Background: an optimization exercise with open tools, aiming at small area. Do not read the settings as production practice.
Where RTL was checked, it was by simulation tests only, not by an equivalence proof against the original.
Not every run is shown, and edits may drop behaviour that the tests do not exercise.
For runs 10 and 11, only the layout was checked, not whether the RTL still works.
Power is estimated from default activity; no workload was simulated.

[design.v]
module security
		#(
			parameter	MAIN_MEM_ADDR = 14,
			parameter	CACHE_ADDR = 7,
			parameter 	PREG_PROTECT_LOW = 384,
			parameter 	PREG_PROTECT_HIGH = 767
		)
		(
			input clock,
			input reset,
			input [MAIN_MEM_ADDR-1:0]	mainmem_address,
			input [CACHE_ADDR-1:0]		cache_address,
			input 						MemoryAccess,
			input 						cache_hit,
			input 						cache_miss,
			output	reg					IRQ,
			output	reg					VVV_STATE
		);
localparam	IDLE = 3'b000,
			FIRST_V = 3'b001,
			FIRST_A = 3'b010,			
			SECOND_V_VH = 3'b011,
			SECOND_V_AM = 3'b100,			
			SECOND_A_VM = 3'b101,
			SECOND_A_AH = 3'b110,
			ATTACK = 3'b111;
reg	 [2:0]	REG_STATES	[0:(2**CACHE_ADDR)-1];
reg	 [2:0]	next_state;
reg		VVV_STATE_Reached;
wire [2:0]	state;
wire		attack_space;
integer i;
always @(posedge clock, posedge reset)
begin
	if (reset)
		for(i=0;i<(2**CACHE_ADDR);i=i+1)
			REG_STATES[i] <= 0;
	else
		if (MemoryAccess) 
			REG_STATES[cache_address] <= next_state;
end 
assign state = REG_STATES[cache_address];
always @(posedge clock, posedge reset)
begin
	if (reset) begin
		IRQ 				<= 0;
		VVV_STATE			<= 0;
	end
	else
	begin
		IRQ					<= (next_state == ATTACK);
		VVV_STATE			<= VVV_STATE_Reached;
	end		
end 
assign attack_space = (mainmem_address < PREG_PROTECT_LOW) | (mainmem_address > PREG_PROTECT_HIGH);
always @*
begin
	VVV_STATE_Reached = 1'b0;
	case (state)
	IDLE: begin
			if (MemoryAccess) 
				if (attack_space)
					next_state = FIRST_A;
				else
					next_state = FIRST_V;
			else
				next_state = state;
	end
	FIRST_A: begin
				if (MemoryAccess) 
					if (attack_space)
						if (cache_hit)
							next_state = SECOND_A_AH;
						else
							next_state = IDLE;
					else
						if (cache_miss)
							next_state = SECOND_A_VM;
						else
							next_state = IDLE;
				else
					next_state = state;		
	end
	FIRST_V: begin
				if (MemoryAccess) 
					if (attack_space)
						if (cache_miss)
							next_state = SECOND_V_AM;
						else
							next_state = IDLE;
					else
						if (cache_hit)
							next_state = SECOND_V_VH;
						else
							next_state = IDLE;
				else
					next_state = state;			
	end
	SECOND_V_VH: begin
					if (MemoryAccess) 
						if (attack_space)
							if (cache_miss)
								next_state = ATTACK;
							else
								next_state = IDLE;
						else
							if (cache_hit) begin
								next_state = ATTACK;
								end
							else
								next_state = IDLE;
					else
						next_state = state;		
	end
	SECOND_V_AM:begin
					if (MemoryAccess) 
						if (attack_space)
							next_state = IDLE;
						else
							if (cache_miss)
								next_state = ATTACK;
							else
								next_state = IDLE;
					else
						next_state = state;		
	end
	SECOND_A_VM:begin
					if (MemoryAccess) 
						if (attack_space)
							if (cache_miss)
								next_state = ATTACK;
							else
								next_state = IDLE;
						else
							next_state = ATTACK;						
				else
					next_state = state;		
	end
	SECOND_A_AH:begin
					if (MemoryAccess) 
						if (attack_space)						
							next_state = IDLE;
					else
						if (cache_miss)
							next_state = ATTACK;
						else
							next_state = IDLE;
				else
					next_state = state;		
	end
	ATTACK: next_state = IDLE;	
	default: next_state = IDLE;
	endcase
end
endmodule
[run.sh]
#!/bin/bash
# synth_recipe.tcl (not shown) runs the flow's synth.tcl, then flattens the netlist and writes it again
# the make line also repeats each setting of config.mk as NAME=value (left out here)
make -C /OpenROAD-flow-scripts/flow DESIGN_CONFIG=/design/flow/config.mk WORK_HOME=/design/flow/orfs CLKGATE_MAP_FILE= SYNTH_SCRIPT=/design/flow/synth_recipe.tcl finish
[config.mk]
export PLATFORM = sky130hd
export DESIGN_NAME = security
export DESIGN_NICKNAME = security
export VERILOG_FILES = /design/flow/design.v
export SDC_FILE = /design/flow/constraint.sdc
export NUM_CORES = 4
export LEC_CHECK = 0
export CAP_MARGIN = 20
export CORE_MARGIN = 2
export CORE_UTILIZATION = 40
export SLEW_MARGIN = 20
[constraint.sdc]
create_clock -name core_clock -period 6.0 [get_ports {clock}]
set_input_delay 1.2000 -clock core_clock [delete_from_list [all_inputs] [get_ports {clock}]]
set_output_delay 1.2000 -clock core_clock [all_outputs]
set_load 0.01 [all_outputs]
**Run 1: the whole layout, all layers**

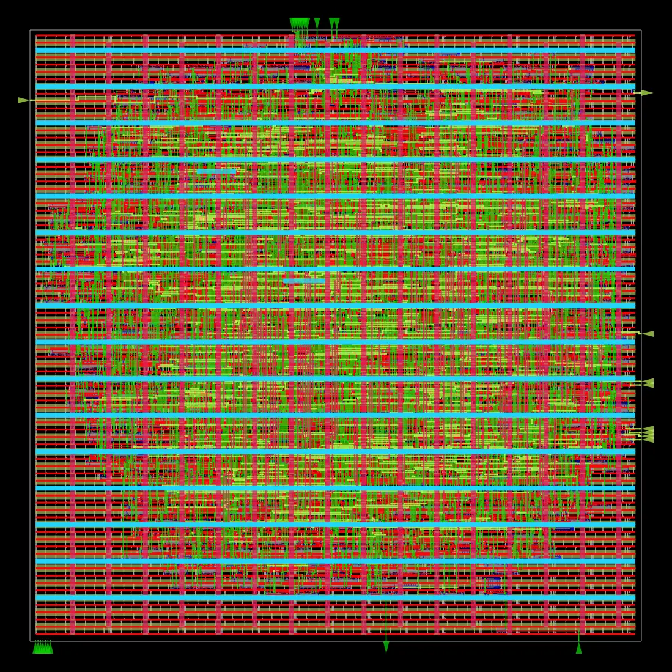
Final Util: 46.4%
Die W: 228 um
Vert. Die Dim: 228 um
Row Count: 82
Top Ports: 28

**Run 1: zoomed window**

Region (94, 139) to (134, 179) um. Cells in gray, sequential cells in the stronger gray; small squares are vias.
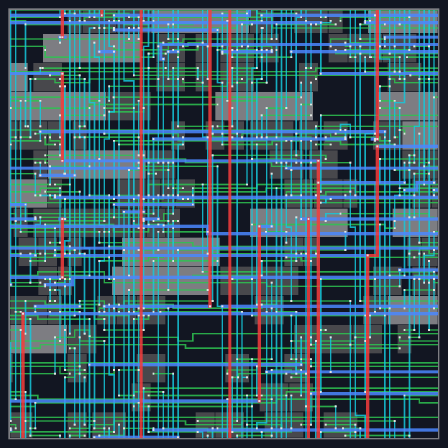
- cyan: M2
- green: M1
- blue: M3
- red: M4
- most frequent: nand2_1 (18), dfrtp_1 (12), buf_4 (9)
- sequential cells in the window: 12
- cells with their middle in the window: 98
- netlist names of flops here include: `REG_STATES` (12)

==> impl_metrics.ini, run 1 <==
[power_and_ir_drop]
p_leak_nw = 9.47
power.share.clock_pct = 38.0
p_seq_share_pct = 43.9
p_per_area_nw_per_um2 = 304
irDropWorstVdd_mv = 0.189
combPwrFrac_pct = 18.1
internal-power_mw = 4.88

[timing]
hold_viol_final = 0
finalHoldWorstSlack_ps = 473
finClkSkew_ps = 20.2
slew_headroom_pct = 18.0
rsz0062_at_grt = no
layout_min_cycle_time_ps = 5380
worst_pin_slew_ps = 1220
slew_violations = 0
fmax_mhz = 186
setup-violations-final = 0

[place]
gp_congestion = 0.969

[synth]
synth.most_common_cell = dfrtp_1
async_flop_share_pct = 100
synth_xor_area_share_pct = 0.0437
yosys.area_share.adder_pct = 0
synth_flop_cell = dfrtp_1
synthSimpleGateAreaFrac_pct = 22.6
yosysUniqueCellTypes = 79
synth_edf_count = 0
yosys.area.top_type_share_pct = 48.1
synth.area.mux_share_pct = 2.48
synth_seq_area_share_pct = 48.1
synth_seq_cells = 385

[clock_tree]
path_clk_slew_ps = 60
clkLatencyLatePin_ps = 580
ctsHtreeMaxLevel = 2
numCtsBuffers = 44
cts_resized = 0
cts.sinks = 385

[critical_path]
path_class = in -> reg
crit_buf_inv = 5
critPathCaptureType = register
cpPeakStageDelay_ps = 700

[final_layout]
filler_cell_count = 4791
area_delta_synth_final_pct = 15.3
drive_gt1_share_pct = 13.1
fin_area_um2 = 23100

[detailed_routing]
ant_nets = 0
avgRoutedWirePerCell_um = 28.7
vias_per_cell = 6.46
drt_pass1_iterations = 9
vias = 19355

[grt]
track_usage_pct = 32.6
grt_pass1_wl_mm = 127
antenna_found_initial = 4

[run_status]
status = complete, no violations

[floorplanning]
dieArea_um2 = 51900
**Run 1: clock tree branches**

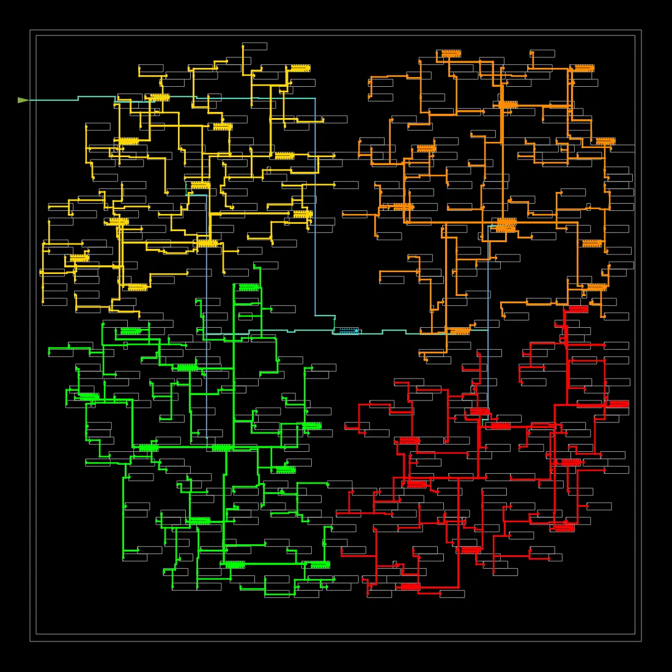
CTS root buf: clkbuf_16
seq_cells: 385

**Run 1: wires at chosen ports, followed through buffers**

Bar = 50 um.
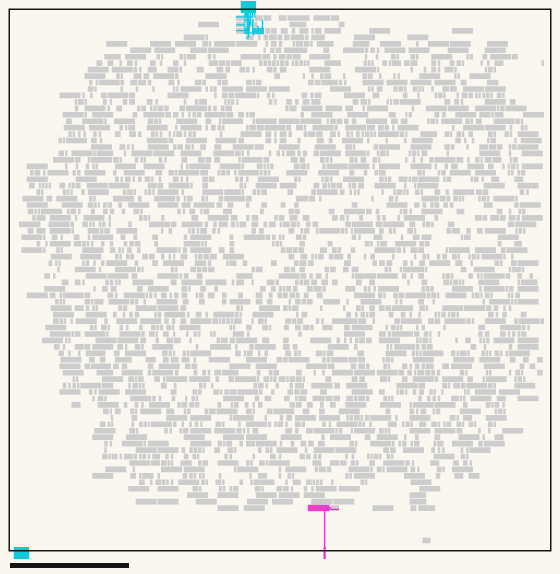
- magenta: `IRQ` (bits 1; direction output; end cells 1; buffers 1; wire 24.1 um)
- cyan: `mainmem_address` (bits 14; direction input; end cells 3; buffers 7; wire 86.2 um)
Port Buffers: 19

==> run 1: power groups by stage <==
stage               combinational [mW]  clock (mW)  sequential, mW
finish                            1.27        2.67            3.09
global route                      1.35        2.81            3.11
CTS                               1.24        2.69            3.08
detailed placement                1.24           0            3.12
global placement                  1.22           0            3.11
floorplan                        0.775           0            3.04
==> run 1: layout by cell type (no fill, tap or decap), types with 14 or more instances in the layout <==
master | netlist | routed
a22oi_1 | 62 | 62
o21ai_0 | 145 | 145
a21oi_1 | 55 | 54
nor2_1 | 316 | 315
nor3_1 | 19 | 18
nor2b_1 | 14 | 14
buf_4 | 22 | 139
a31oi_1 | 135 | 135
nor4_1 | 17 | 17
a32oi_1 | 15 | 15
clkbuf_16 | 0 | 45
buf_12 | 0 | 26
mux2_2 | 35 | 35
clkbuf_1 | 111 | 16
o31ai_1 | 110 | 110
nand2_1 | 364 | 364
o41ai_1 | 22 | 22
dfrtp_1 | 385 | 385
nand3_1 | 104 | 104
and3_1 | 15 | 15
nand4_1 | 27 | 27
==> run 1: layer usage <==
layer,GRT usage [%],part of all wire (%),wire [um],up-vias
li1,-,-,-,8358
met1,43.6,39,34000,9427
met3,9.04,12,10100,319
met2,47.8,42,36400,1247
met5,0,0.030,26,-
met4,17.8,6.4,5530,4
==> run 1: layout make-up <==
class	instances	share of cell area, %
Sequential cell	385	41.7
Multi-Input combinational cell	1671	41.1
Timing Repair Buffer	181	7.37
Clock buffer	72	5.79
Tap cell	672	3.64
Clock inverter	5	0.217
Inverter	9	0.162
Antenna cell	2	0.0217
==> run 1: cell families after synthesis <==
group / Yosys count
other cells: 1
compound gates: 642
simple gates: 982
xor+xnor: 1
flops: 385
buf+inv: 223
mux: 45
==> run 1: worst register-to-register path: cells and delay by family (launching register included) <==
kind                   cells  cell delay (ps)
AOI/OAI and AO/OA          4             1450
buffers and inverters      2              550
DFF                        1              370
and+or+nand+nor            6             1620
==> run 1: metrics by stage <==
stage | TNS (ps) | worst slack, ps | cells
2_1_floorplan | -144740 | -376 | 2279
3_3_place_gp | 0 | 366 | 2917
3_5_place_dp | 0 | 314 | 2917
4_1_cts | 0 | 867 | 2994
5_1_grt | 0 | 641 | 2995
6_report | 0 | 620 | 2997
==> run 1: flip-flops by register name, summed over array words and instances (netlist names) <==
signal and cells:
IRQ 1, REG_STATES 384
==> run 1: path summary, 6_finish.rpt <==
check	start	to	slack, ps	depth (start not counted)
max in group asynchronous	reset	REG_STATES[102][0]	4020	3
min in group asynchronous	reset	REG_STATES[104][0]	1160	3
worst min register to register	REG_STATES[36][1]	REG_STATES[36][1]	470	2
worst max-delay path	cache_address[5]	REG_STATES[54][0]	620	15
worst max register to register	REG_STATES[121][1]	REG_STATES[54][0]	1860	12
worst min-delay path	REG_STATES[36][1]	REG_STATES[36][1]	470	2
**Run 1: metal layers overlaid**

Only two layers are drawn.
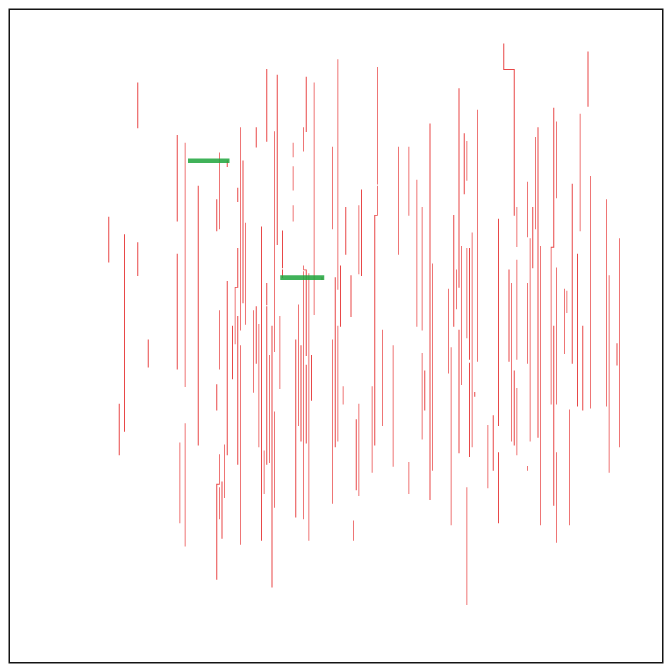

==> run 2, diff against run 1 <==
==> design.v (replaced) <==
module security
		#(
			parameter	MAIN_MEM_ADDR = 14,
			parameter	CACHE_ADDR = 7,
			parameter 	PREG_PROTECT_LOW = 384,
			parameter 	PREG_PROTECT_HIGH = 767
		)
		(
			input clock,
			input reset,
			input [MAIN_MEM_ADDR-1:0]	mainmem_address,
			input [CACHE_ADDR-1:0]		cache_address,
			input 						MemoryAccess,
			input 						cache_hit,
			input 						cache_miss,
			output	reg					IRQ,
			output	wire				VVV_STATE
		);
localparam	NLINES = 2**CACHE_ADDR;
localparam	IDLE      = 3'b000,
			FIRST_A   = 3'b001,
			FIRST_V   = 3'b010,
			SECOND_VVH = 3'b011,
			SECOND_XAM = 3'b100,	 
			SECOND_AVM = 3'b101,
			ATTACK    = 3'b111;
assign VVV_STATE = 1'b0;
wire attack_space = (mainmem_address < PREG_PROTECT_LOW) | (mainmem_address > PREG_PROTECT_HIGH);
localparam	HI = CACHE_ADDR - CACHE_ADDR/2;
localparam	LO = CACHE_ADDR/2;
wire [(2**HI)-1:0] rsel;
wire [(2**LO)-1:0] csel;
wire [NLINES-1:0]  sel;
genvar gi, gj;
generate
	for (gi = 0; gi < 2**HI; gi = gi + 1) begin : g_row
		assign rsel[gi] = (MemoryAccess & (cache_address[CACHE_ADDR-1:LO] == gi)) | reset;
	end
	for (gj = 0; gj < 2**LO; gj = gj + 1) begin : g_col
		assign csel[gj] = (cache_address[LO-1:0] == gj) | reset;
	end
	for (gi = 0; gi < 2**HI; gi = gi + 1) begin : g_sr
		for (gj = 0; gj < 2**LO; gj = gj + 1) begin : g_sc
			assign sel[gi*(2**LO)+gj] = rsel[gi] & csel[gj];
		end
	end
endgenerate
reg [3*NLINES-1:0] REG_STATES;
reg [2:0] state;
reg [2:0] next_state;
wire [2:0] d = reset ? IDLE : next_state;
integer i;
always @* begin
	state = 3'b000;
	for (i = 0; i < NLINES; i = i + 1)
		state = state | (REG_STATES[3*i +: 3] & {3{sel[i]}});
end
generate
	for (gi = 0; gi < NLINES; gi = gi + 1) begin : g_line
		always @(posedge clock)
			if (sel[gi])
				REG_STATES[3*gi +: 3] <= d;
	end
endgenerate
always @* begin
	case (state)
	IDLE:       next_state = attack_space ? FIRST_A : FIRST_V;
	FIRST_A:    next_state = attack_space ? (cache_hit  ? SECOND_XAM : IDLE)
	                                      : (cache_miss ? SECOND_AVM : IDLE);
	FIRST_V:    next_state = attack_space ? (cache_miss ? SECOND_XAM : IDLE)
	                                      : (cache_hit  ? SECOND_VVH : IDLE);
	SECOND_VVH: next_state = (attack_space ? cache_miss : cache_hit) ? ATTACK : IDLE;
	SECOND_XAM: next_state = (!attack_space & cache_miss) ? ATTACK : IDLE;
	SECOND_AVM: next_state = (!attack_space | cache_miss) ? ATTACK : IDLE;
	default:    next_state = IDLE;
	endcase
end
always @(posedge clock, posedge reset)
	if (reset)
		IRQ <= 1'b0;
	else
		IRQ <= (next_state == ATTACK);
endmodule
**Run 2: metal layers overlaid**

Only two layers are drawn.
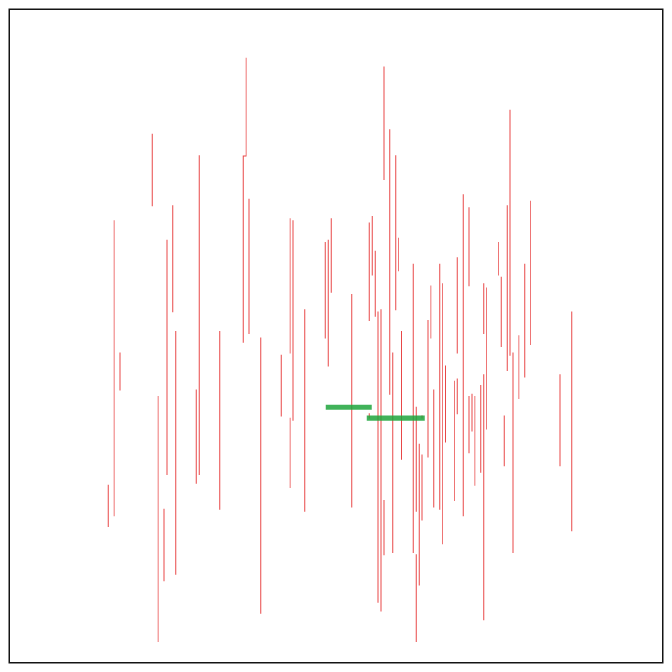
- green: M5 (wire length 29.4 um)
- red: M4 (wire length 3,100 um)
WL per Instance: 33.5 um
via count: 11,888
global-route usage over all layers: 29.6%
Routed Wire Length: 61.3 mm

**Run 2: the whole layout, all layers**

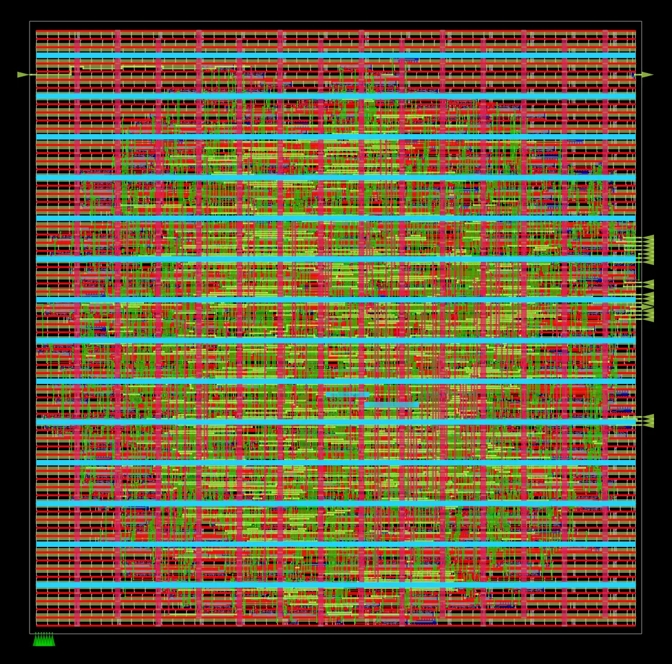
Die W: 205 um
Final Util: 48.5%
die area: 41,800 um2

==> impl_metrics.ini, run 2 <==
[run_status]
status = complete, no violations

[place]
place_inst = 1759
gp_congestion = 0.976
port_buffers = 19

[synth]
synth.most_common_cell = edfxtp_1
yosys.area.top_type_share_pct = 71.7
synth_seq_cells = 385
async_flop_share_pct = 0.260
synth_seq_area_share_pct = 71.9
yosysUniqueCellTypes = 80
synth_flop_cell = edfxtp_1
synth_edf_count = 384

[clock_tree]
ctsHtreeMaxLevel = 2
cts.sinks = 385
numCtsBuffers = 41
clkLatencyLatePin_ps = 570
path_clk_slew_ps = 60
clock-root-buffer = clkbuf_16

[final_layout]
area_delta_synth_final_pct = 19.9
regMostFlops = REG_STATES
drive_gt1_share_pct = 18.7
reg_top3 = REG_STATES: 384 flops, IRQ: 1 flops
filler_cell_count = 3420
antennaDiodeCount = 0
layoutNonFillerInstCount = 1829

[power_and_ir_drop]
combPwrFrac_pct = 10.5
internal-power_mw = 4.62
p_per_area_nw_per_um2 = 318
power.share.clock_pct = 39.0
p_leak_nw = 6.68
irDropWorstVdd_mv = 0.171

[grt]
antenna_found_initial = 2

[timing]
setup-violations-final = 0
finClkSkew_ps = 24.3
layout_min_cycle_time_ps = 5240
hold_viol_final = 0
slew_violations = 0
setup_tns_ps = 0

[detailed_routing]
wl_met2_mm = 26.2
drt_pass1_iterations = 6
ant_nets = 0
dr_wl_met3_mm = 7.66
drt-met1-wl_mm = 24.3

[floorplanning]
rows = 73
io-pin-count = 28

[critical_path]
critPathCaptureType = register
## run 2: worst max-delay path, cell delays in order
cell	delay (ps)
buf_2	430
buf_4	320
nand3b_1	210
nand2_1	490
nand3_1	430
nand4_1	220
nor4_1	560
nand4_1	250
nor4_4	310
buf_4	220
nor2b_1	180
a32oi_1	110
o32ai_4	260
buf_12	200
buf_12	190
## run 2: final cells by class
cell class	instances	area [um2]	area share, %
clock buffers	54	1100	5.68
clock inverters	16	130	0.675
inverters	5	18.8	0.0973
multi-input cells	676	4240	22.0
flip-flops and latches	385	11600	59.9
well taps	525	657	3.41
repair buffers	168	1590	8.23
## run 2: metal layers
metal | up-vias | GRT usage, %
li1 | 4840 | -
met1 | 5946 | 42.3
met2 | 934 | 43.0
met3 | 164 | 6.82
met4 | 4 | 13.4
met5 | - | 0
## run 2: metrics by stage
stage	cell area, um2	hold WS [ps]	setup slack (ps)
after detailed placement	18100	1130	363
after global placement	18100	1110	360
after floorplan	16100	927	26.1
after CTS	19300	912	926
final	19300	948	763
after global routing	19300	991	662
## run 2: power by group through the flow
stage | Combinational, mW | Clock (mW) | Sequential (mW)
2_1_floorplan | 0.291 | 0 | 3.13
3_3_place_gp | 0.612 | 0 | 3.15
3_5_place_dp | 0.615 | 0 | 3.16
4_1_cts | 0.617 | 2.42 | 3.10
5_1_grt | 0.653 | 2.52 | 3.11
6_report | 0.644 | 2.40 | 3.10
## run 2: final timing paths
kind | slack (ps) | startpoint | end | cells after the start
min reg2reg | 1140 | REG_STATES[284] | IRQ | 6
max | 760 | cache_address[0] | REG_STATES[65] | 15
min in group core_clock | 1140 | REG_STATES[284] | IRQ | 6
max reg2reg | 2290 | REG_STATES[120] | REG_STATES[276] | 13
min | 950 | reset | IRQ | 3
max in group asynchronous | 4860 | reset | IRQ | 3
## run 2: logic make-up after synthesis
| kind of cell | Yosys count | synth area share [%] |
|---|---|---|
| buffers and inverters | 73 | 2.10 |
| XOR/XNOR | 1 | 0.0545 |
| AND/OR/NAND/NOR | 355 | 11.2 |
| multiplexers | 20 | 1.35 |
| flip-flops | 385 | 71.9 |
| AO/OA/AOI/OAI | 298 | 13.3 |
| adder cells (fa/ha/maj) | 1 | 0.0622 |
| other | 1 | 0.0233 |
**Run 2: cell sizes after repair**

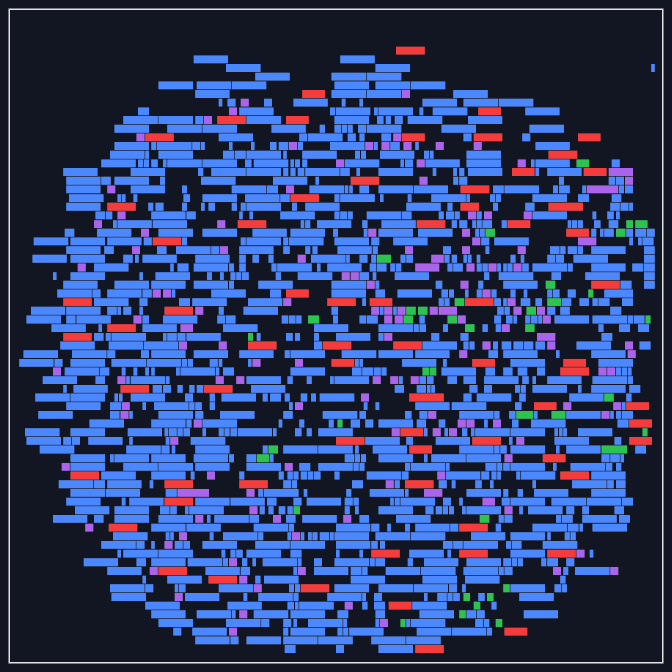

==> run 3, diff against run 2 <==
--- a/design.v
+++ b/design.v
@@ -28,32 +28,47 @@
 wire attack_space = (mainmem_address < PREG_PROTECT_LOW) | (mainmem_address > PREG_PROTECT_HIGH);
 localparam	HI = CACHE_ADDR - CACHE_ADDR/2;
 localparam	LO = CACHE_ADDR/2;
-wire [(2**HI)-1:0] rsel;
-wire [(2**LO)-1:0] csel;
+localparam	NAOI = (NLINES + 2) / 3;
+wire [(2**HI)-1:0] rsel_n;
+wire [(2**LO)-1:0] csel_n;
 wire [NLINES-1:0]  sel;
-genvar gi, gj;
+wire [3*NLINES-1:0] REG_STATES_w;
+wire [3*NAOI-1:0]  rd_n;
+genvar gi, gj, gb;
 generate
 	for (gi = 0; gi < 2**HI; gi = gi + 1) begin : g_row
-		assign rsel[gi] = (MemoryAccess & (cache_address[CACHE_ADDR-1:LO] == gi)) | reset;
+		assign rsel_n[gi] = ~((MemoryAccess & (cache_address[CACHE_ADDR-1:LO] == gi)) | reset);
 	end
 	for (gj = 0; gj < 2**LO; gj = gj + 1) begin : g_col
-		assign csel[gj] = (cache_address[LO-1:0] == gj) | reset;
+		assign csel_n[gj] = ~((cache_address[LO-1:0] == gj) | reset);
 	end
 	for (gi = 0; gi < 2**HI; gi = gi + 1) begin : g_sr
 		for (gj = 0; gj < 2**LO; gj = gj + 1) begin : g_sc
-			assign sel[gi*(2**LO)+gj] = rsel[gi] & csel[gj];
+			security_nor2 u_sel (.a(rsel_n[gi]), .b(csel_n[gj]), .y(sel[gi*(2**LO)+gj]));
+		end
+	end
+	for (gb = 0; gb < 3; gb = gb + 1) begin : g_rb
+		for (gi = 0; gi < NAOI; gi = gi + 1) begin : g_ra
+			security_aoi222 u_rd (
+				.a1(sel[3*gi]),
+				.a2(REG_STATES_w[3*(3*gi)+gb]),
+				.b1((3*gi+1 < NLINES) ? sel[(3*gi+1) % NLINES] : 1'b0),
+				.b2((3*gi+1 < NLINES) ? REG_STATES_w[3*((3*gi+1) % NLINES)+gb] : 1'b0),
+				.c1((3*gi+2 < NLINES) ? sel[(3*gi+2) % NLINES] : 1'b0),
+				.c2((3*gi+2 < NLINES) ? REG_STATES_w[3*((3*gi+2) % NLINES)+gb] : 1'b0),
+				.y(rd_n[gb*NAOI+gi]));
 		end
 	end
 endgenerate
 reg [3*NLINES-1:0] REG_STATES;
+assign REG_STATES_w = REG_STATES;
 reg [2:0] state;
 reg [2:0] next_state;
 wire [2:0] d = reset ? IDLE : next_state;
-integer i;
 always @* begin
-	state = 3'b000;
-	for (i = 0; i < NLINES; i = i + 1)
-		state = state | (REG_STATES[3*i +: 3] & {3{sel[i]}});
+	state[0] = ~&rd_n[0*NAOI +: NAOI];
+	state[1] = ~&rd_n[1*NAOI +: NAOI];
+	state[2] = ~&rd_n[2*NAOI +: NAOI];
 end
 generate
 	for (gi = 0; gi < NLINES; gi = gi + 1) begin : g_line
@@ -81,3 +96,9 @@
 	else
 		IRQ <= (next_state == ATTACK);
 endmodule
+module security_nor2 (input a, input b, output y);
+assign y = ~(a | b);
+endmodule
+module security_aoi222 (input a1, input a2, input b1, input b2, input c1, input c2, output y);
+assign y = ~((a1 & a2) | (b1 & b2) | (c1 & c2));
+endmodule
--- a/config.mk
+++ b/config.mk
@@ -9,3 +9,5 @@
 export CORE_MARGIN = 2
 export CORE_UTILIZATION = 40
 export SLEW_MARGIN = 20
+export SYNTH_HIERARCHICAL = 1
+export SYNTH_MINIMUM_KEEP_SIZE = 0
**Run 3: cell sizes after repair**

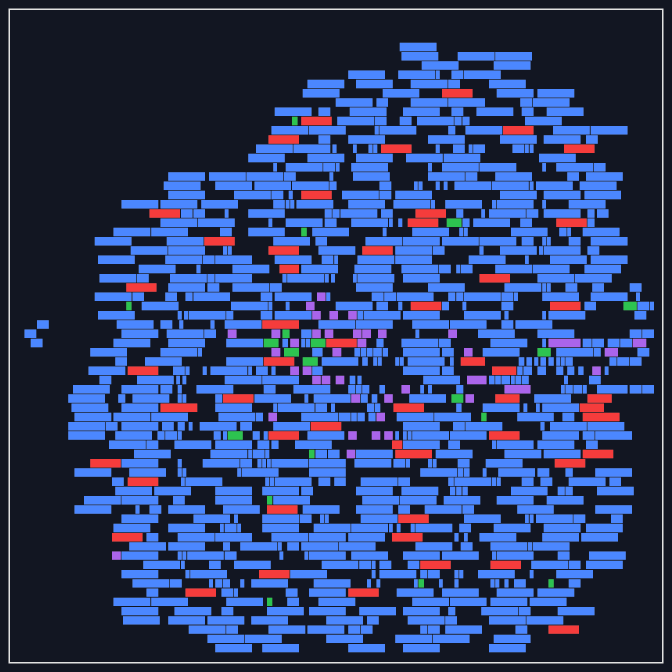
- purple: x3 and x4 (cells 40; share 4.5%; most used buf_4)
- green: x2 (cells 19; share 2.1%; most used clkinv_2)
- blue: x1 and smaller (cells 785; share 88%; most used edfxtp_1)
- red: x6 and larger (cells 51; share 5.7%; most used clkbuf_16)
Area Overhead vs Synth: 17.0%
post-route cell area: 16,500 um2
PnR worst setup slack: 757 ps
Non-clk bufs: 58

==> impl_metrics.ini, run 3 <==
[clock_tree]
path_clk_slew_ps = 60
clock-root-buffer = clkbuf_16
clkLatencyLatePin_ps = 530

[final_layout]
fin_util_pct = 47.7
reg_top3 = REG_STATES: 384 flops, IRQ: 1 flops
layoutNonFillerInstCount = 1350
regMostFlops = REG_STATES

[grt]
grt_pass1_wl_mm = 46.1
track_usage_pct = 16.4
antenna_found_initial = 0

[timing]
setup-violations-final = 0
layout_min_cycle_time_ps = 5240
slew_violations = 0
setup_tns_ps = 0
finalHoldWorstSlack_ps = 916

[critical_path]
rr_endpoint = REG_STATES[53]
cpPeakStageDelay_ps = 700
crit_buf_inv = 4
r2r_start = REG_STATES[369]
cp_num_cells = 13
crit_chain = clkdlybuf4s50_1 > inv_1 > a31oi_2 > buf_4 > nor2_1 > a222oi_1 > nand4_1 > nor4_1 > nand3_1 > and3_1 > o211ai_1 > o311ai_4 > buf_12
critPathTopFamily = simple AND/OR/NAND/NOR gates
slowest_stage = nor4_1
critPathCaptureType = register
rr_worst_depth = 8

[synth]
synth.most_common_cell = edfxtp_1
synth_edf_count = 384
yosys.area.top_type_share_pct = 81.8
synth_flop_cell = edfxtp_1
yosysUniqueCellTypes = 37
async_flop_share_pct = 0.260
synth_seq_area_share_pct = 81.9

[power_and_ir_drop]
p_leak_nw = 5.45
irDropWorstVdd_mv = 0.217
p_per_area_nw_per_um2 = 351

[detailed_routing]
ant_nets = 0
vias = 7996
drt_pass1_iterations = 7
avgRoutedWirePerCell_um = 22.3
wl_mm = 30.1

[worst_hold_path]
hold_depth = 6
min_to = IRQ
hp-start = REG_STATES[212]

[floorplanning]
rows = 68

[place]
place_inst = 1280
port_buffers = 19
dpl_cell_area_um2 = 15300
gp_congestion = 0.776

[run_status]
status = complete, no violations
**Run 3: clock tree branches**

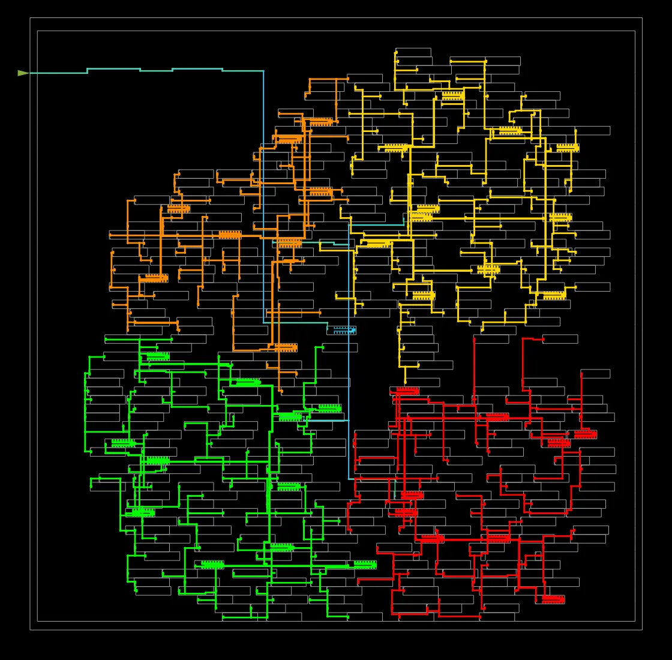
CTS Buf Count: 40
H-tree levels: 2
clock sinks: 385

run 3: cell types whose count changed in the layout (fill, tap and decap cells not counted), sizes merged, moves of 9 or more:
cell and delta:
a2111oi -11, a21oi -35, a222oi +122, a22o -16, a22oi -56, a32oi -18, and3 -17, buf -112
mux2i -16, nand2 -9, nand3 -82, o21ai -69, or2 -9
run 3: layout make-up:
cell class	count	area, um2
clock inverter	22	220
multi-input combinational	378	2570
fill	2829	18100
clock buffer	48	1030
inverter	4	15.0
tap	455	569
timing repair buffer	58	546
sequential	385	11600
run 3: worst reg2reg max path: cells and delay by family (launching register included):
kind | cells | cell delay (ps)
AOI/OAI and AO/OA | 3 | 830
and+or+nand+nor | 4 | 1630
buffers and inverters | 1 | 230
DFF | 1 | 370
run 3: logic make-up after synthesis:
kind of cell	Yosys count	share of synthesized area [%]
adder cells (fa/ha/maj)	1	0.0798
buffers and inverters	12	0.408
AND/OR/NAND/NOR	201	6.57
flip-flops	385	81.9
AO/OA/AOI/OAI	168	10.9
multiplexers	1	0.0798
other	1	0.0266
run 3: report_power, final:
| part | internal, mW | leakage [nW] | switching (mW) |
|---|---|---|---|
| clock network | 1.40 | 0.615 | 0.974 |
| registers | 3.06 | 3.78 | 0.0293 |
| logic | 0.105 | 1.06 | 0.230 |
| total | 4.56 | 5.45 | 1.23 |
run 3: per-module statistics from Yosys, one instance, submodules excluded:
module / area (um2) / flip-flops and latches / cells / copies in the design
security_nor2: 3.75 / 0 / 1 / 128
security_aoi222: 10.0 / 0 / 1 / 129
security: 12300 / 385 / 512 / 1
run 3: metal layers:
layer	routed length, um	global-route usage [%]	share of wire (%)	up-vias
met1	13800	24.0	46	4092
met3	2050	3.34	6.8	42
met4	484	3.99	1.6	0
met2	13700	25.3	46	264
met5	0	0	0	-
li1	-	-	-	3598
run 3: worst max-delay path by stage:
stage                      from              end  slack [ps]
3_5_place_dp   cache_address[1]   REG_STATES[50]         320
4_1_cts        cache_address[1]    REG_STATES[2]         810
3_3_place_gp   cache_address[1]   REG_STATES[50]         370
5_1_grt        cache_address[1]   REG_STATES[26]         450
2_1_floorplan             reset  REG_STATES[101]          20
6_report       cache_address[1]   REG_STATES[53]         760
**Run 3: metal layers overlaid**

Only two layers are drawn.
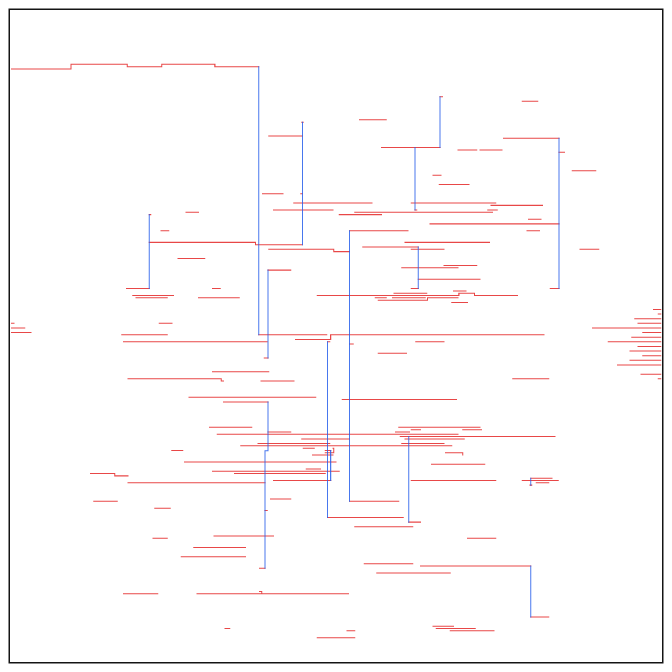

==> run 4, diff against run 3 <==
--- a/config.mk
+++ b/config.mk
@@ -8,6 +8,10 @@
 export CAP_MARGIN = 20
 export CORE_MARGIN = 2
 export CORE_UTILIZATION = 40
+export CTS_BUF_LIST = sky130_fd_sc_hd__clkbuf_8
+export CTS_CLUSTER_DIAMETER = 60
+export CTS_CLUSTER_SIZE = 12
+export GPL_TIMING_DRIVEN = 0
 export SLEW_MARGIN = 20
 export SYNTH_HIERARCHICAL = 1
 export SYNTH_MINIMUM_KEEP_SIZE = 0
**Run 4: metal layers overlaid**

Only two layers are drawn.
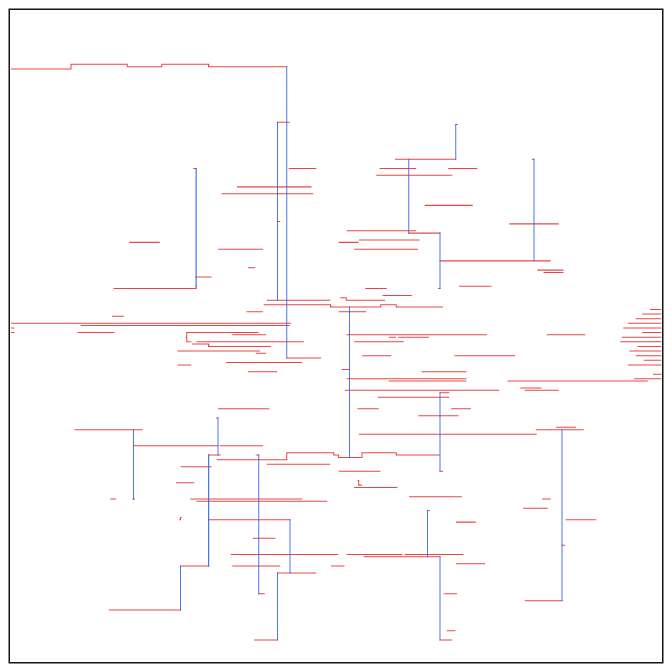
- blue: M4 (wire length 560 um)
- red: M3 (wire length 1,880 um)
WL per Instance: 23.0 um
global-route usage over all layers: 16.4%
Routed Wire Length: 30.4 mm
via count: 7,935

==> impl_metrics.ini, run 4 <==
[final_layout]
fin_util_pct = 46.3
fin_area_um2 = 16000
filler_cell_count = 2881
reg_top3 = REG_STATES: 384 flops, IRQ: 1 flops
regMostFlops = REG_STATES
drive_gt1_share_pct = 12.8
area_delta_synth_final_pct = 13.8
final_common_cell = edfxtp_1

[detailed_routing]
drc = 0
ant_nets = 0
drt_pass1_iterations = 5

[synth]
synth_area_um2 = 14100
synth_flop_cell = edfxtp_1
synth.most_common_cell = edfxtp_1
synth_seq_cells = 385
synthTopCellsByCount = edfxtp_1, nor2_1, a222oi_1
synth_seq_area_share_pct = 81.9
netlist_top_cells_area = edfxtp_1, a222oi_1, nor2_1, nand4_1, a21oi_1
yosysUniqueCellTypes = 37
synth_edf_count = 384
yosys.area.top_type_share_pct = 81.8
async_flop_share_pct = 0.260

[worst_hold_path]
hp-class = reg -> reg

[timing]
fin_crit_sh_pct = 95.3
slew_headroom_pct = 45.7
fmax_mhz = 175
slew_violations = 0
setup_tns_ps = 0
layout_min_cycle_time_ps = 5720
setup-violations-final = 0

[power_and_ir_drop]
switchingPower_mw = 1.09
p_leak_nw = 5.18
p_per_area_nw_per_um2 = 304
combPwrFrac_pct = 7.1
p_seq_share_pct = 63.2
internal-power_mw = 3.79
irDropWorstVdd_mv = 0.144
power.share.clock_pct = 29.7
swShare_pct = 22.3

[floorplanning]
coreArea_um2 = 34600
rows = 68
io-pin-count = 28
die_x_um = 192
dieArea_um2 = 36800

[place]
port_buffers = 16
dpl_cell_area_um2 = 15200
gp_congestion = 0.731

[critical_path]
critPathCaptureType = register

[clock_tree]
cts.sinks = 385
cts_tree = built
ctsHtreeMaxLevel = 2
path_clk_slew_ps = 80
clkLatencyLatePin_ps = 570

[grt]
grt_pass1_wl_mm = 46.2
antenna_found_initial = 1

[run_status]
status = complete, no violations
**Run 4: clock tree branches**

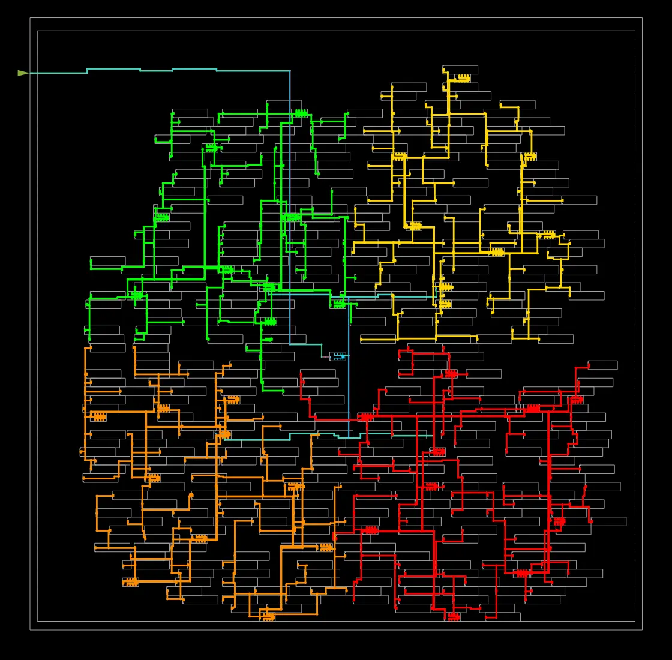
CTS Buf Count: 38
CTS root buf: clkbuf_8

[run 4: cell type report]
| type | count | area [um2] | area share (%) |
|---|---|---|---|
| sequential | 385 | 11600 | 72.0 |
| multi-input combinational | 379 | 2720 | 17.0 |
| tap | 455 | 569 | 3.55 |
| timing repair buffer | 47 | 549 | 3.42 |
| clock buffer | 39 | 537 | 3.35 |
| clock inverter | 5 | 52.6 | 0.328 |
| buffer | 8 | 42.5 | 0.265 |
| inverter | 4 | 15.0 | 0.0936 |
| antenna | 1 | 2.50 | 0.0156 |
[run 4: power by group through the flow]
| stage | clock (mW) | sequential [mW] | combinational [mW] |
|---|---|---|---|
| floorplan | 0 | 3.13 | 0.207 |
| global placement | 0 | 3.14 | 0.314 |
| detailed placement | 0 | 3.14 | 0.324 |
| CTS | 1.50 | 3.08 | 0.330 |
| global route | 1.59 | 3.09 | 0.377 |
| finish | 1.45 | 3.08 | 0.348 |
[run 4: cell families (layout without fill, tap and decap cells)]
group,count (synthesis),after routing,synth area share (%)
simple gates,201,201,6.57
flops,385,385,81.9
fa+ha+maj,1,1,0.0798
compound gates,168,169,10.9
buf+inv,12,103,0.408
other cells,1,8,0.0266
mux,1,1,0.0798
[run 4: per-layer routing]
metal | up-vias | track usage (%) | wire length (um)
li1 | 3564 | - | -
met1 | 4080 | 23.9 | 13600
met2 | 244 | 25.2 | 14400
met3 | 47 | 3.36 | 1880
met4 | 0 | 4.59 | 559
met5 | - | 0 | 0
[run 4: modules after synthesis, one instance, submodules excluded]
module           copies in the design  cells  cell area [um2]
security                            1    512            12300
security_aoi222                   129      1             10.0
security_nor2                     128      1             3.75
[run 4: metrics by stage]
stage / cells / worst slack (ps) / hold WS (ps)
CTS: 1308 / 14.6 / 843
finish: 1323 / 281 / 909
floorplan: 775 / 19.3 / 773
global route: 1322 / -25.7 / 987
detailed placement: 1260 / -1030 / 885
global placement: 1246 / -3560 / 876
[run 4: critical path, cell delays in order]
cell             delay [ps]
clkdlybuf4s50_1         660
inv_1                   350
o31a_4                  410
nor2_1                  210
a222oi_1                480
nand4_1                 240
nor4_2                  500
nand3_1                 360
and3_1                  280
o211ai_1                390
o311ai_4                320
buf_8                   250
buf_6                   170
buf_8                   160
[run 4: path summary, 6_finish.rpt]
check | start | to | slack (ps) | depth (start not counted)
worst max register to register | REG_STATES[342] | REG_STATES[26] | 2250 | 10
max in group asynchronous | reset | IRQ | 4740 | 2
worst max-delay path | cache_address[1] | REG_STATES[26] | 280 | 14
min in group asynchronous | reset | IRQ | 980 | 2
worst min-delay path | REG_STATES[230] | IRQ | 910 | 6
worst min register to register | REG_STATES[230] | IRQ | 910 | 6
[run 4: repair_timing]
| action | CTS | global route |
|---|---|---|
| pin swaps | 2 | 5 |
| resized for setup | 5 | 17 |
| hold buffers | 0 | 0 |
| gates cloned | 0 | 1 |
| setup buffers | 4 | 13 |
| endpoints found under the setup margin | 288 | 254 |
**Run 4: zoomed window**

Region (76, 114) to (116, 154) um. Cells in gray, sequential cells in the stronger gray; small squares are vias.
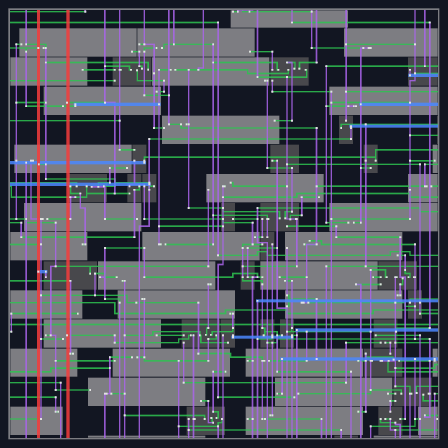

==> run 5, diff against run 4 <==
--- a/config.mk
+++ b/config.mk
@@ -7,10 +7,10 @@
 export LEC_CHECK = 0
 export CAP_MARGIN = 20
 export CORE_MARGIN = 2
-export CORE_UTILIZATION = 40
+export CORE_UTILIZATION = 55
 export CTS_BUF_LIST = sky130_fd_sc_hd__clkbuf_8
-export CTS_CLUSTER_DIAMETER = 60
-export CTS_CLUSTER_SIZE = 12
+export CTS_CLUSTER_DIAMETER = 50
+export CTS_CLUSTER_SIZE = 16
 export GPL_TIMING_DRIVEN = 0
 export SLEW_MARGIN = 20
 export SYNTH_HIERARCHICAL = 1
**Run 5: zoomed window**

Region (62, 95) to (102, 135) um. Cells in gray, sequential cells in the stronger gray; small squares are vias.
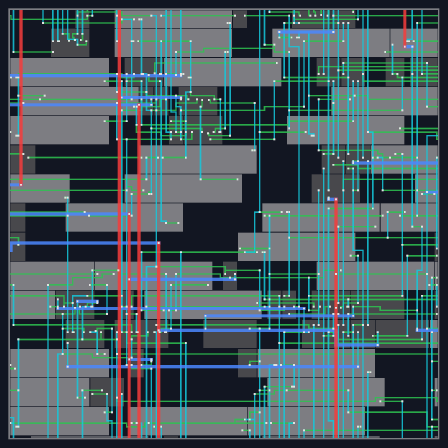
- red: M4
- cyan: M2
- blue: M3
- green: M1
- cells with their middle in the window: 63
- netlist names of flops here include: `REG_STATES` (27)
- most frequent: edfxtp_1 (27), nor2_1 (11), a222oi_1 (9)
- sequential cells in the window: 27

==> impl_metrics.ini, run 5 <==
[run_status]
status = complete, no violations

[synth]
yosysUniqueCellTypes = 37
synth_seq_cells = 385
synth_area_um2 = 14100
synth_flop_cell = edfxtp_1
synth_edf_count = 384
synthTopCellsByCount = edfxtp_1, nor2_1, a222oi_1
synth_seq_area_share_pct = 81.9

[place]
place_ws_ps = -919
gp_congestion = 0.773

[power_and_ir_drop]
swShare_pct = 22.6
p_seq_share_pct = 62.4
p_leak_nw = 5.17
combPwrFrac_pct = 6.8
p_per_area_nw_per_um2 = 312
internal-power_mw = 3.83
irDropWorstVdd_mv = 0.247
power.share.clock_pct = 30.8

[floorplanning]
rows = 58
coreArea_um2 = 25200
dieArea_um2 = 26900
die_x_um = 164

[clock_tree]
clkLatencyLatePin_ps = 550
hold_buffers = 0
clock-root-buffer = clkbuf_8
cts.sinks = 385
path_clk_slew_ps = 90
ctsHtreeMaxLevel = 2

[grt]
track_usage_pct = 23.0
antenna_found_initial = 2
grt_pass1_wl_mm = 46.0

[final_layout]
regMostFlops = REG_STATES
ff_latch_area_um2 = 11600
drive_gt1_share_pct = 11.7
area_delta_synth_final_pct = 12.4

[detailed_routing]
vias = 7970
drc = 0
wl_mm = 30.7
ant_nets = 0

[timing]
fmax_mhz = 175
setup_tns_ps = 0
finalHoldWorstSlack_ps = 833
fin_crit_sh_pct = 95.1
worst_slack_ps = 296
slew_violations = 0

[critical_path]
critPathCaptureType = register
slowest_stage = clkdlybuf4s50_1

[worst_hold_path]
hp-class = in -> async
**Run 5: wires at chosen ports, followed through buffers**

Bar = 50 um.
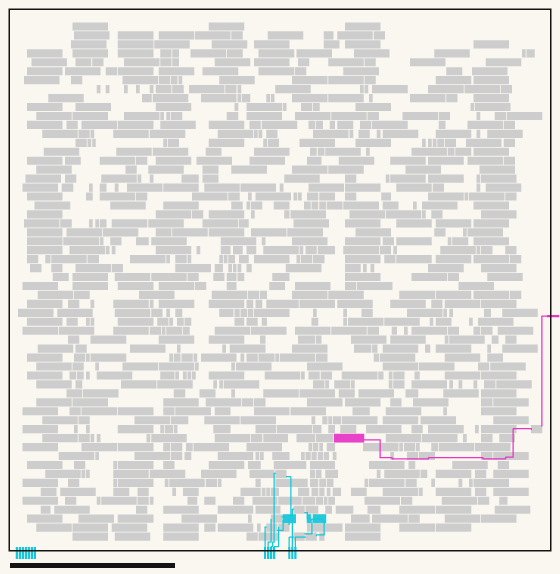
- magenta: `IRQ` (bits 1; direction output; end cells 1; buffers 1; wire 103 um)
- cyan: `mainmem_address` (bits 14; direction input; end cells 3; buffers 7; wire 117 um)
Port Buffers: 16

run 5: worst paths after layout:
path,start,end,slack [ps],cells after the start
max reg2reg,REG_STATES[81],REG_STATES[70],2240,11
min reg2reg,REG_STATES[212],IRQ,950,6
max in group asynchronous,reset,IRQ,4930,2
min in group core_clock,REG_STATES[212],IRQ,950,6
min,reset,IRQ,830,2
max,cache_address[2],REG_STATES[70],300,16
run 5: area by class of cell:
cell class	instances	share of cell area, %
Tap cell	330	2.60
Clock inverter	17	1.03
Antenna cell	1	0.0158
Sequential cell	385	72.9
Multi-Input combinational cell	378	16.8
Buffer	8	0.268
Clock buffer	37	3.21
Timing Repair Buffer	37	3.05
Inverter	4	0.0947
run 5: power by group through the flow:
stage	clock, mW	combinational [mW]	sequential, mW
2_1_floorplan	0	0.207	3.13
3_3_place_gp	0	0.301	3.14
3_5_place_dp	0	0.327	3.15
4_1_cts	1.56	0.332	3.09
5_1_grt	1.66	0.363	3.09
6_report	1.52	0.338	3.09
run 5: metrics by stage:
stage / cell area, um2 / instances / util [%]
floorplan: 14200 / 775 / -
global placement: 14700 / 1121 / 58.5
detailed placement: 15100 / 1138 / 59.9
CTS: 15800 / 1196 / 62.7
global route: 15900 / 1196 / 62.9
finish: 15900 / 1197 / 63.0
run 5: layer usage:
metal  up-vias  GRT usage (%)  wire length [um]
met2       311           36.3             14600
met3        55           4.24              2060
met5         -              0                10
met1      4050           33.0             13100
met4         2           7.18               843
li1       3552              -                 -
run 5: kinds of logic (layout without fill, tap and decap cells):
kind of cell	count (synthesis)	count (layout)	synth area share [%]
AO/OA/AOI/OAI	168	168	10.9
adder cells (fa/ha/maj)	1	1	0.0798
buffers and inverters	12	103	0.408
flip-flops	385	385	81.9
multiplexers	1	1	0.0798
other	1	8	0.0266
AND/OR/NAND/NOR	201	201	6.57
run 5: what timing repair did:
item	4_1_cts	5_1_grt
pin swaps	1	1
setup buffers	4	0
endpoints found under the setup margin	171	50
resized for setup	2	12
endpoints found under the hold margin	0	0
run 5: per-module statistics from Yosys, one instance, submodules excluded:
| module | flops+latches | cells | copies in the design | cell area, um2 |
|---|---|---|---|---|
| security | 385 | 512 | 1 | 12300 |
| security_aoi222 | 0 | 1 | 129 | 10.0 |
| security_nor2 | 0 | 1 | 128 | 3.75 |
run 5: critical path: cells and delay by family:
kind	cells	cell delay (ps)
AOI/OAI and AO/OA	4	1170
buffers and inverters	7	1940
and+or+nand+nor	5	1740
**Run 5: metal layers overlaid**

Only two layers are drawn.
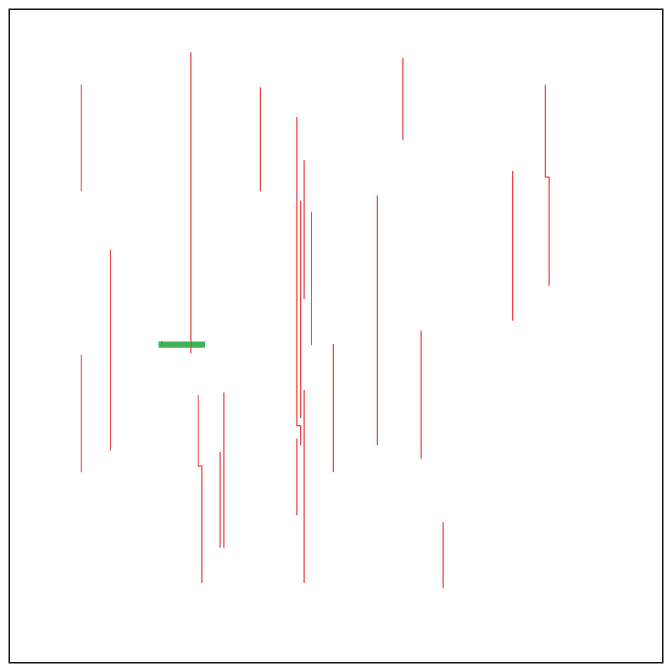

==> run 6, diff against run 5 <==
==> flow/run.sh (new file) <==
#!/bin/bash
# Own layout flow: the standard flow (standard.sh, standard synthesis unchanged) with
# - input/output port buffers of the smallest buffer cell (resized later by repair_design),
# - clock tree from clkbuf_8 cells without dummy loads,
# - power (area) recovery on paths with positive slack after global routing.
set -euo pipefail
export BUFFER_PORTS_ARGS="-buffer_cell sky130_fd_sc_hd__buf_1"
export CTS_ARGS="-sink_clustering_enable -repair_clock_nets -buf_list sky130_fd_sc_hd__clkbuf_8 -sink_clustering_size 16 -sink_clustering_max_diameter 50 -dont_use_dummy_load"
export RECOVER_POWER=100
bash standard.sh > standard_flow.log 2>&1
==> standard.sh (new file) <==
#!/bin/bash
# synth_recipe.tcl (not shown) runs the flow's synth.tcl, then flattens the netlist and writes it again
# the make line also repeats each setting of config.mk as NAME=value (left out here)
make -C /OpenROAD-flow-scripts/flow DESIGN_CONFIG=/design/flow/config.mk WORK_HOME=/design/flow/orfs CLKGATE_MAP_FILE= SYNTH_SCRIPT=/design/flow/synth_recipe.tcl "${@:-finish}"
removed: run.sh
**Run 6: metal layers overlaid**

Only two layers are drawn.
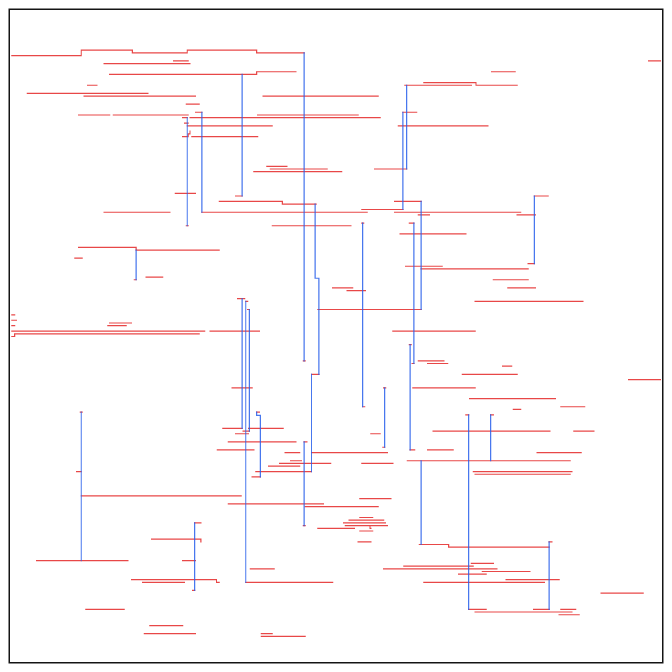
- blue: M4 (wire length 774 um)
- red: M3 (wire length 1,840 um)
via count: 7,955
WL per Instance: 25.3 um
global-route usage over all layers: 22.4%
Routed Wire Length: 29.7 mm

==> impl_metrics.ini, run 6 <==
[place]
dpl_cell_area_um2 = 15000
port_buffers = 16

[final_layout]
area_delta_synth_final_pct = 9.38
antennaDiodeCount = 0
fin_area_um2 = 15400
regMostFlops = REG_STATES
ff_latch_area_um2 = 11600

[critical_path]
r2r_slack_ps = 2340
critPathCaptureType = register
rr_endpoint = REG_STATES[128]
rr_worst_depth = 10

[grt]
antenna_found_initial = 1
grt_pass1_wl_mm = 45.4

[clock_tree]
path_clk_slew_ps = 70
clkLatencyLatePin_ps = 540
cts.sinks = 385
ctsHtreeMaxLevel = 2
clock-root-buffer = clkbuf_8

[timing]
fin_crit_sh_pct = 92.6
fmax_mhz = 180

[synth]
synthTopCellsByCount = edfxtp_1, nor2_1, a222oi_1
yosysUniqueCellTypes = 37
synth_edf_count = 384
synth_area_um2 = 14100
synth_seq_cells = 385

[worst_hold_path]
hp-class = in -> async

[detailed_routing]
ant_nets = 0

[run_status]
status = complete, no violations

[floorplanning]
coreArea_um2 = 25200

[power_and_ir_drop]
p_leak_nw = 4.98
**Run 6: the whole layout, all layers**

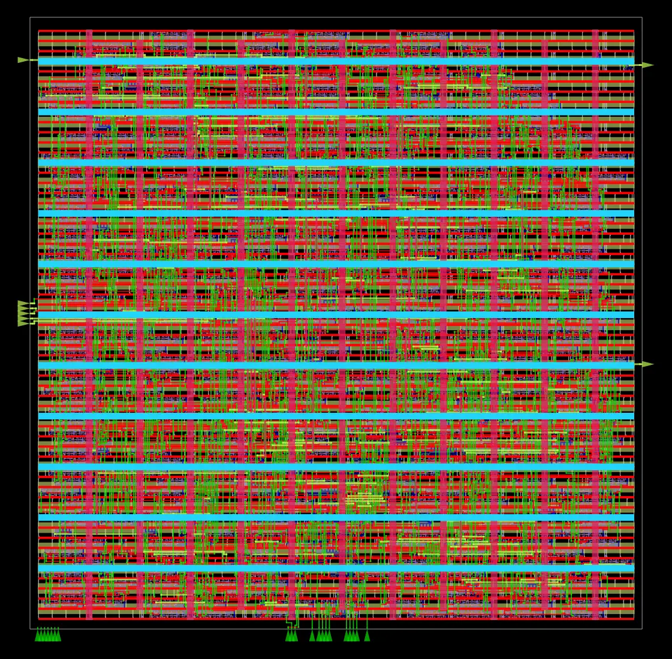
Row Count: 58
die area: 26,900 um2
Die W: 164 um

[run 6: cell counts after synthesis]
Identical to the previous run, type by type.
[run 6: worst min-delay path by stage]
stage	depth (start not counted)	end	slack, ps
floorplan	6	IRQ	770
global route	2	IRQ	860
detailed placement	6	IRQ	910
finish	2	IRQ	830
global placement	6	IRQ	890
CTS	2	IRQ	820
[run 6: report_power, final]
part | internal, mW | switching, mW
sequential | 3.06 | 0.0295
combinational | 0.0879 | 0.234
clock | 0.524 | 0.755
total | 3.67 | 1.02
[run 6: stage by stage]
| step | setup WS, ps | setup TNS, ps | power (mW) | utilization, % | cells |
|---|---|---|---|---|---|
| final | 444 | 0 | 4.69 | 61.3 | 1176 |
| after global routing | 72.1 | 0 | 4.85 | 61.3 | 1176 |
| after CTS | 3.37 | 0 | 4.72 | 61.3 | 1173 |
| after detailed placement | -734 | -82350 | 3.47 | 59.4 | 1138 |
| after global placement | -3600 | -1314070 | 3.44 | 58.1 | 1121 |
| after floorplan | 19.3 | 0 | 3.34 | - | 775 |
[run 6: cells by family (layout without fill, tap and decap cells)]
family                   count (synthesis)  after routing  share of synthesized area [%]
AO/OA/AOI/OAI                          168            168                           10.9
adder cells (fa/ha/maj)                  1              1                         0.0798
buffers and inverters                   12             83                          0.408
flip-flops                             385            385                           81.9
multiplexers                             1              1                         0.0798
other                                    1              7                         0.0266
AND/OR/NAND/NOR                        201            201                           6.57
[run 6: layout make-up]
class                      count  share of cell area, %
buffer                         8                  0.268
tap                          330                   2.68
inverter                       4                 0.0973
sequential                   385                   74.9
timing repair buffer          36                   2.07
multi-input combinational    378                   16.8
clock buffer                  35                   3.12
[run 6: timing repair]
item                                    CTS  global route
endpoints found under the setup margin   45            79
gates resized for setup                   2             8
pin swaps                                 0             1
buffers inserted                          0             3
hold buffers                              0             0
[run 6: per-module statistics from Yosys (local to each module, per instance)]
| module | times used | cells | cell area (um2) |
|---|---|---|---|
| security_nor2 | 128 | 1 | 3.75 |
| security | 1 | 512 | 12300 |
| security_aoi222 | 129 | 1 | 10.0 |
[run 6: critical path: stages]
cell      delay (ps)
clkbuf_1         240
clkbuf_1         360
a21oi_1          770
nor2_1           290
a222oi_1         510
nand4_1          220
nor4_1           400
and3_1           230
clkbuf_1         330
o21ai_0          130
o21a_1           150
nor3_4           200
buf_8            190
buf_8            170
buf_8            160
buf_6            170
buf_8            170
[run 6: metal layers]
layer / GRT usage, % / vias up / part of all wire [%]
li1: - / 3521 / -
met1: 31.6 / 4102 / 43
met2: 35.9 / 274 / 48
met3: 3.99 / 58 / 6.2
met4: 7.30 / 0 / 2.6
met5: 0 / - / 0
**Run 6: zoomed window**

Region (62, 95) to (102, 135) um. Cells in gray, sequential cells in the stronger gray; small squares are vias.
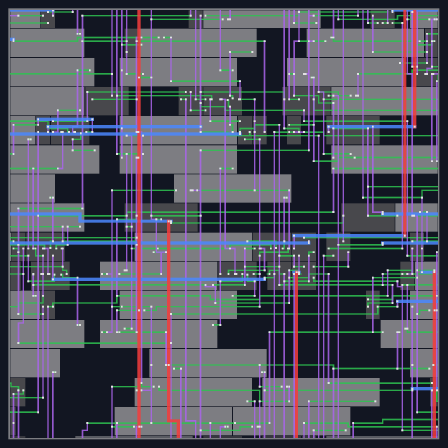

==> run 7, diff against run 6 <==
--- a/design.v
+++ b/design.v
@@ -28,6 +28,7 @@
 wire attack_space = (mainmem_address < PREG_PROTECT_LOW) | (mainmem_address > PREG_PROTECT_HIGH);
 localparam	HI = CACHE_ADDR - CACHE_ADDR/2;
 localparam	LO = CACHE_ADDR/2;
+localparam	NAOI3 = NLINES / 3;
 localparam	NAOI = (NLINES + 2) / 3;
 wire [(2**HI)-1:0] rsel_n;
 wire [(2**LO)-1:0] csel_n;
@@ -48,15 +49,21 @@
 		end
 	end
 	for (gb = 0; gb < 3; gb = gb + 1) begin : g_rb
-		for (gi = 0; gi < NAOI; gi = gi + 1) begin : g_ra
+		for (gi = 0; gi < NAOI3; gi = gi + 1) begin : g_ra
 			security_aoi222 u_rd (
-				.a1(sel[3*gi]),
-				.a2(REG_STATES_w[3*(3*gi)+gb]),
-				.b1((3*gi+1 < NLINES) ? sel[(3*gi+1) % NLINES] : 1'b0),
-				.b2((3*gi+1 < NLINES) ? REG_STATES_w[3*((3*gi+1) % NLINES)+gb] : 1'b0),
-				.c1((3*gi+2 < NLINES) ? sel[(3*gi+2) % NLINES] : 1'b0),
-				.c2((3*gi+2 < NLINES) ? REG_STATES_w[3*((3*gi+2) % NLINES)+gb] : 1'b0),
+				.a1(sel[3*gi]),   .a2(REG_STATES_w[3*(3*gi)+gb]),
+				.b1(sel[3*gi+1]), .b2(REG_STATES_w[3*(3*gi+1)+gb]),
+				.c1(sel[3*gi+2]), .c2(REG_STATES_w[3*(3*gi+2)+gb]),
 				.y(rd_n[gb*NAOI+gi]));
+		end
+		if (NLINES % 3 == 2) begin : g_r2
+			security_aoi22 u_rd (
+				.a1(sel[NLINES-2]), .a2(REG_STATES_w[3*(NLINES-2)+gb]),
+				.b1(sel[NLINES-1]), .b2(REG_STATES_w[3*(NLINES-1)+gb]),
+				.y(rd_n[gb*NAOI+NAOI3]));
+		end
+		if (NLINES % 3 == 1) begin : g_r1
+			assign rd_n[gb*NAOI+NAOI3] = ~(sel[NLINES-1] & REG_STATES_w[3*(NLINES-1)+gb]);
 		end
 	end
 endgenerate
@@ -99,6 +106,9 @@
 module security_nor2 (input a, input b, output y);
 assign y = ~(a | b);
 endmodule
+module security_aoi22 (input a1, input a2, input b1, input b2, output y);
+assign y = ~((a1 & a2) | (b1 & b2));
+endmodule
 module security_aoi222 (input a1, input a2, input b1, input b2, input c1, input c2, output y);
 assign y = ~((a1 & a2) | (b1 & b2) | (c1 & c2));
 endmodule
--- a/config.mk
+++ b/config.mk
@@ -5,13 +5,13 @@
 export SDC_FILE = /design/flow/constraint.sdc
 export NUM_CORES = 4
 export LEC_CHECK = 0
-export CAP_MARGIN = 20
+export CAP_MARGIN = 10
 export CORE_MARGIN = 2
 export CORE_UTILIZATION = 55
 export CTS_BUF_LIST = sky130_fd_sc_hd__clkbuf_8
 export CTS_CLUSTER_DIAMETER = 50
 export CTS_CLUSTER_SIZE = 16
 export GPL_TIMING_DRIVEN = 0
-export SLEW_MARGIN = 20
+export SLEW_MARGIN = 10
 export SYNTH_HIERARCHICAL = 1
 export SYNTH_MINIMUM_KEEP_SIZE = 0
**Run 7: zoomed window**

Region (62, 95) to (102, 135) um. Cells in gray, sequential cells in the stronger gray; small squares are vias.
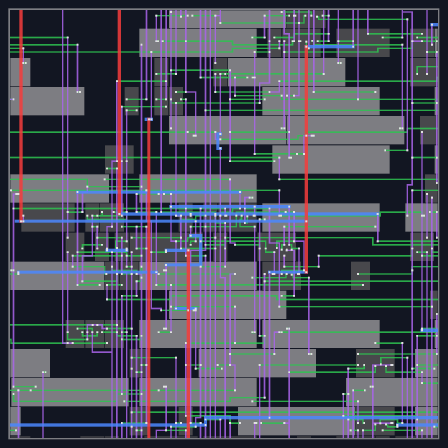
- red: M4
- blue: M3
- purple: M2
- green: M1
- cells with their middle in the window: 60
- most frequent: edfxtp_1 (21), nor2_1 (9), a21oi_1 (8)
- netlist names of flops here include: `REG_STATES` (21)
- sequential cells in the window: 21

**Run 7: metal layers overlaid**

Only two layers are drawn.
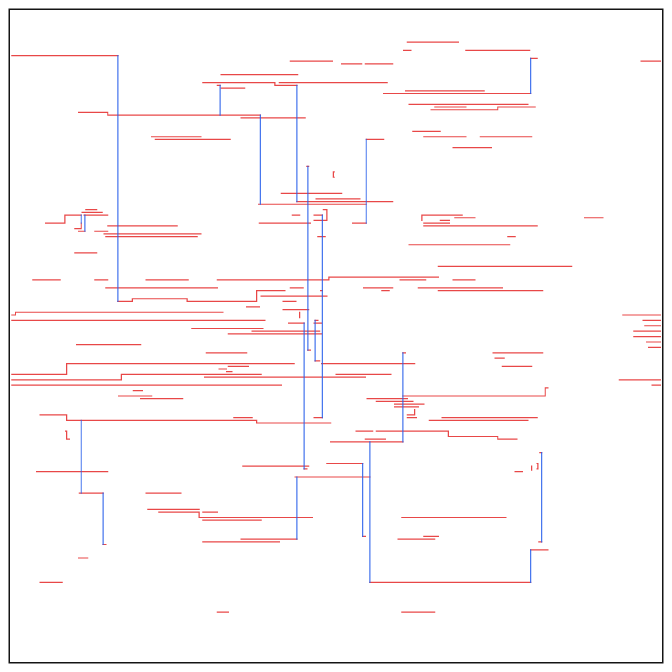
- blue: M4 (wire length 455 um)
- red: M3 (wire length 2,170 um)
global-route usage over all layers: 22.6%
WL per Instance: 25.8 um

==> impl_metrics.ini, run 7 <==
[floorplanning]
die_x_um = 164

[critical_path]
crit_buf_inv = 4
path_common_cell = clkbuf_1
slowest_stage = a31oi_1
critPathTopFamily = compound AO/OA/AOI/OAI gates

[clock_tree]
cts.sinks = 385
path_clk_slew_ps = 90
ctsHtreeMaxLevel = 1
clkLatencyLatePin_ps = 600
hold_buffers = 0
cts_resized = 0
clock-root-buffer = clkbuf_8

[power_and_ir_drop]
power_mw = 4.61
p_leak_nw = 4.88

[synth]
synth_top_family_by_area = compound AO/OA/AOI/OAI gates
synthTopCellsByCount = edfxtp_1, nor2_1, a222oi_1
synthSimpleGateAreaFrac_pct = 6.56
yosysUniqueCellTypes = 38
synth_xor_area_share_pct = 0

[grt]
antenna_found_initial = 5
grt_pass1_wl_mm = 45.7

[detailed_routing]
vias = 7854
wl_mm = 30.0
ant_nets = 0

[final_layout]
fin_util_pct = 60.6
regMostFlops = REG_STATES
layoutNonFillerInstCount = 1164
fin_area_um2 = 15200

[timing]
fmax_mhz = 172
worst_slack_ps = 190

[run_status]
status = complete, no violations

[place]
place_ws_ps = -478
port_buffers = 16

[worst_hold_path]
hp-class = in -> async
[run 7: final timing paths]
| kind | from | to | cells past startpoint |
|---|---|---|---|
| setup / recovery | reset | REG_STATES[317] | 13 |
| hold / removal | reset | IRQ | 2 |
| setup reg to reg | REG_STATES[333] | REG_STATES[317] | 9 |
| hold reg to reg | REG_STATES[212] | IRQ | 6 |
| max in group asynchronous | reset | IRQ | 2 |
| min in group core_clock | REG_STATES[212] | IRQ | 6 |
[run 7: layer usage]
| layer | up-vias | global-route usage [%] | part of all wire, % |
|---|---|---|---|
| met5 | - | 0 | 0 |
| met1 | 4006 | 33.4 | 44 |
| met2 | 303 | 36.0 | 48 |
| met4 | 0 | 5.02 | 1.5 |
| met3 | 44 | 3.89 | 7.2 |
| li1 | 3501 | - | - |
[run 7: layout make-up]
cell class	count	area share (%)
sequential	385	75.8
multi-input combinational	372	17.0
clock buffer	31	2.80
tap	330	2.71
timing repair buffer	29	1.25
buffer	8	0.271
inverter	4	0.0985
antenna	5	0.0820
[run 7: kinds of logic (layout without fill, tap and decap cells)]
| logic type | count (synthesis) | count (layout) |
|---|---|---|
| simple gates | 201 | 201 |
| flops | 385 | 385 |
| buf+inv | 12 | 72 |
| fa+ha+maj | 1 | 1 |
| other cells | 1 | 6 |
| mux | 1 | 1 |
| compound gates | 168 | 168 |
[run 7: Yosys stat by module (local to each module, per instance)]
module           copies in the design  cells inside
security                            1           512
security_aoi22                      3             1
security_aoi222                   126             1
security_nor2                     128             1
[run 7: where the power goes]
part           total, mW  switching (mW)  internal (mW)
sequential          3.08          0.0301           3.05
clock               1.21           0.753          0.459
combinational      0.314           0.231         0.0833
[run 7: worst reg2reg max path, delay by kind of cell, from the launching register on]
| family | cells | cell delay, ps |
|---|---|---|
| buffers and inverters | 2 | 500 |
| and+or+nand+nor | 4 | 1540 |
| AOI/OAI and AO/OA | 3 | 1030 |
| DFF | 1 | 380 |
**Run 7: clock tree branches**

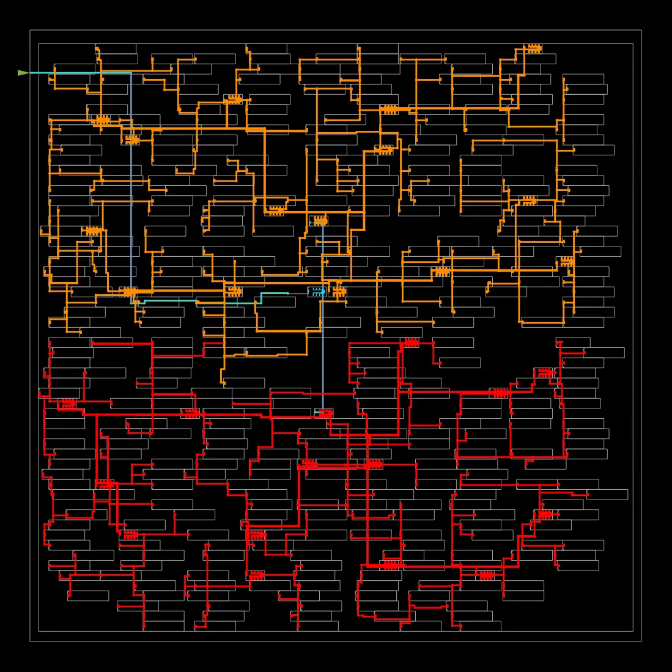

==> run 8, diff against run 7 <==
==> flow/run.sh (replaced) <==
#!/bin/bash
# Own layout flow: the standard flow (standard.sh, standard synthesis unchanged) with
# - input/output port buffers of the smallest buffer cell (resized later by repair_design),
# - clock tree from clkbuf_4 and clkbuf_8 cells without dummy loads,
# - power (area) recovery on paths with positive slack after global routing.
set -euo pipefail
export BUFFER_PORTS_ARGS="-buffer_cell sky130_fd_sc_hd__buf_1"
export CTS_ARGS="-sink_clustering_enable -repair_clock_nets -buf_list {sky130_fd_sc_hd__clkbuf_4 sky130_fd_sc_hd__clkbuf_8} -sink_clustering_size 8 -sink_clustering_max_diameter 40 -dont_use_dummy_load"
export RECOVER_POWER=100
bash standard.sh > standard_flow.log 2>&1
**Run 8: clock tree branches**

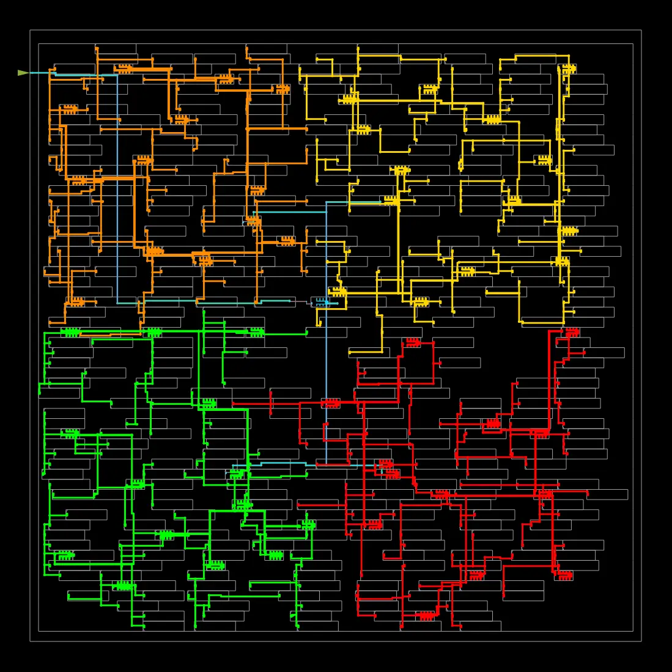
CTS Buf Count: 55

==> impl_metrics.ini, run 8 <==
[run_status]
status = complete, no violations

[power_and_ir_drop]
switchingPower_mw = 1.10
combPwrFrac_pct = 6.2
swShare_pct = 21.8
p_leak_nw = 5.06
power_mw = 5.05
power.share.clock_pct = 32.6
p_seq_share_pct = 61.2
internal-power_mw = 3.95
irDropWorstVdd_mv = 0.189

[floorplanning]
io-pin-count = 28
rows = 58
die_y_um = 164
die_x_um = 164

[clock_tree]
ctsHtreeMaxLevel = 2
path_clk_slew_ps = 50
clock-root-buffer = clkbuf_8
cts.sinks = 385

[grt]
grt_use_met3_pct = 4.65
grt_pass1_wl_mm = 46.5
use_met1_pct = 33.6
use_met2_pct = 36.4
track_usage_pct = 23.2
antenna_found_initial = 5

[synth]
synthTopCellsByCount = edfxtp_1, nor2_1, a222oi_1
yosysUniqueCellTypes = 38
synth_flop_cell = edfxtp_1
yosys.area.top_type = edfxtp_1

[worst_hold_path]
hp-class = in -> async

[detailed_routing]
ant_nets = 0
avgRoutedWirePerCell_um = 25.6
wl_mm = 30.5
vias = 7985
vias_per_cell = 6.72

[final_layout]
fin_util_pct = 62.0
regMostFlops = REG_STATES
layoutNonFillerInstCount = 1188
final_common_cell = edfxtp_1
drive_gt1_share_pct = 10.7
nNetsFinal = 881

[place]
port_buffers = 16
place_ws_ps = -478

[timing]
finalHoldWorstSlack_ps = 849
fmax_mhz = 174
**Run 8: cell sizes after repair**

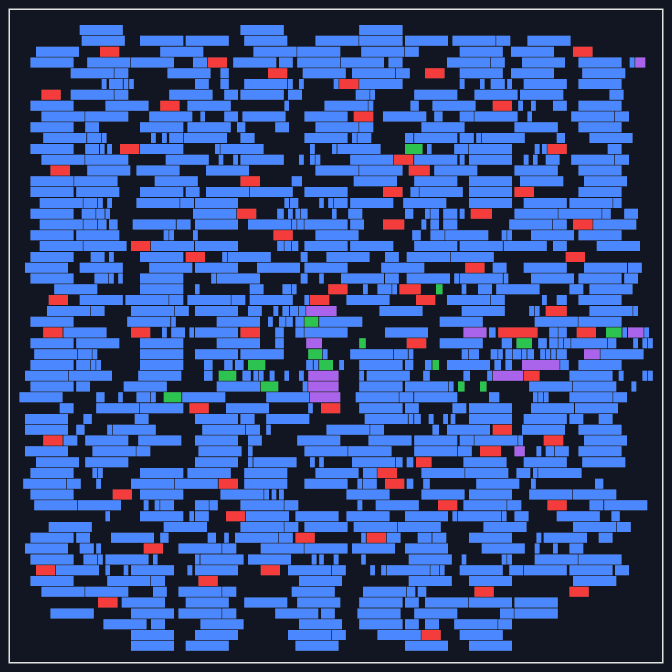
- blue: x1 and smaller (cells 762; share 89%; most used edfxtp_1)
- red: x6 and larger (cells 64; share 7.5%; most used clkbuf_8)
- purple: x3 and x4 (cells 12; share 1.4%; most used a31oi_4)
- green: x2 (cells 15; share 1.8%; most used clkbuf_2)
PnR worst setup slack: 243 ps
Area Overhead vs Synth: 10.6%
post-route cell area: 15,600 um2
Non-clk bufs: 37

## run 8: cell counts after synthesis
No cell type changed its count.
## run 8: routing by layer
layer	share of wire, %	vias to the layer above
met2	48	304
li1	-	3547
met4	1.8	0
met1	44	4085
met5	0	-
met3	6.7	49
## run 8: Yosys stat by module, one instance, submodules excluded
| module | cells | flip-flops and latches | cell area [um2] | copies in the design |
|---|---|---|---|---|
| security | 512 | 385 | 12300 | 1 |
| security_aoi22 | 1 | 0 | 12.5 | 3 |
| security_aoi222 | 1 | 0 | 10.0 | 126 |
| security_nor2 | 1 | 0 | 3.75 | 128 |
## run 8: cell type report
type | instances | area, um2
inverter | 4 | 15.0
multi-input combinational | 372 | 2590
fill | 1789 | 9580
sequential | 385 | 11600
antenna | 5 | 12.5
buffer | 8 | 42.5
timing repair buffer | 29 | 216
tap | 330 | 413
clock buffer | 55 | 757
## run 8: cells by family after synthesis
logic type,share of synthesized area [%]
adder cells (fa/ha/maj),0.0798
other,0.0266
AND/OR/NAND/NOR,6.56
AO/OA/AOI/OAI,10.9
multiplexers,0.0798
buffers and inverters,0.408
flip-flops,81.9
## run 8: power by group through the flow
stage	Combinational, mW	Sequential [mW]	Clock [mW]
detailed placement	0.313	3.15	0
floorplan	0.207	3.13	0
finish	0.314	3.09	1.65
global placement	0.295	3.14	0
CTS	0.313	3.09	1.69
global route	0.341	3.10	1.80
## run 8: final timing paths
path	slack, ps	startpoint	depth (start not counted)	end
min in group core_clock	1000	REG_STATES[212]	6	IRQ
worst min register to register	1000	REG_STATES[212]	6	IRQ
worst max-delay path	240	reset	11	REG_STATES[87]
worst max register to register	2290	REG_STATES[333]	7	REG_STATES[87]
max in group asynchronous	4930	reset	2	IRQ
worst min-delay path	850	reset	2	IRQ
## run 8: worst max-delay path, cell delays in order
cell	delay [ps]
clkbuf_1	260
clkbuf_1	370
a31oi_1	770
nor2_1	290
a222oi_1	560
nand4_1	220
nor4_1	610
nand3_1	400
o21ai_0	340
a32o_4	710
buf_16	320
## run 8: timing repair
| action | in CTS | in global routing |
|---|---|---|
| hold endpoints to repair | 0 | 0 |
| hold buffers | 0 | 0 |
| gates resized for setup | 0 | 4 |
| setup endpoints to repair | 0 | 108 |
**Run 8: zoomed window**

Region (62, 95) to (102, 135) um. Cells in gray, sequential cells in the stronger gray; small squares are vias.
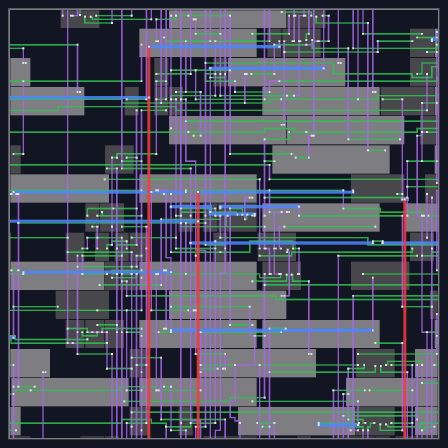

==> run 9, diff against run 8 <==
==> flow/run.sh (replaced) <==
#!/bin/bash
# Own layout flow: the standard flow (standard.sh, standard synthesis unchanged) with
# - input/output port buffers of the smallest buffer cell (resized later by repair_design),
# - clock tree from clkbuf_16 cells without dummy loads,
# - power (area) recovery on paths with positive slack after global routing.
set -euo pipefail
export BUFFER_PORTS_ARGS="-buffer_cell sky130_fd_sc_hd__buf_1"
export CTS_ARGS="-sink_clustering_enable -repair_clock_nets -buf_list sky130_fd_sc_hd__clkbuf_16 -sink_clustering_size 30 -sink_clustering_max_diameter 80 -dont_use_dummy_load"
export RECOVER_POWER=100
bash standard.sh > standard_flow.log 2>&1
**Run 9: zoomed window**

Region (62, 95) to (102, 135) um. Cells in gray, sequential cells in the stronger gray; small squares are vias.
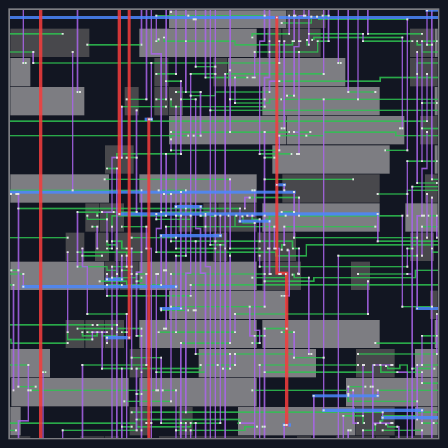
- red: M4
- blue: M3
- purple: M2
- green: M1
- sequential cells in the window: 21
- most frequent: edfxtp_1 (21), nor2_1 (9), a21oi_1 (8)
- netlist names of flops here include: `REG_STATES` (21)
- cells with their middle in the window: 59

**Run 9: metal layers overlaid**

Only two layers are drawn.
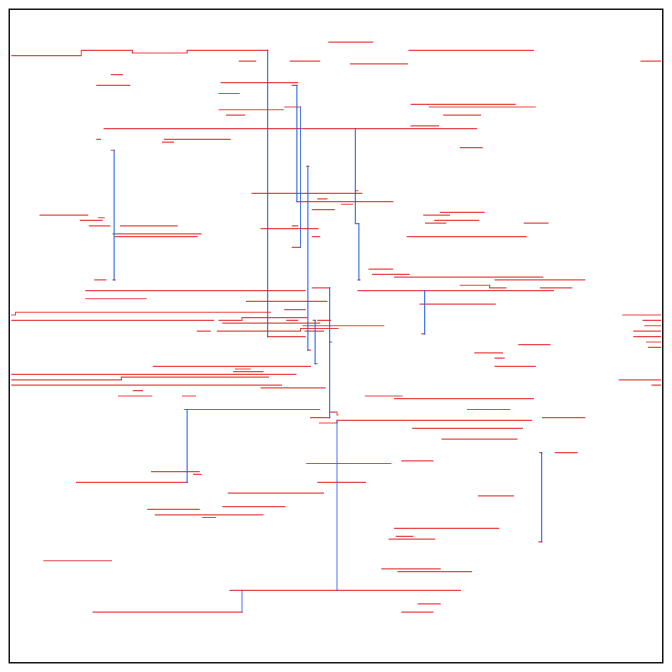
- blue: M4 (wire length 398 um)
- red: M3 (wire length 2,080 um)
via count: 7,738
Routed Wire Length: 29.5 mm
global-route usage over all layers: 22.3%

==> impl_metrics.ini, run 9 <==
[run_status]
status = complete, no violations

[detailed_routing]
vias_per_cell = 6.73
avgRoutedWirePerCell_um = 25.7

[clock_tree]
numCtsBuffers = 17
clock-root-buffer = clkbuf_16

[final_layout]
area_delta_synth_final_pct = 8.11
multi_input_area_um2 = 2590
ff_latch_area_um2 = 11600
regMostFlops = REG_STATES
final_common_cell = edfxtp_1
filler_cell_count = 1820
drive_gt1_share_pct = 6.50

[power_and_ir_drop]
internal-power_mw = 3.65
p_seq_share_pct = 66.6
power.share.clock_pct = 26.6
swShare_pct = 21.2
p_leak_nw = 4.87
power_mw = 4.63

[grt]
grt_pass1_wl_mm = 45.1

[place]
port_buffers = 16

[synth]
synth_xor_area_share_pct = 0
synth_flop_cell = edfxtp_1
yosysUniqueCellTypes = 38

[floorplanning]
io-pin-count = 28
die_x_um = 164

[critical_path]
cpPeakStageDelay_ps = 750
slowest_stage = a31oi_1
crit_chain = clkbuf_1 > clkbuf_1 > a31oi_1 > nor2_1 > a222oi_1 > nand4_1 > nor4_1 > nand3_1 > and3_1 > o211ai_1 > o311ai_4 > buf_8 > clkbuf_4
critPathTopFamily = compound AO/OA/AOI/OAI gates
crit_buf_inv = 4

[timing]
fmax_mhz = 174
==> run 9: cell counts after synthesis <==
Identical to the previous run, type by type.
==> run 9: modules after synthesis (local to each module, per instance) <==
| module | times used | flops+latches | cell area, um2 |
|---|---|---|---|
| security_nor2 | 128 | 0 | 3.75 |
| security_aoi22 | 3 | 0 | 12.5 |
| security | 1 | 385 | 12300 |
| security_aoi222 | 126 | 0 | 10.0 |
==> run 9: cells by family after synthesis <==
family / count (synthesis)
flip-flops: 385
AND/OR/NAND/NOR: 201
AO/OA/AOI/OAI: 168
buffers and inverters: 12
multiplexers: 1
adder cells (fa/ha/maj): 1
other: 1
==> run 9: worst paths after layout <==
kind                                      start         endpoint  slack [ps]  depth (start not counted)
worst max-delay path                      reset  REG_STATES[329]         240                         13
worst min-delay path                      reset              IRQ         890                          2
worst max register to register   REG_STATES[19]  REG_STATES[100]        2320                         10
worst min register to register  REG_STATES[203]              IRQ         910                          6
max in group asynchronous                 reset              IRQ        4880                          2
min in group core_clock         REG_STATES[203]              IRQ         910                          6
==> run 9: per-stage QoR <==
step,instance area [um2],utilization (%),instances,TNS (ps),hold WS (ps)
after floorplan,14200,-,769,0,773
after global placement,14600,58.1,1115,-1289320,884
after detailed placement,14900,59.1,1128,-89360,879
after CTS,15300,60.8,1145,0,886
after global routing,15200,60.5,1145,0,901
final,15300,60.6,1150,0,892
==> run 9: power by group through the flow <==
stage / Combinational [mW] / Sequential, mW / Clock, mW
after floorplan: 0.207 / 3.13 / 0
after global placement: 0.295 / 3.14 / 0
after detailed placement: 0.313 / 3.15 / 0
after CTS: 0.313 / 3.09 / 1.26
after global routing: 0.341 / 3.09 / 1.36
final: 0.312 / 3.08 / 1.23
==> run 9: what timing repair did <==
| action | in CTS | in global routing |
|---|---|---|
| endpoints found under the setup margin | 0 | 111 |
| resized for setup | 0 | 4 |
| hold buffers | 0 | 0 |
==> run 9: layout make-up <==
| type | instances | area share (%) |
|---|---|---|
| diodes | 5 | 0.0820 |
| plain buffers | 8 | 0.271 |
| flip-flops and latches | 385 | 75.8 |
| clock buffers | 17 | 2.79 |
| multi-input cells | 372 | 17.0 |
| repair buffers | 29 | 1.29 |
| well taps | 330 | 2.71 |
| inverters | 4 | 0.0984 |
==> run 9: layer usage <==
metal | vias up | share of wire [%] | global-route usage, %
li1 | 3480 | - | -
met1 | 3963 | 44 | 33.0
met2 | 267 | 48 | 35.9
met3 | 28 | 7.0 | 3.66
met4 | 0 | 1.3 | 4.07
met5 | - | 0 | 0
**Run 9: the whole layout, all layers**

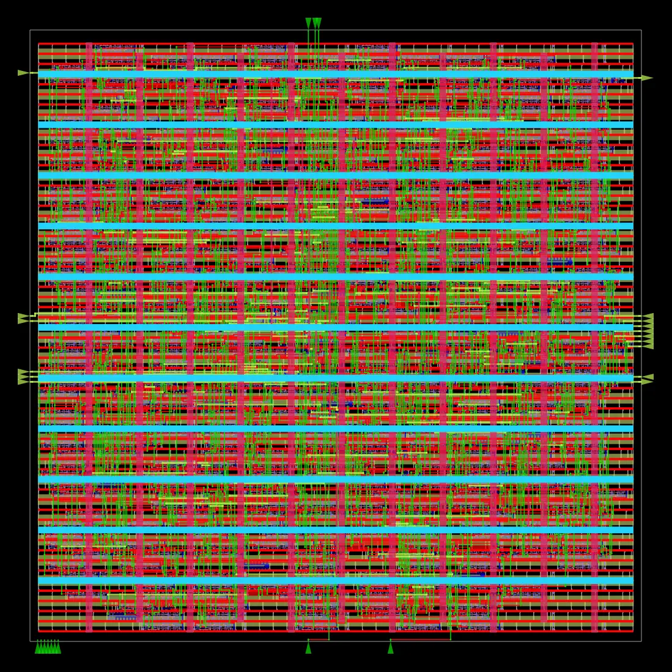

==> run 10, diff against run 9 <==
--- a/design.v
+++ b/design.v
@@ -18,12 +18,12 @@
 		);
 localparam	NLINES = 2**CACHE_ADDR;
 localparam	IDLE      = 3'b000,
-			FIRST_A   = 3'b001,
-			FIRST_V   = 3'b010,
-			SECOND_VVH = 3'b011,
-			SECOND_XAM = 3'b100,	 
-			SECOND_AVM = 3'b101,
-			ATTACK    = 3'b111;
+			FIRST_A   = 3'd2,
+			FIRST_V   = 3'd3,
+			SECOND_VVH = 3'd1,
+			SECOND_XAM = 3'd4,	 
+			SECOND_AVM = 3'd5,
+			ATTACK    = 3'd6;
 assign VVV_STATE = 1'b0;
 wire attack_space = (mainmem_address < PREG_PROTECT_LOW) | (mainmem_address > PREG_PROTECT_HIGH);
 localparam	HI = CACHE_ADDR - CACHE_ADDR/2;
==> flow/run.sh (replaced) <==
#!/bin/bash
# Own layout flow: the standard flow (standard.sh, standard synthesis unchanged) with
# - input/output port buffers of the smallest buffer cell (resized later by repair_design),
# - clock tree from clkbuf_8 cells without dummy loads,
# - power (area) recovery on paths with positive slack after global routing.
set -euo pipefail
export BUFFER_PORTS_ARGS="-buffer_cell sky130_fd_sc_hd__buf_1"
export CTS_ARGS="-sink_clustering_enable -repair_clock_nets -buf_list sky130_fd_sc_hd__clkbuf_8 -sink_clustering_size 18 -sink_clustering_max_diameter 50 -dont_use_dummy_load"
export RECOVER_POWER=100
bash standard.sh > standard_flow.log 2>&1
**Run 10: the whole layout, all layers**

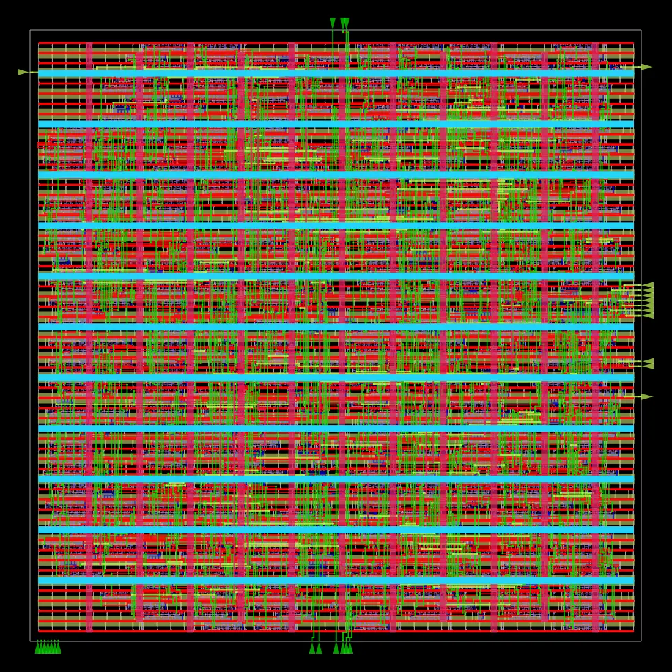
fin cells: 1,171
Die W: 164 um
Final Util: 61.9%

**Run 10: metal layers overlaid**

Only two layers are drawn.
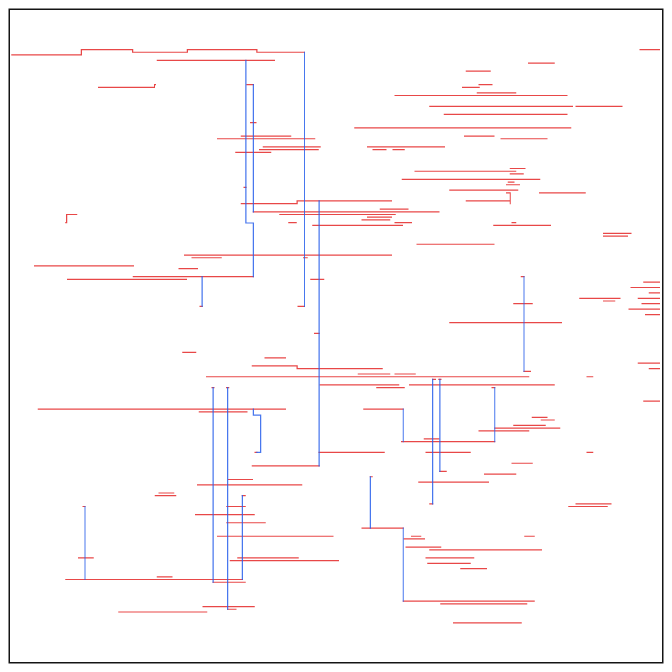
- red: M3 (wire length 1,880 um)
- blue: M4 (wire length 515 um)
global-route usage over all layers: 22.8%
via count: 7,850
WL per Instance: 25.5 um

==> impl_metrics.ini, run 10 <==
[clock_tree]
hold_buffers = 0
numCtsBuffers = 35
clock-root-buffer = clkbuf_8

[critical_path]
rr_worst_depth = 11
crit_buf_inv = 7
slowest_stage = a31oi_1
cp_num_cells = 16
critPathTopFamily = compound AO/OA/AOI/OAI gates
crit_chain = clkbuf_1 > clkbuf_1 > a31oi_1 > buf_4 > nor2_1 > a222oi_1 > nand4_2 > nor4_2 > nand3_2 > nor2_2 > nor2_1 > a211oi_4 > buf_8 > buf_8 > buf_8 > buf_6
cpPeakStageDelay_ps = 570

[synth]
yosysUniqueCellTypes = 35
synth_flop_cell = edfxtp_1

[floorplanning]
io-pin-count = 28

[final_layout]
drive_gt1_share_pct = 10.9
final_common_cell = edfxtp_1
regMostFlops = REG_STATES
antennaDiodeCount = 0
filler_cell_count = 1818

[power_and_ir_drop]
power.share.clock_pct = 27.1
p_seq_share_pct = 65.9
swShare_pct = 21.6

[timing]
setup_tns_ps = 0
fmax_mhz = 182

[detailed_routing]
wl_mm = 29.9

[run_status]
status = complete, no violations

[grt]
use_met1_pct = 32.1
grt_pass1_wl_mm = 45.6
use_met2_pct = 36.9

[place]
place_inst = 1125
==> run 10: changes by cell type in the layout (fill, tap and decap cells not counted), moves of 4 or more <==
cell and delta:
clkbuf_8 +35, clkbuf_1 +4, a21oi_1 -8, clkbuf_16 -17, diode_2 -5, a21oi_2 +5, buf_12 +7
==> run 10: repair_timing <==
action | 4_1_cts | 5_1_grt
setup buffers | 0 | 11
endpoints found under the hold margin | 0 | 0
endpoints found under the setup margin | 0 | 22
==> run 10: kinds of logic after synthesis <==
family | synth area share (%)
other | 0.0266
buffers and inverters | 0.187
muxes | 0.0800
and+or+nand+nor | 6.80
DFF | 82.1
AOI/OAI and AO/OA | 10.8
==> run 10: power by group through the flow <==
| stage | registers [mW] | logic [mW] | clock network [mW] |
|---|---|---|---|
| after floorplan | 3.13 | 0.215 | 0 |
| final | 3.09 | 0.329 | 1.27 |
| after global routing | 3.09 | 0.358 | 1.41 |
| after detailed placement | 3.15 | 0.323 | 0 |
| after global placement | 3.14 | 0.306 | 0 |
| after CTS | 3.09 | 0.323 | 1.32 |
==> run 10: Yosys stat by module, one instance, submodules excluded <==
module           cells inside  copies in the design  cell area, um2
security_aoi22              1                     3            12.5
security_aoi222             1                   126            10.0
security_nor2               1                   128            3.75
security                  500                     1           12300
==> run 10: layout make-up <==
| type | count | area [um2] | share of cell area (%) |
|---|---|---|---|
| buffer | 3 | 16.3 | 0.104 |
| clock buffer | 35 | 482 | 3.09 |
| inverter | 3 | 11.3 | 0.0722 |
| multi-input combinational | 366 | 2630 | 16.9 |
| sequential | 385 | 11600 | 74.1 |
| tap | 330 | 413 | 2.65 |
| timing repair buffer | 49 | 490 | 3.14 |
==> run 10: final timing paths <==
kind,from,slack (ps),endpoint
setup / recovery,reset,500,REG_STATES[64]
max in group asynchronous,reset,5030,IRQ
min in group core_clock,REG_STATES[211],850,IRQ
hold / removal,reset,740,IRQ
hold reg to reg,REG_STATES[211],850,IRQ
setup reg to reg,REG_STATES[288],2230,REG_STATES[64]
==> run 10: layer usage <==
metal  vias to the layer above  share of wire, %
met3                        38               6.3
met5                         -                 0
met4                         0               1.7
li1                       3510                 -
met1                      4021                43
met2                       281                49
**Run 10: cell sizes after repair**

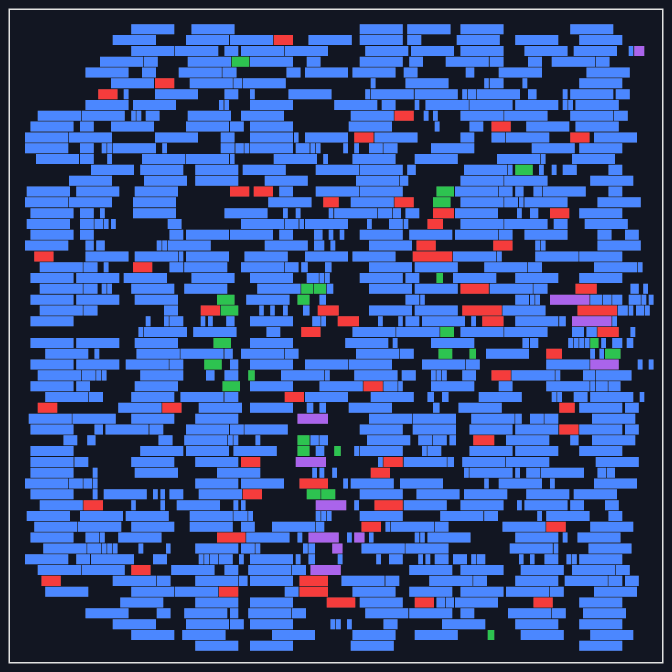

==> run 11, diff against run 10 <==
==> flow/run.sh (replaced) <==
#!/bin/bash
# Own layout flow: the standard flow (standard.sh, standard synthesis unchanged) with
# - synthesis buffers removed at floorplan instead of pre-placement timing repair
#   (sizing is left to the placement-aware repair steps),
# - input/output port buffers of the smallest buffer cell (resized later by repair_design),
# - clock tree from clkbuf_8 cells without dummy loads,
# - power (area) recovery on paths with positive slack after global routing.
set -euo pipefail
export REMOVE_ABC_BUFFERS=1
export BUFFER_PORTS_ARGS="-buffer_cell sky130_fd_sc_hd__buf_1"
export CTS_ARGS="-sink_clustering_enable -repair_clock_nets -buf_list sky130_fd_sc_hd__clkbuf_8 -sink_clustering_size 18 -sink_clustering_max_diameter 50 -dont_use_dummy_load"
export RECOVER_POWER=100
bash standard.sh > standard_flow.log 2>&1
**Run 11: cell sizes after repair**

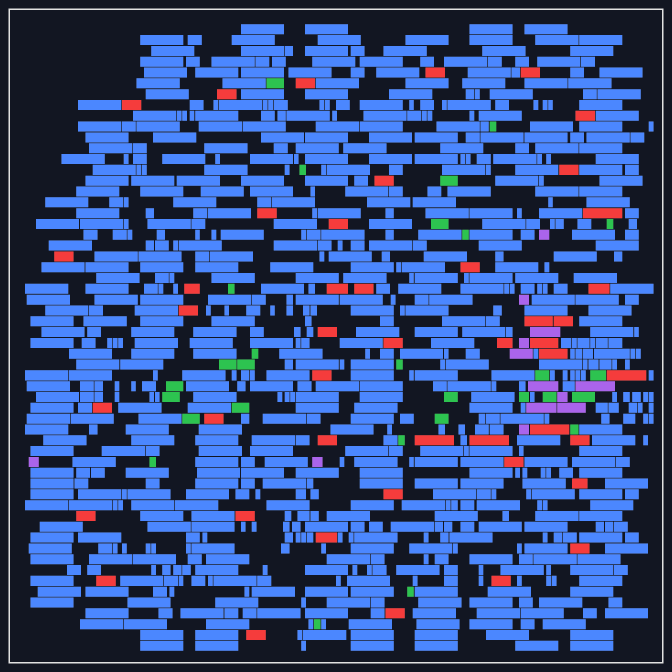
- red: x6 and larger (cells 45; share 5.4%; most used clkbuf_8)
- blue: x1 and smaller (cells 753; share 90%; most used edfxtp_1)
- purple: x3 and x4 (cells 13; share 1.5%; most used buf_4)
- green: x2 (cells 28; share 3.3%; most used buf_2)
PnR worst setup slack: 362 ps
post-route cell area: 15,500 um2
Area Overhead vs Synth: 9.81%

==> impl_metrics.ini, run 11 <==
[run_status]
status = complete, no violations

[detailed_routing]
wl_mm = 29.9
vias = 8035
avgRoutedWirePerCell_um = 25.6

[place]
place_inst = 1131

[synth]
synth_xor_area_share_pct = 0
synth_flop_cell = edfxtp_1
synthSimpleGateAreaFrac_pct = 6.80
synth_compound_area_share_pct = 10.8
yosysUniqueCellTypes = 35
yosys.area_share.adder_pct = 0
synth_top_family_by_area = compound AO/OA/AOI/OAI gates

[final_layout]
regMostFlops = REG_STATES
final_common_cell = edfxtp_1
layoutNonFillerInstCount = 1169
antennaDiodeCount = 0

[clock_tree]
numCtsBuffers = 31
clock-root-buffer = clkbuf_8

[grt]
grt_pass1_wl_mm = 45.1

[critical_path]
crit_chain = clkbuf_1 > nor2b_1 > a21oi_1 > nor2_1 > a222oi_1 > nand4_1 > nor4_1 > and3_2 > nor3_1 > a2111oi_4 > buf_4 > buf_2 > buf_4 > buf_2 > buf_4
slowest_stage = a21oi_1

[timing]
setup_tns_ps = 0
fmax_mhz = 177

[floorplanning]
die_x_um = 164
io-pin-count = 28
**Run 11: zoomed window**

Region (62, 95) to (102, 135) um. Cells in gray, sequential cells in the stronger gray; small squares are vias.
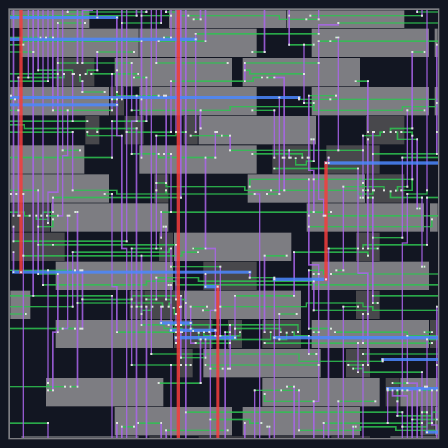
- red: M4
- blue: M3
- green: M1
- purple: M2
- netlist names of flops here include: `REG_STATES` (29)
- sequential cells in the window: 29
- most frequent: edfxtp_1 (29), nor2_1 (10), a222oi_1 (8)
- cells with their middle in the window: 54

-- run 11: cell count changes in the layout (fill, tap and decap cells not counted), sizes merged --
cell,before,now
clkbuf,50,43
buf,37,42
-- run 11: worst paths after layout --
path	startpoint	to	slack (ps)	cells after the start
max	cache_address[6]	REG_STATES[339]	360	15
min reg2reg	REG_STATES[211]	IRQ	910	5
max in group asynchronous	reset	IRQ	5010	2
min in group core_clock	REG_STATES[211]	IRQ	910	5
min	reset	IRQ	820	2
max reg2reg	REG_STATES[37]	REG_STATES[339]	2080	11
-- run 11: layout make-up --
type                            instances  area [um2]
Inverter                                3        11.3
Multi-Input combinational cell        366        2580
Timing Repair Buffer                   54         467
Tap cell                              330         413
Fill cell                            1794        9730
Clock buffer                           31         427
Sequential cell                       385       11600
-- run 11: cells by family after synthesis --
kind of cell	Yosys count
AOI/OAI and AO/OA	163
muxes	1
other	1
and+or+nand+nor	201
buffers and inverters	6
DFF	385
-- run 11: per-stage QoR --
step	setup WS [ps]	util [%]	area, um2
global placement	-16950	57.8	14500
CTS	60.5	61.2	15400
global route	88.9	61.4	15500
detailed placement	-845	59.5	15000
finish	362	61.4	15500
floorplan	-6720	-	14100
-- run 11: routing by layer --
metal / vias up / track usage [%] / part of all wire [%]
met5: - / 0 / 0
met4: 0 / 5.46 / 2.0
met3: 48 / 2.50 / 6.4
met2: 336 / 35.3 / 48
met1: 4140 / 33.8 / 44
li1: 3511 / - / -
-- run 11: power breakdown --
group / switching, mW / total (mW) / internal (mW)
logic: 0.233 / 0.321 / 0.0885
registers: 0.0308 / 3.09 / 3.05
clock network: 0.741 / 1.20 / 0.458
-- run 11: timing repair --
action | CTS | global route
endpoints found under the setup margin | 23 | 33
buffers inserted | 0 | 7
pin swaps | 0 | 3
gates resized for setup | 2 | 3
-- run 11: Yosys stat by module, one instance, submodules excluded --
module / flops+latches / copies in the design
security: 385 / 1
security_aoi22: 0 / 3
security_aoi222: 0 / 126
security_nor2: 0 / 128
-- run 11: critical path: cells and delay by family --
kind / cells / cell delay, ps
and+or+nand+nor: 6 / 1710
buffers and inverters: 6 / 1310
AOI/OAI and AO/OA: 3 / 1840
**Run 11: wires at chosen ports, followed through buffers**

Bar = 50 um.
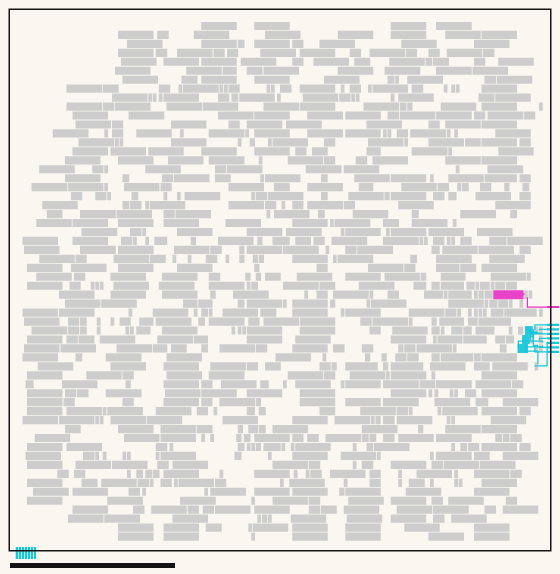

==> run 12, diff against run 11 <==
--- a/design.v
+++ b/design.v
@@ -18,12 +18,12 @@
 		);
 localparam	NLINES = 2**CACHE_ADDR;
 localparam	IDLE      = 3'b000,
-			FIRST_A   = 3'd2,
-			FIRST_V   = 3'd3,
-			SECOND_VVH = 3'd1,
-			SECOND_XAM = 3'd4,	 
-			SECOND_AVM = 3'd5,
-			ATTACK    = 3'd6;
+			FIRST_A   = 3'b001,
+			FIRST_V   = 3'b010,
+			SECOND_VVH = 3'b011,
+			SECOND_XAM = 3'b100,	 
+			SECOND_AVM = 3'b101,
+			ATTACK    = 3'b111;
 assign VVV_STATE = 1'b0;
 wire attack_space = (mainmem_address < PREG_PROTECT_LOW) | (mainmem_address > PREG_PROTECT_HIGH);
 localparam	HI = CACHE_ADDR - CACHE_ADDR/2;
**Run 12: wires at chosen ports, followed through buffers**

Bar = 50 um.
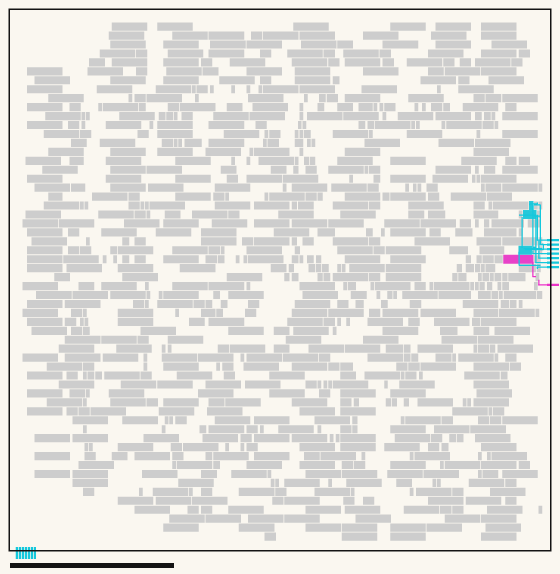
- cyan: `mainmem_address` (bits 14; direction input; end cells 3; buffers 7; wire 123 um)
- magenta: `IRQ` (bits 1; direction output; end cells 1; buffers 1; wire 9.90 um)
Port Buffers: 19

==> impl_metrics.ini, run 12 <==
[critical_path]
arrival_ps = 6120
path_common_cell = nor2_1
r2r_slack_ps = 2200
crit_buf_inv = 4
crit_start = cache_address[1]
critPathTopFamily = compound AO/OA/AOI/OAI gates
crit_chain = clkbuf_1 > inv_1 > a31oi_4 > nor2_1 > a222oi_1 > nand4_1 > nor4_2 > nand3_2 > nor2_1 > a21oi_1 > o311ai_0 > buf_8 > clkbuf_4
slowest_stage = a31oi_4
r2r_start = REG_STATES[352]

[floorplanning]
die_x_um = 164
rows = 58
io-pin-count = 28

[final_layout]
final_common_cell = edfxtp_1
fin_area_um2 = 15300
layoutNonFillerInstCount = 1156
antennaDiodeCount = 0
drive_gt1_share_pct = 7.99
area_delta_synth_final_pct = 8.50
largest_reg_flops = 384
regMostFlops = REG_STATES
fin_util_pct = 60.8

[clock_tree]
numCtsBuffers = 31
clock-root-buffer = clkbuf_8
cts_tree = built

[place]
post-dp-hpwl_mm = 19.1
place_inst = 1125
dpl_cell_area_um2 = 14900
place_ws_ps = -590

[worst_hold_path]
hp-class = in -> async

[timing]
setup_tns_ps = 0
rsz0062_at_grt = no
finClkSkew_ps = 73.1
finalHoldWorstSlack_ps = 827
fmax_mhz = 174
worst_slack_ps = 255
hold_viol_final = 0

[detailed_routing]
drt_pass1_iterations = 6
ant_nets = 0
avgRoutedWirePerCell_um = 26.4
dr_wl_met3_mm = 2.26
vias_per_cell = 6.94
vias = 8024
drt-met1-wl_mm = 13.4
wl_met2_mm = 14.3
wl_mm = 30.5
highest_layer = met4

[synth]
synthTopCellsByCount = edfxtp_1, nor2_1, a222oi_1
synth_seq_area_share_pct = 81.9
yosysUniqueCellTypes = 38
synth_area_um2 = 14100
synth_flop_cell = edfxtp_1

[run_status]
status = complete, no violations

[grt]
grt_pass1_wl_mm = 46.1
antenna_found_initial = 0
**Run 12: zoomed window**

Region (62, 95) to (102, 135) um. Cells in gray, sequential cells in the stronger gray; small squares are vias.
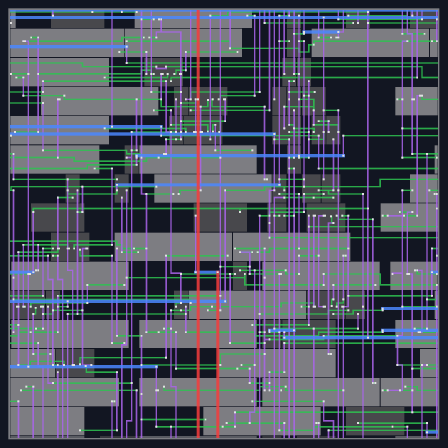
- blue: M3
- purple: M2
- red: M4
- green: M1
- cells with their middle in the window: 63
- most frequent: edfxtp_1 (23), nor2_1 (13), a222oi_1 (8)
- netlist names of flops here include: `REG_STATES` (23)
- sequential cells in the window: 23

## run 12: changes by cell type in the layout (fill, tap and decap cells not counted), moves of 3 or more
cell and change:
buf_8 +5, buf_12 -3, buf_4 -7, buf_2 -7, nor4_2 -3, a21oi_1 +4, nor3b_1 -3, clkbuf_1 -6
clkbuf_2 -3
## run 12: timing repair
action	CTS	global route
endpoints found under the setup margin	0	121
hold buffers	0	0
resized for setup	0	2
buffers inserted	0	0
endpoints found under the hold margin	0	0
## run 12: modules after synthesis, one instance, submodules excluded
module	flops+latches	copies in the design	cell area, um2	cells
security	385	1	12300	512
security_aoi22	0	3	12.5	1
security_aoi222	0	126	10.0	1
security_nor2	0	128	3.75	1
## run 12: path summary, 6_finish.rpt
path,end,cells past startpoint
min,IRQ,2
min in group core_clock,IRQ,6
max reg2reg,REG_STATES[50],8
min reg2reg,IRQ,6
max,REG_STATES[50],13
max in group asynchronous,IRQ,2
## run 12: area by class of cell
| class | instances | area, um2 |
|---|---|---|
| flip-flops and latches | 385 | 11600 |
| fillers | 1789 | 9870 |
| multi-input cells | 372 | 2570 |
| clock buffers | 31 | 427 |
| well taps | 330 | 413 |
| repair buffers | 34 | 329 |
| inverters | 4 | 15.0 |
## run 12: kinds of logic after synthesis
group                    count (synthesis)  synth area share, %
adder cells (fa/ha/maj)                  1               0.0798
flip-flops                             385                 81.9
AND/OR/NAND/NOR                        201                 6.56
buffers and inverters                   12                0.408
other                                    1               0.0266
AO/OA/AOI/OAI                          168                 10.9
multiplexers                             1               0.0798
## run 12: power by group
part	switching (mW)	internal, mW
combinational	0.234	0.0879
clock	0.749	0.458
sequential	0.0309	3.05
total	1.01	3.60
## run 12: worst reg2reg max path, cell delays in order, from the launching register on
cell and delay [ps]:
edfxtp_1 400, a222oi_1 440, nand4_1 240, nor4_1 520, and3_1 480, nand2_1 90
o311ai_0 780, buf_8 280, clkbuf_4 340
## run 12: layer usage
metal  vias up  track usage, %
li1       3491               -
met2       370            35.0
met4         0            6.38
met1      4123            34.9
met3        40            3.16
met5         -               0
**Run 12: cell sizes after repair**

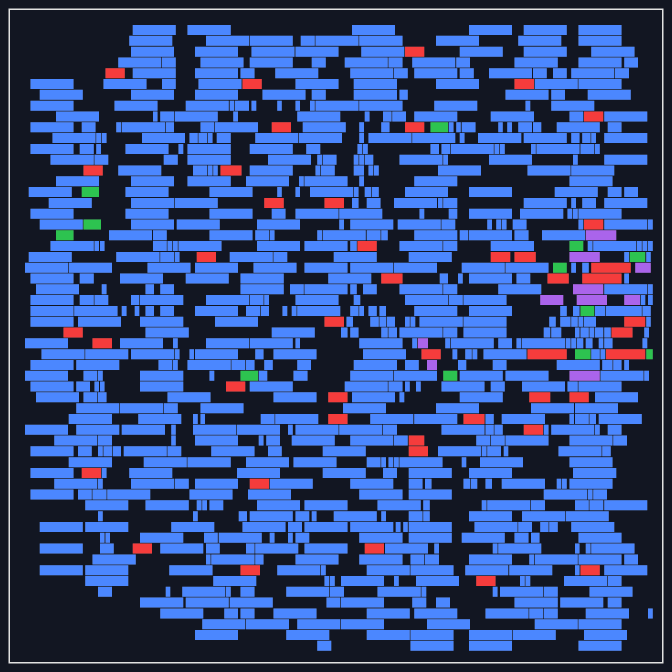

==> run 13, diff against run 12 <==
==> flow/run.sh (replaced) <==
#!/bin/bash
# Own layout flow: the standard flow (standard.sh, standard synthesis unchanged) with
# - input/output port buffers of the smallest buffer cell (resized later by repair_design),
# - clock tree from clkbuf_8 cells without dummy loads,
# - power (area) recovery on paths with positive slack after global routing.
set -euo pipefail
export BUFFER_PORTS_ARGS="-buffer_cell sky130_fd_sc_hd__buf_1"
export CTS_ARGS="-sink_clustering_enable -repair_clock_nets -buf_list sky130_fd_sc_hd__clkbuf_8 -sink_clustering_size 18 -sink_clustering_max_diameter 50 -dont_use_dummy_load"
export RECOVER_POWER=100
bash standard.sh > standard_flow.log 2>&1
--- a/config.mk
+++ b/config.mk
@@ -7,7 +7,7 @@
 export LEC_CHECK = 0
 export CAP_MARGIN = 10
 export CORE_MARGIN = 2
-export CORE_UTILIZATION = 55
+export CORE_UTILIZATION = 68
 export CTS_BUF_LIST = sky130_fd_sc_hd__clkbuf_8
 export CTS_CLUSTER_DIAMETER = 50
 export CTS_CLUSTER_SIZE = 16
**Run 13: cell sizes after repair**

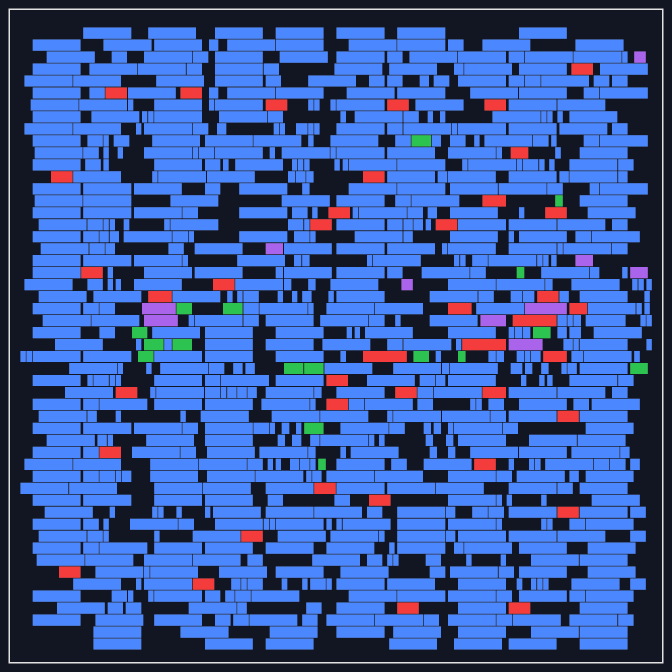
- red: x6 and larger (cells 40; share 4.8%; most used clkbuf_8)
- purple: x3 and x4 (cells 10; share 1.2%)
- green: x2 (cells 17; share 2.1%)
- blue: x1 and smaller (cells 761; share 92%; most used edfxtp_1)
PnR worst setup slack: 254 ps
post-route cell area: 15,200 um2

**Run 13: the whole layout, all layers**

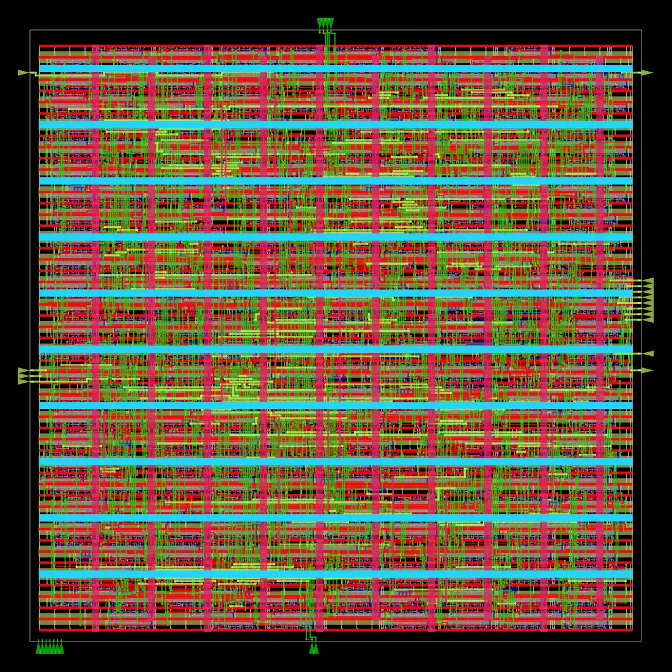
Row Count: 52
fin cells: 1,098
Die W: 148 um
Final Util: 74.8%

==> impl_metrics.ini, run 13 <==
[clock_tree]
cts_tree = built
clock-root-buffer = clkbuf_8
clkLatencyLatePin_ps = 610
numCtsBuffers = 30
hold_buffers = 0
post-cts-setup-buffers = 0

[final_layout]
antennaDiodeCount = 0
final_common_cell = edfxtp_1
drive_gt1_share_pct = 8.09
filler_cell_count = 1173
regMostFlops = REG_STATES
area_delta_synth_final_pct = 7.68

[grt]
grt_pass1_wl_mm = 43.7
antenna_found_initial = 0

[critical_path]
r2r_slack_ps = 2250
r2r_start = REG_STATES[369]
arrival_ps = 6020
rr_endpoint = REG_STATES[47]
rr_worst_depth = 9

[timing]
fmax_mhz = 174
rsz0062_at_grt = no
hold_viol_final = 0
finClkSkew_ps = 76.7
finalHoldWorstSlack_ps = 842

[run_status]
status = complete, no violations

[place]
place_ws_ps = -510
port_buffers = 16
dpl_cell_area_um2 = 14800
post-dp-hpwl_mm = 18.2

[synth]
synth_area_um2 = 14100
synth_flop_cell = edfxtp_1
synthTopCellsByCount = edfxtp_1, nor2_1, a222oi_1
yosysUniqueCellTypes = 38
yosysWarnings = 7
synth_seq_area_share_pct = 81.9

[power_and_ir_drop]
p_per_area_nw_per_um2 = 302
irDropWorstVdd_mv = 0.206

[detailed_routing]
wl_mm = 28.8
vias_per_cell = 7.22
avgRoutedWirePerCell_um = 26.2
ant_nets = 0
vias = 7924
drt_pass1_iterations = 6

[worst_hold_path]
hp-class = in -> async

[floorplanning]
start_util_pct = 69.5
io-pin-count = 28

[flow_run]
maxCapViolCount = 0
-- run 13: cell counts after synthesis --
No cell type changed its count.
-- run 13: layout make-up --
class	count	area (um2)	share of cell area (%)
Buffer	8	42.5	0.280
Clock buffer	30	413	2.72
Inverter	4	15.0	0.0988
Multi-Input combinational cell	372	2580	17.0
Sequential cell	385	11600	76.1
Tap cell	270	338	2.22
Timing Repair Buffer	29	251	1.66
-- run 13: power by group --
group / switching (mW) / total [mW] / internal, mW
logic: 0.228 / 0.312 / 0.0838
clock network: 0.738 / 1.18 / 0.445
registers: 0.0316 / 3.09 / 3.06
total: 0.998 / 4.58 / 3.58
-- run 13: modules after synthesis, one instance, submodules excluded --
module / flip-flops and latches / cell area, um2
security_aoi22: 0 / 12.5
security_nor2: 0 / 3.75
security_aoi222: 0 / 10.0
security: 385 / 12300
-- run 13: layer usage --
metal	vias up	track usage (%)	wire, um
li1	3488	-	-
met1	3986	40.3	12000
met2	412	41.0	13900
met3	38	4.88	2500
met4	0	6.76	446
met5	-	0	0
-- run 13: per-stage QoR --
step,TNS [ps],instances
global placement,-1190990,1055
CTS,0,1097
finish,0,1098
floorplan,0,769
global route,0,1098
detailed placement,-126960,1067
-- run 13: how the worst max path moves through the flow --
stage | start | end | slack [ps]
after global placement | reset | REG_STATES[66] | -3200
final | reset | REG_STATES[47] | 250
after CTS | reset | REG_STATES[181] | 60
after floorplan | reset | REG_STATES[101] | 20
after detailed placement | reset | REG_STATES[344] | -510
after global routing | reset | REG_STATES[38] | 60
-- run 13: logic make-up after synthesis --
logic type	after synthesis	share of synthesized area [%]
compound gates	168	10.9
other cells	1	0.0266
flops	385	81.9
buf+inv	12	0.408
simple gates	201	6.56
fa+ha+maj	1	0.0798
mux	1	0.0798
-- run 13: repair_timing --
item,CTS,global route
setup endpoints to repair,0,117
resized for setup,0,4
hold endpoints to repair,0,0
-- run 13: critical path: stages --
cell and delay (ps):
clkbuf_1 260, a31oi_2 1110, nor2_1 360, a222oi_1 500, nand4_1 260, nor4_1 490, nand3_1 370, and3_1 300
o211ai_1 250, o311ai_4 200, clkbuf_2 340, clkbuf_4 350

## Gallery

Cell sizes after repair.
image #1
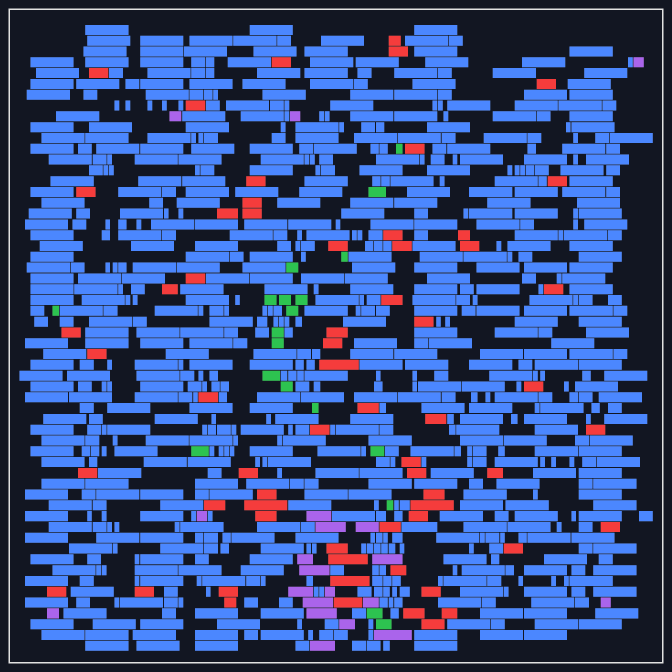
image #2
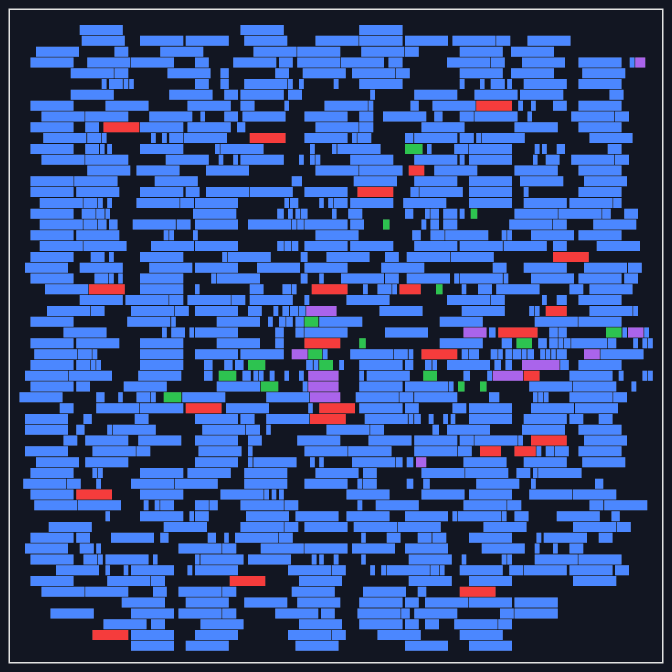
image #3
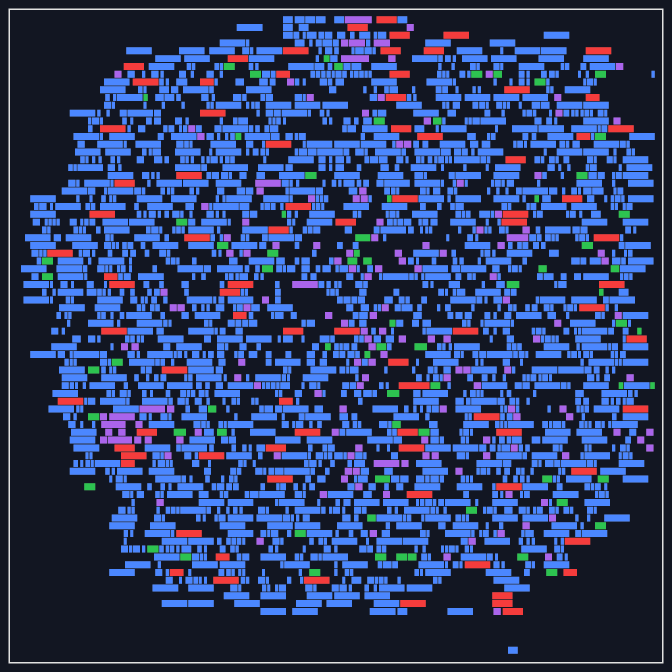
image #4
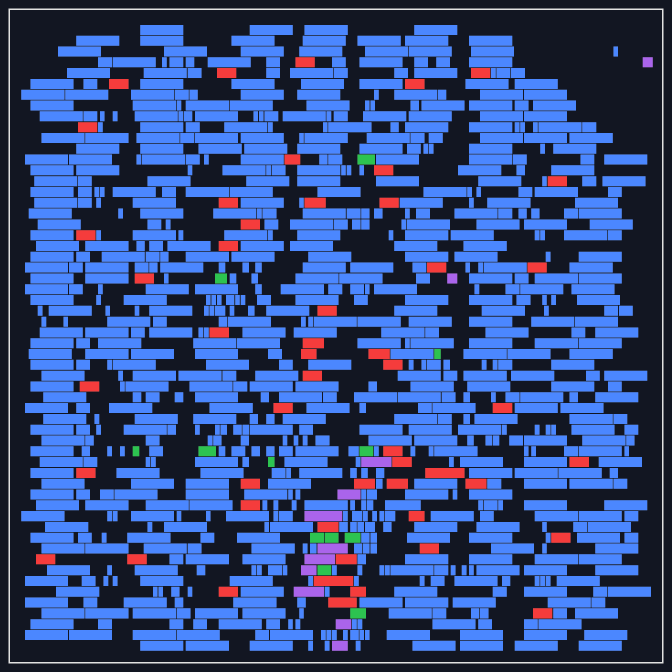
image #5
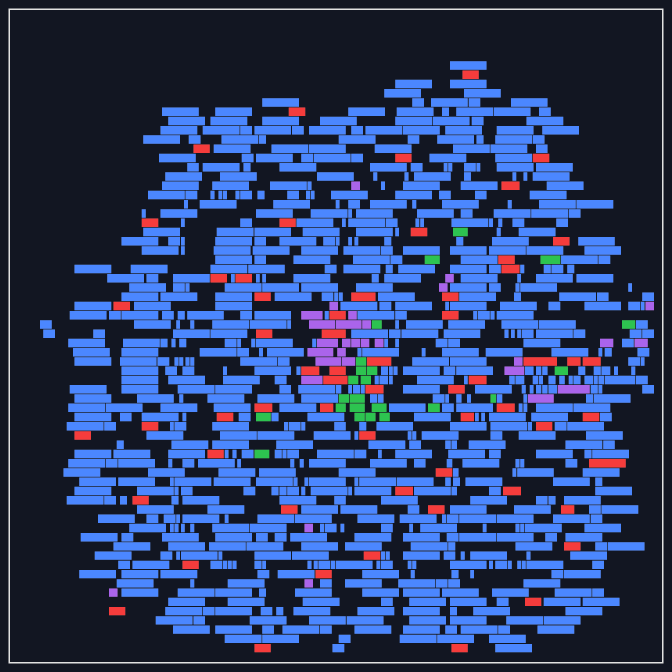
| from | picture |
|---|---|
| run 9 | image #2 |
| run 5 | image #1 |
| run 1 | image #3 |
| run 6 | image #4 |
| run 4 | image #5 |

Key to image #5:
- blue: x1 and smaller (cells 756; share 87%; most used edfxtp_1)
- red: x6 and larger (cells 59; share 6.8%; most used clkbuf_8)
- green: x2 (cells 23; share 2.7%; most used a21oi_2)
- purple: x3 and x4 (cells 29; share 3.3%; most used buf_4)


## Gallery

Metal layers overlaid.
Only two layers are drawn.
picture 1
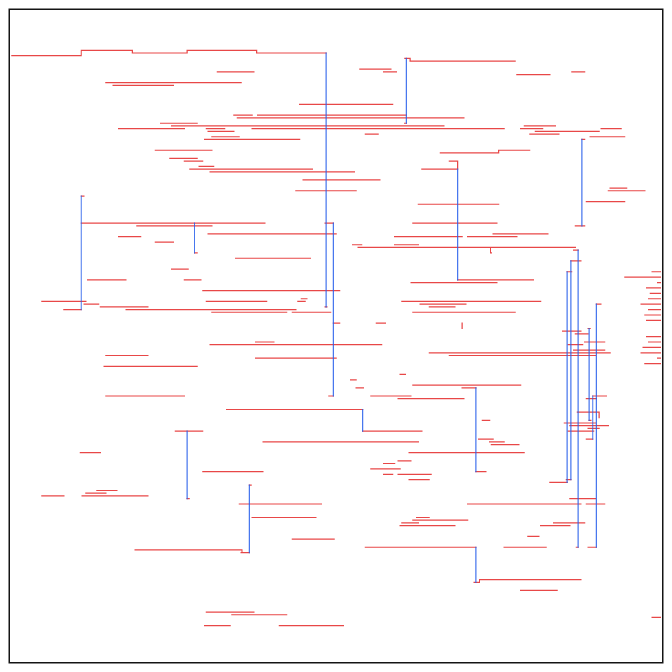
picture 2
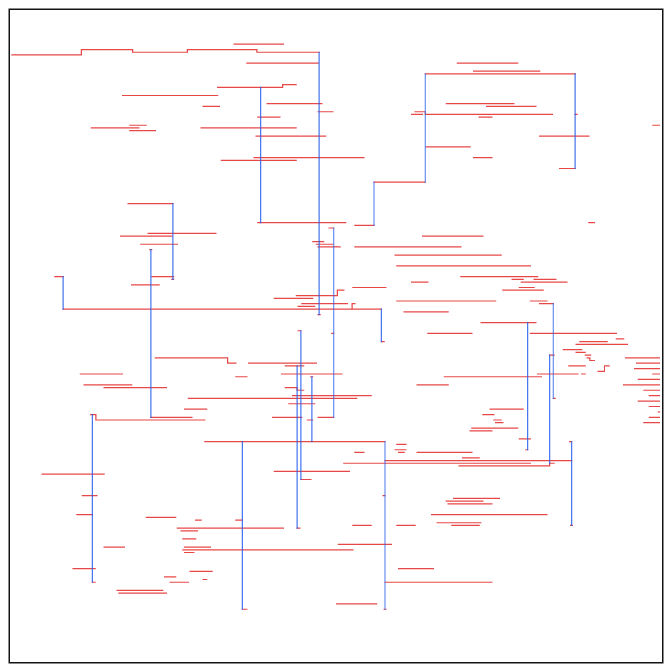
picture 3
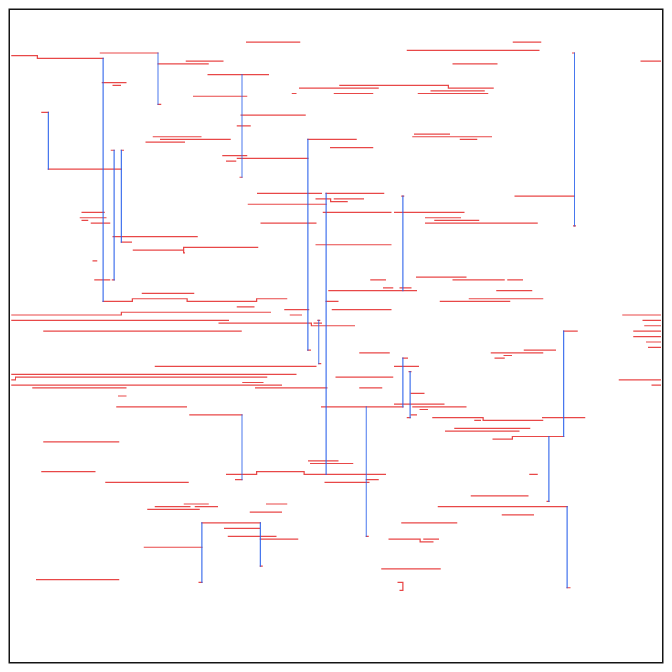
picture 4
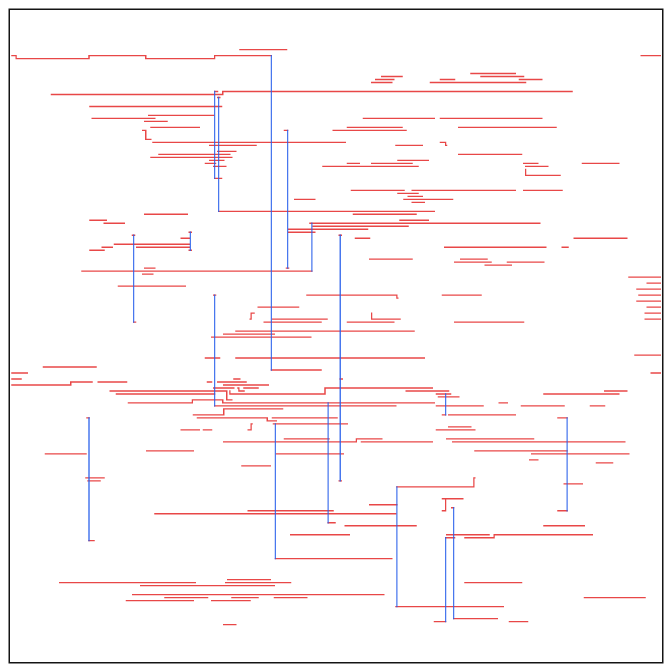
Picture 4 comes from run 13.
Picture 2 comes from run 11.
Picture 1 comes from run 12.
Picture 3 comes from run 8.

-- port drivers added, routing unchanged --
In the flow no input, the clock included, has a driving cell. The finished layouts below were timed again as built, in two steps.
Step 1: set_driving_cell puts a clkbuf_16 on clock and a buf_2 on each other input, an assumption about the parent block.
Step 2 times the ports against the registers' clock, not the clock port: input delays grow and output delays shrink by t, the midpoint of the rising clock arrivals with the driver on.
Three values: no drivers, after step 1, after step 2; two values: the first two.
run	shift t [ns]	slack for setup (ns)
run 1	0.633	0.620 / 0.645 / 0.012
run 2	0.613	0.763 / 0.795 / 0.182
run 3	0.570	0.757 / 0.782 / 0.212
run 4	0.597	0.281 / 0.302 / -0.295
run 5	0.583	0.296 / 0.311 / -0.272
run 6	0.562	0.444 / 0.469 / -0.093
run 7	0.621	0.190 / 0.181 / -0.441
run 8	0.609	0.243 / 0.234 / -0.375
run 9	0.531	0.243 / 0.238 / -0.293
run 10	0.558	0.498 / 0.495 / -0.063
run 11	0.633	0.362 / 0.385 / -0.247
run 12	0.615	0.255 / 0.271 / -0.345
run 13	0.619	0.254 / 0.247 / -0.372
With both steps, setup timing fails in 10 of these runs, where it was met with ideal ports.
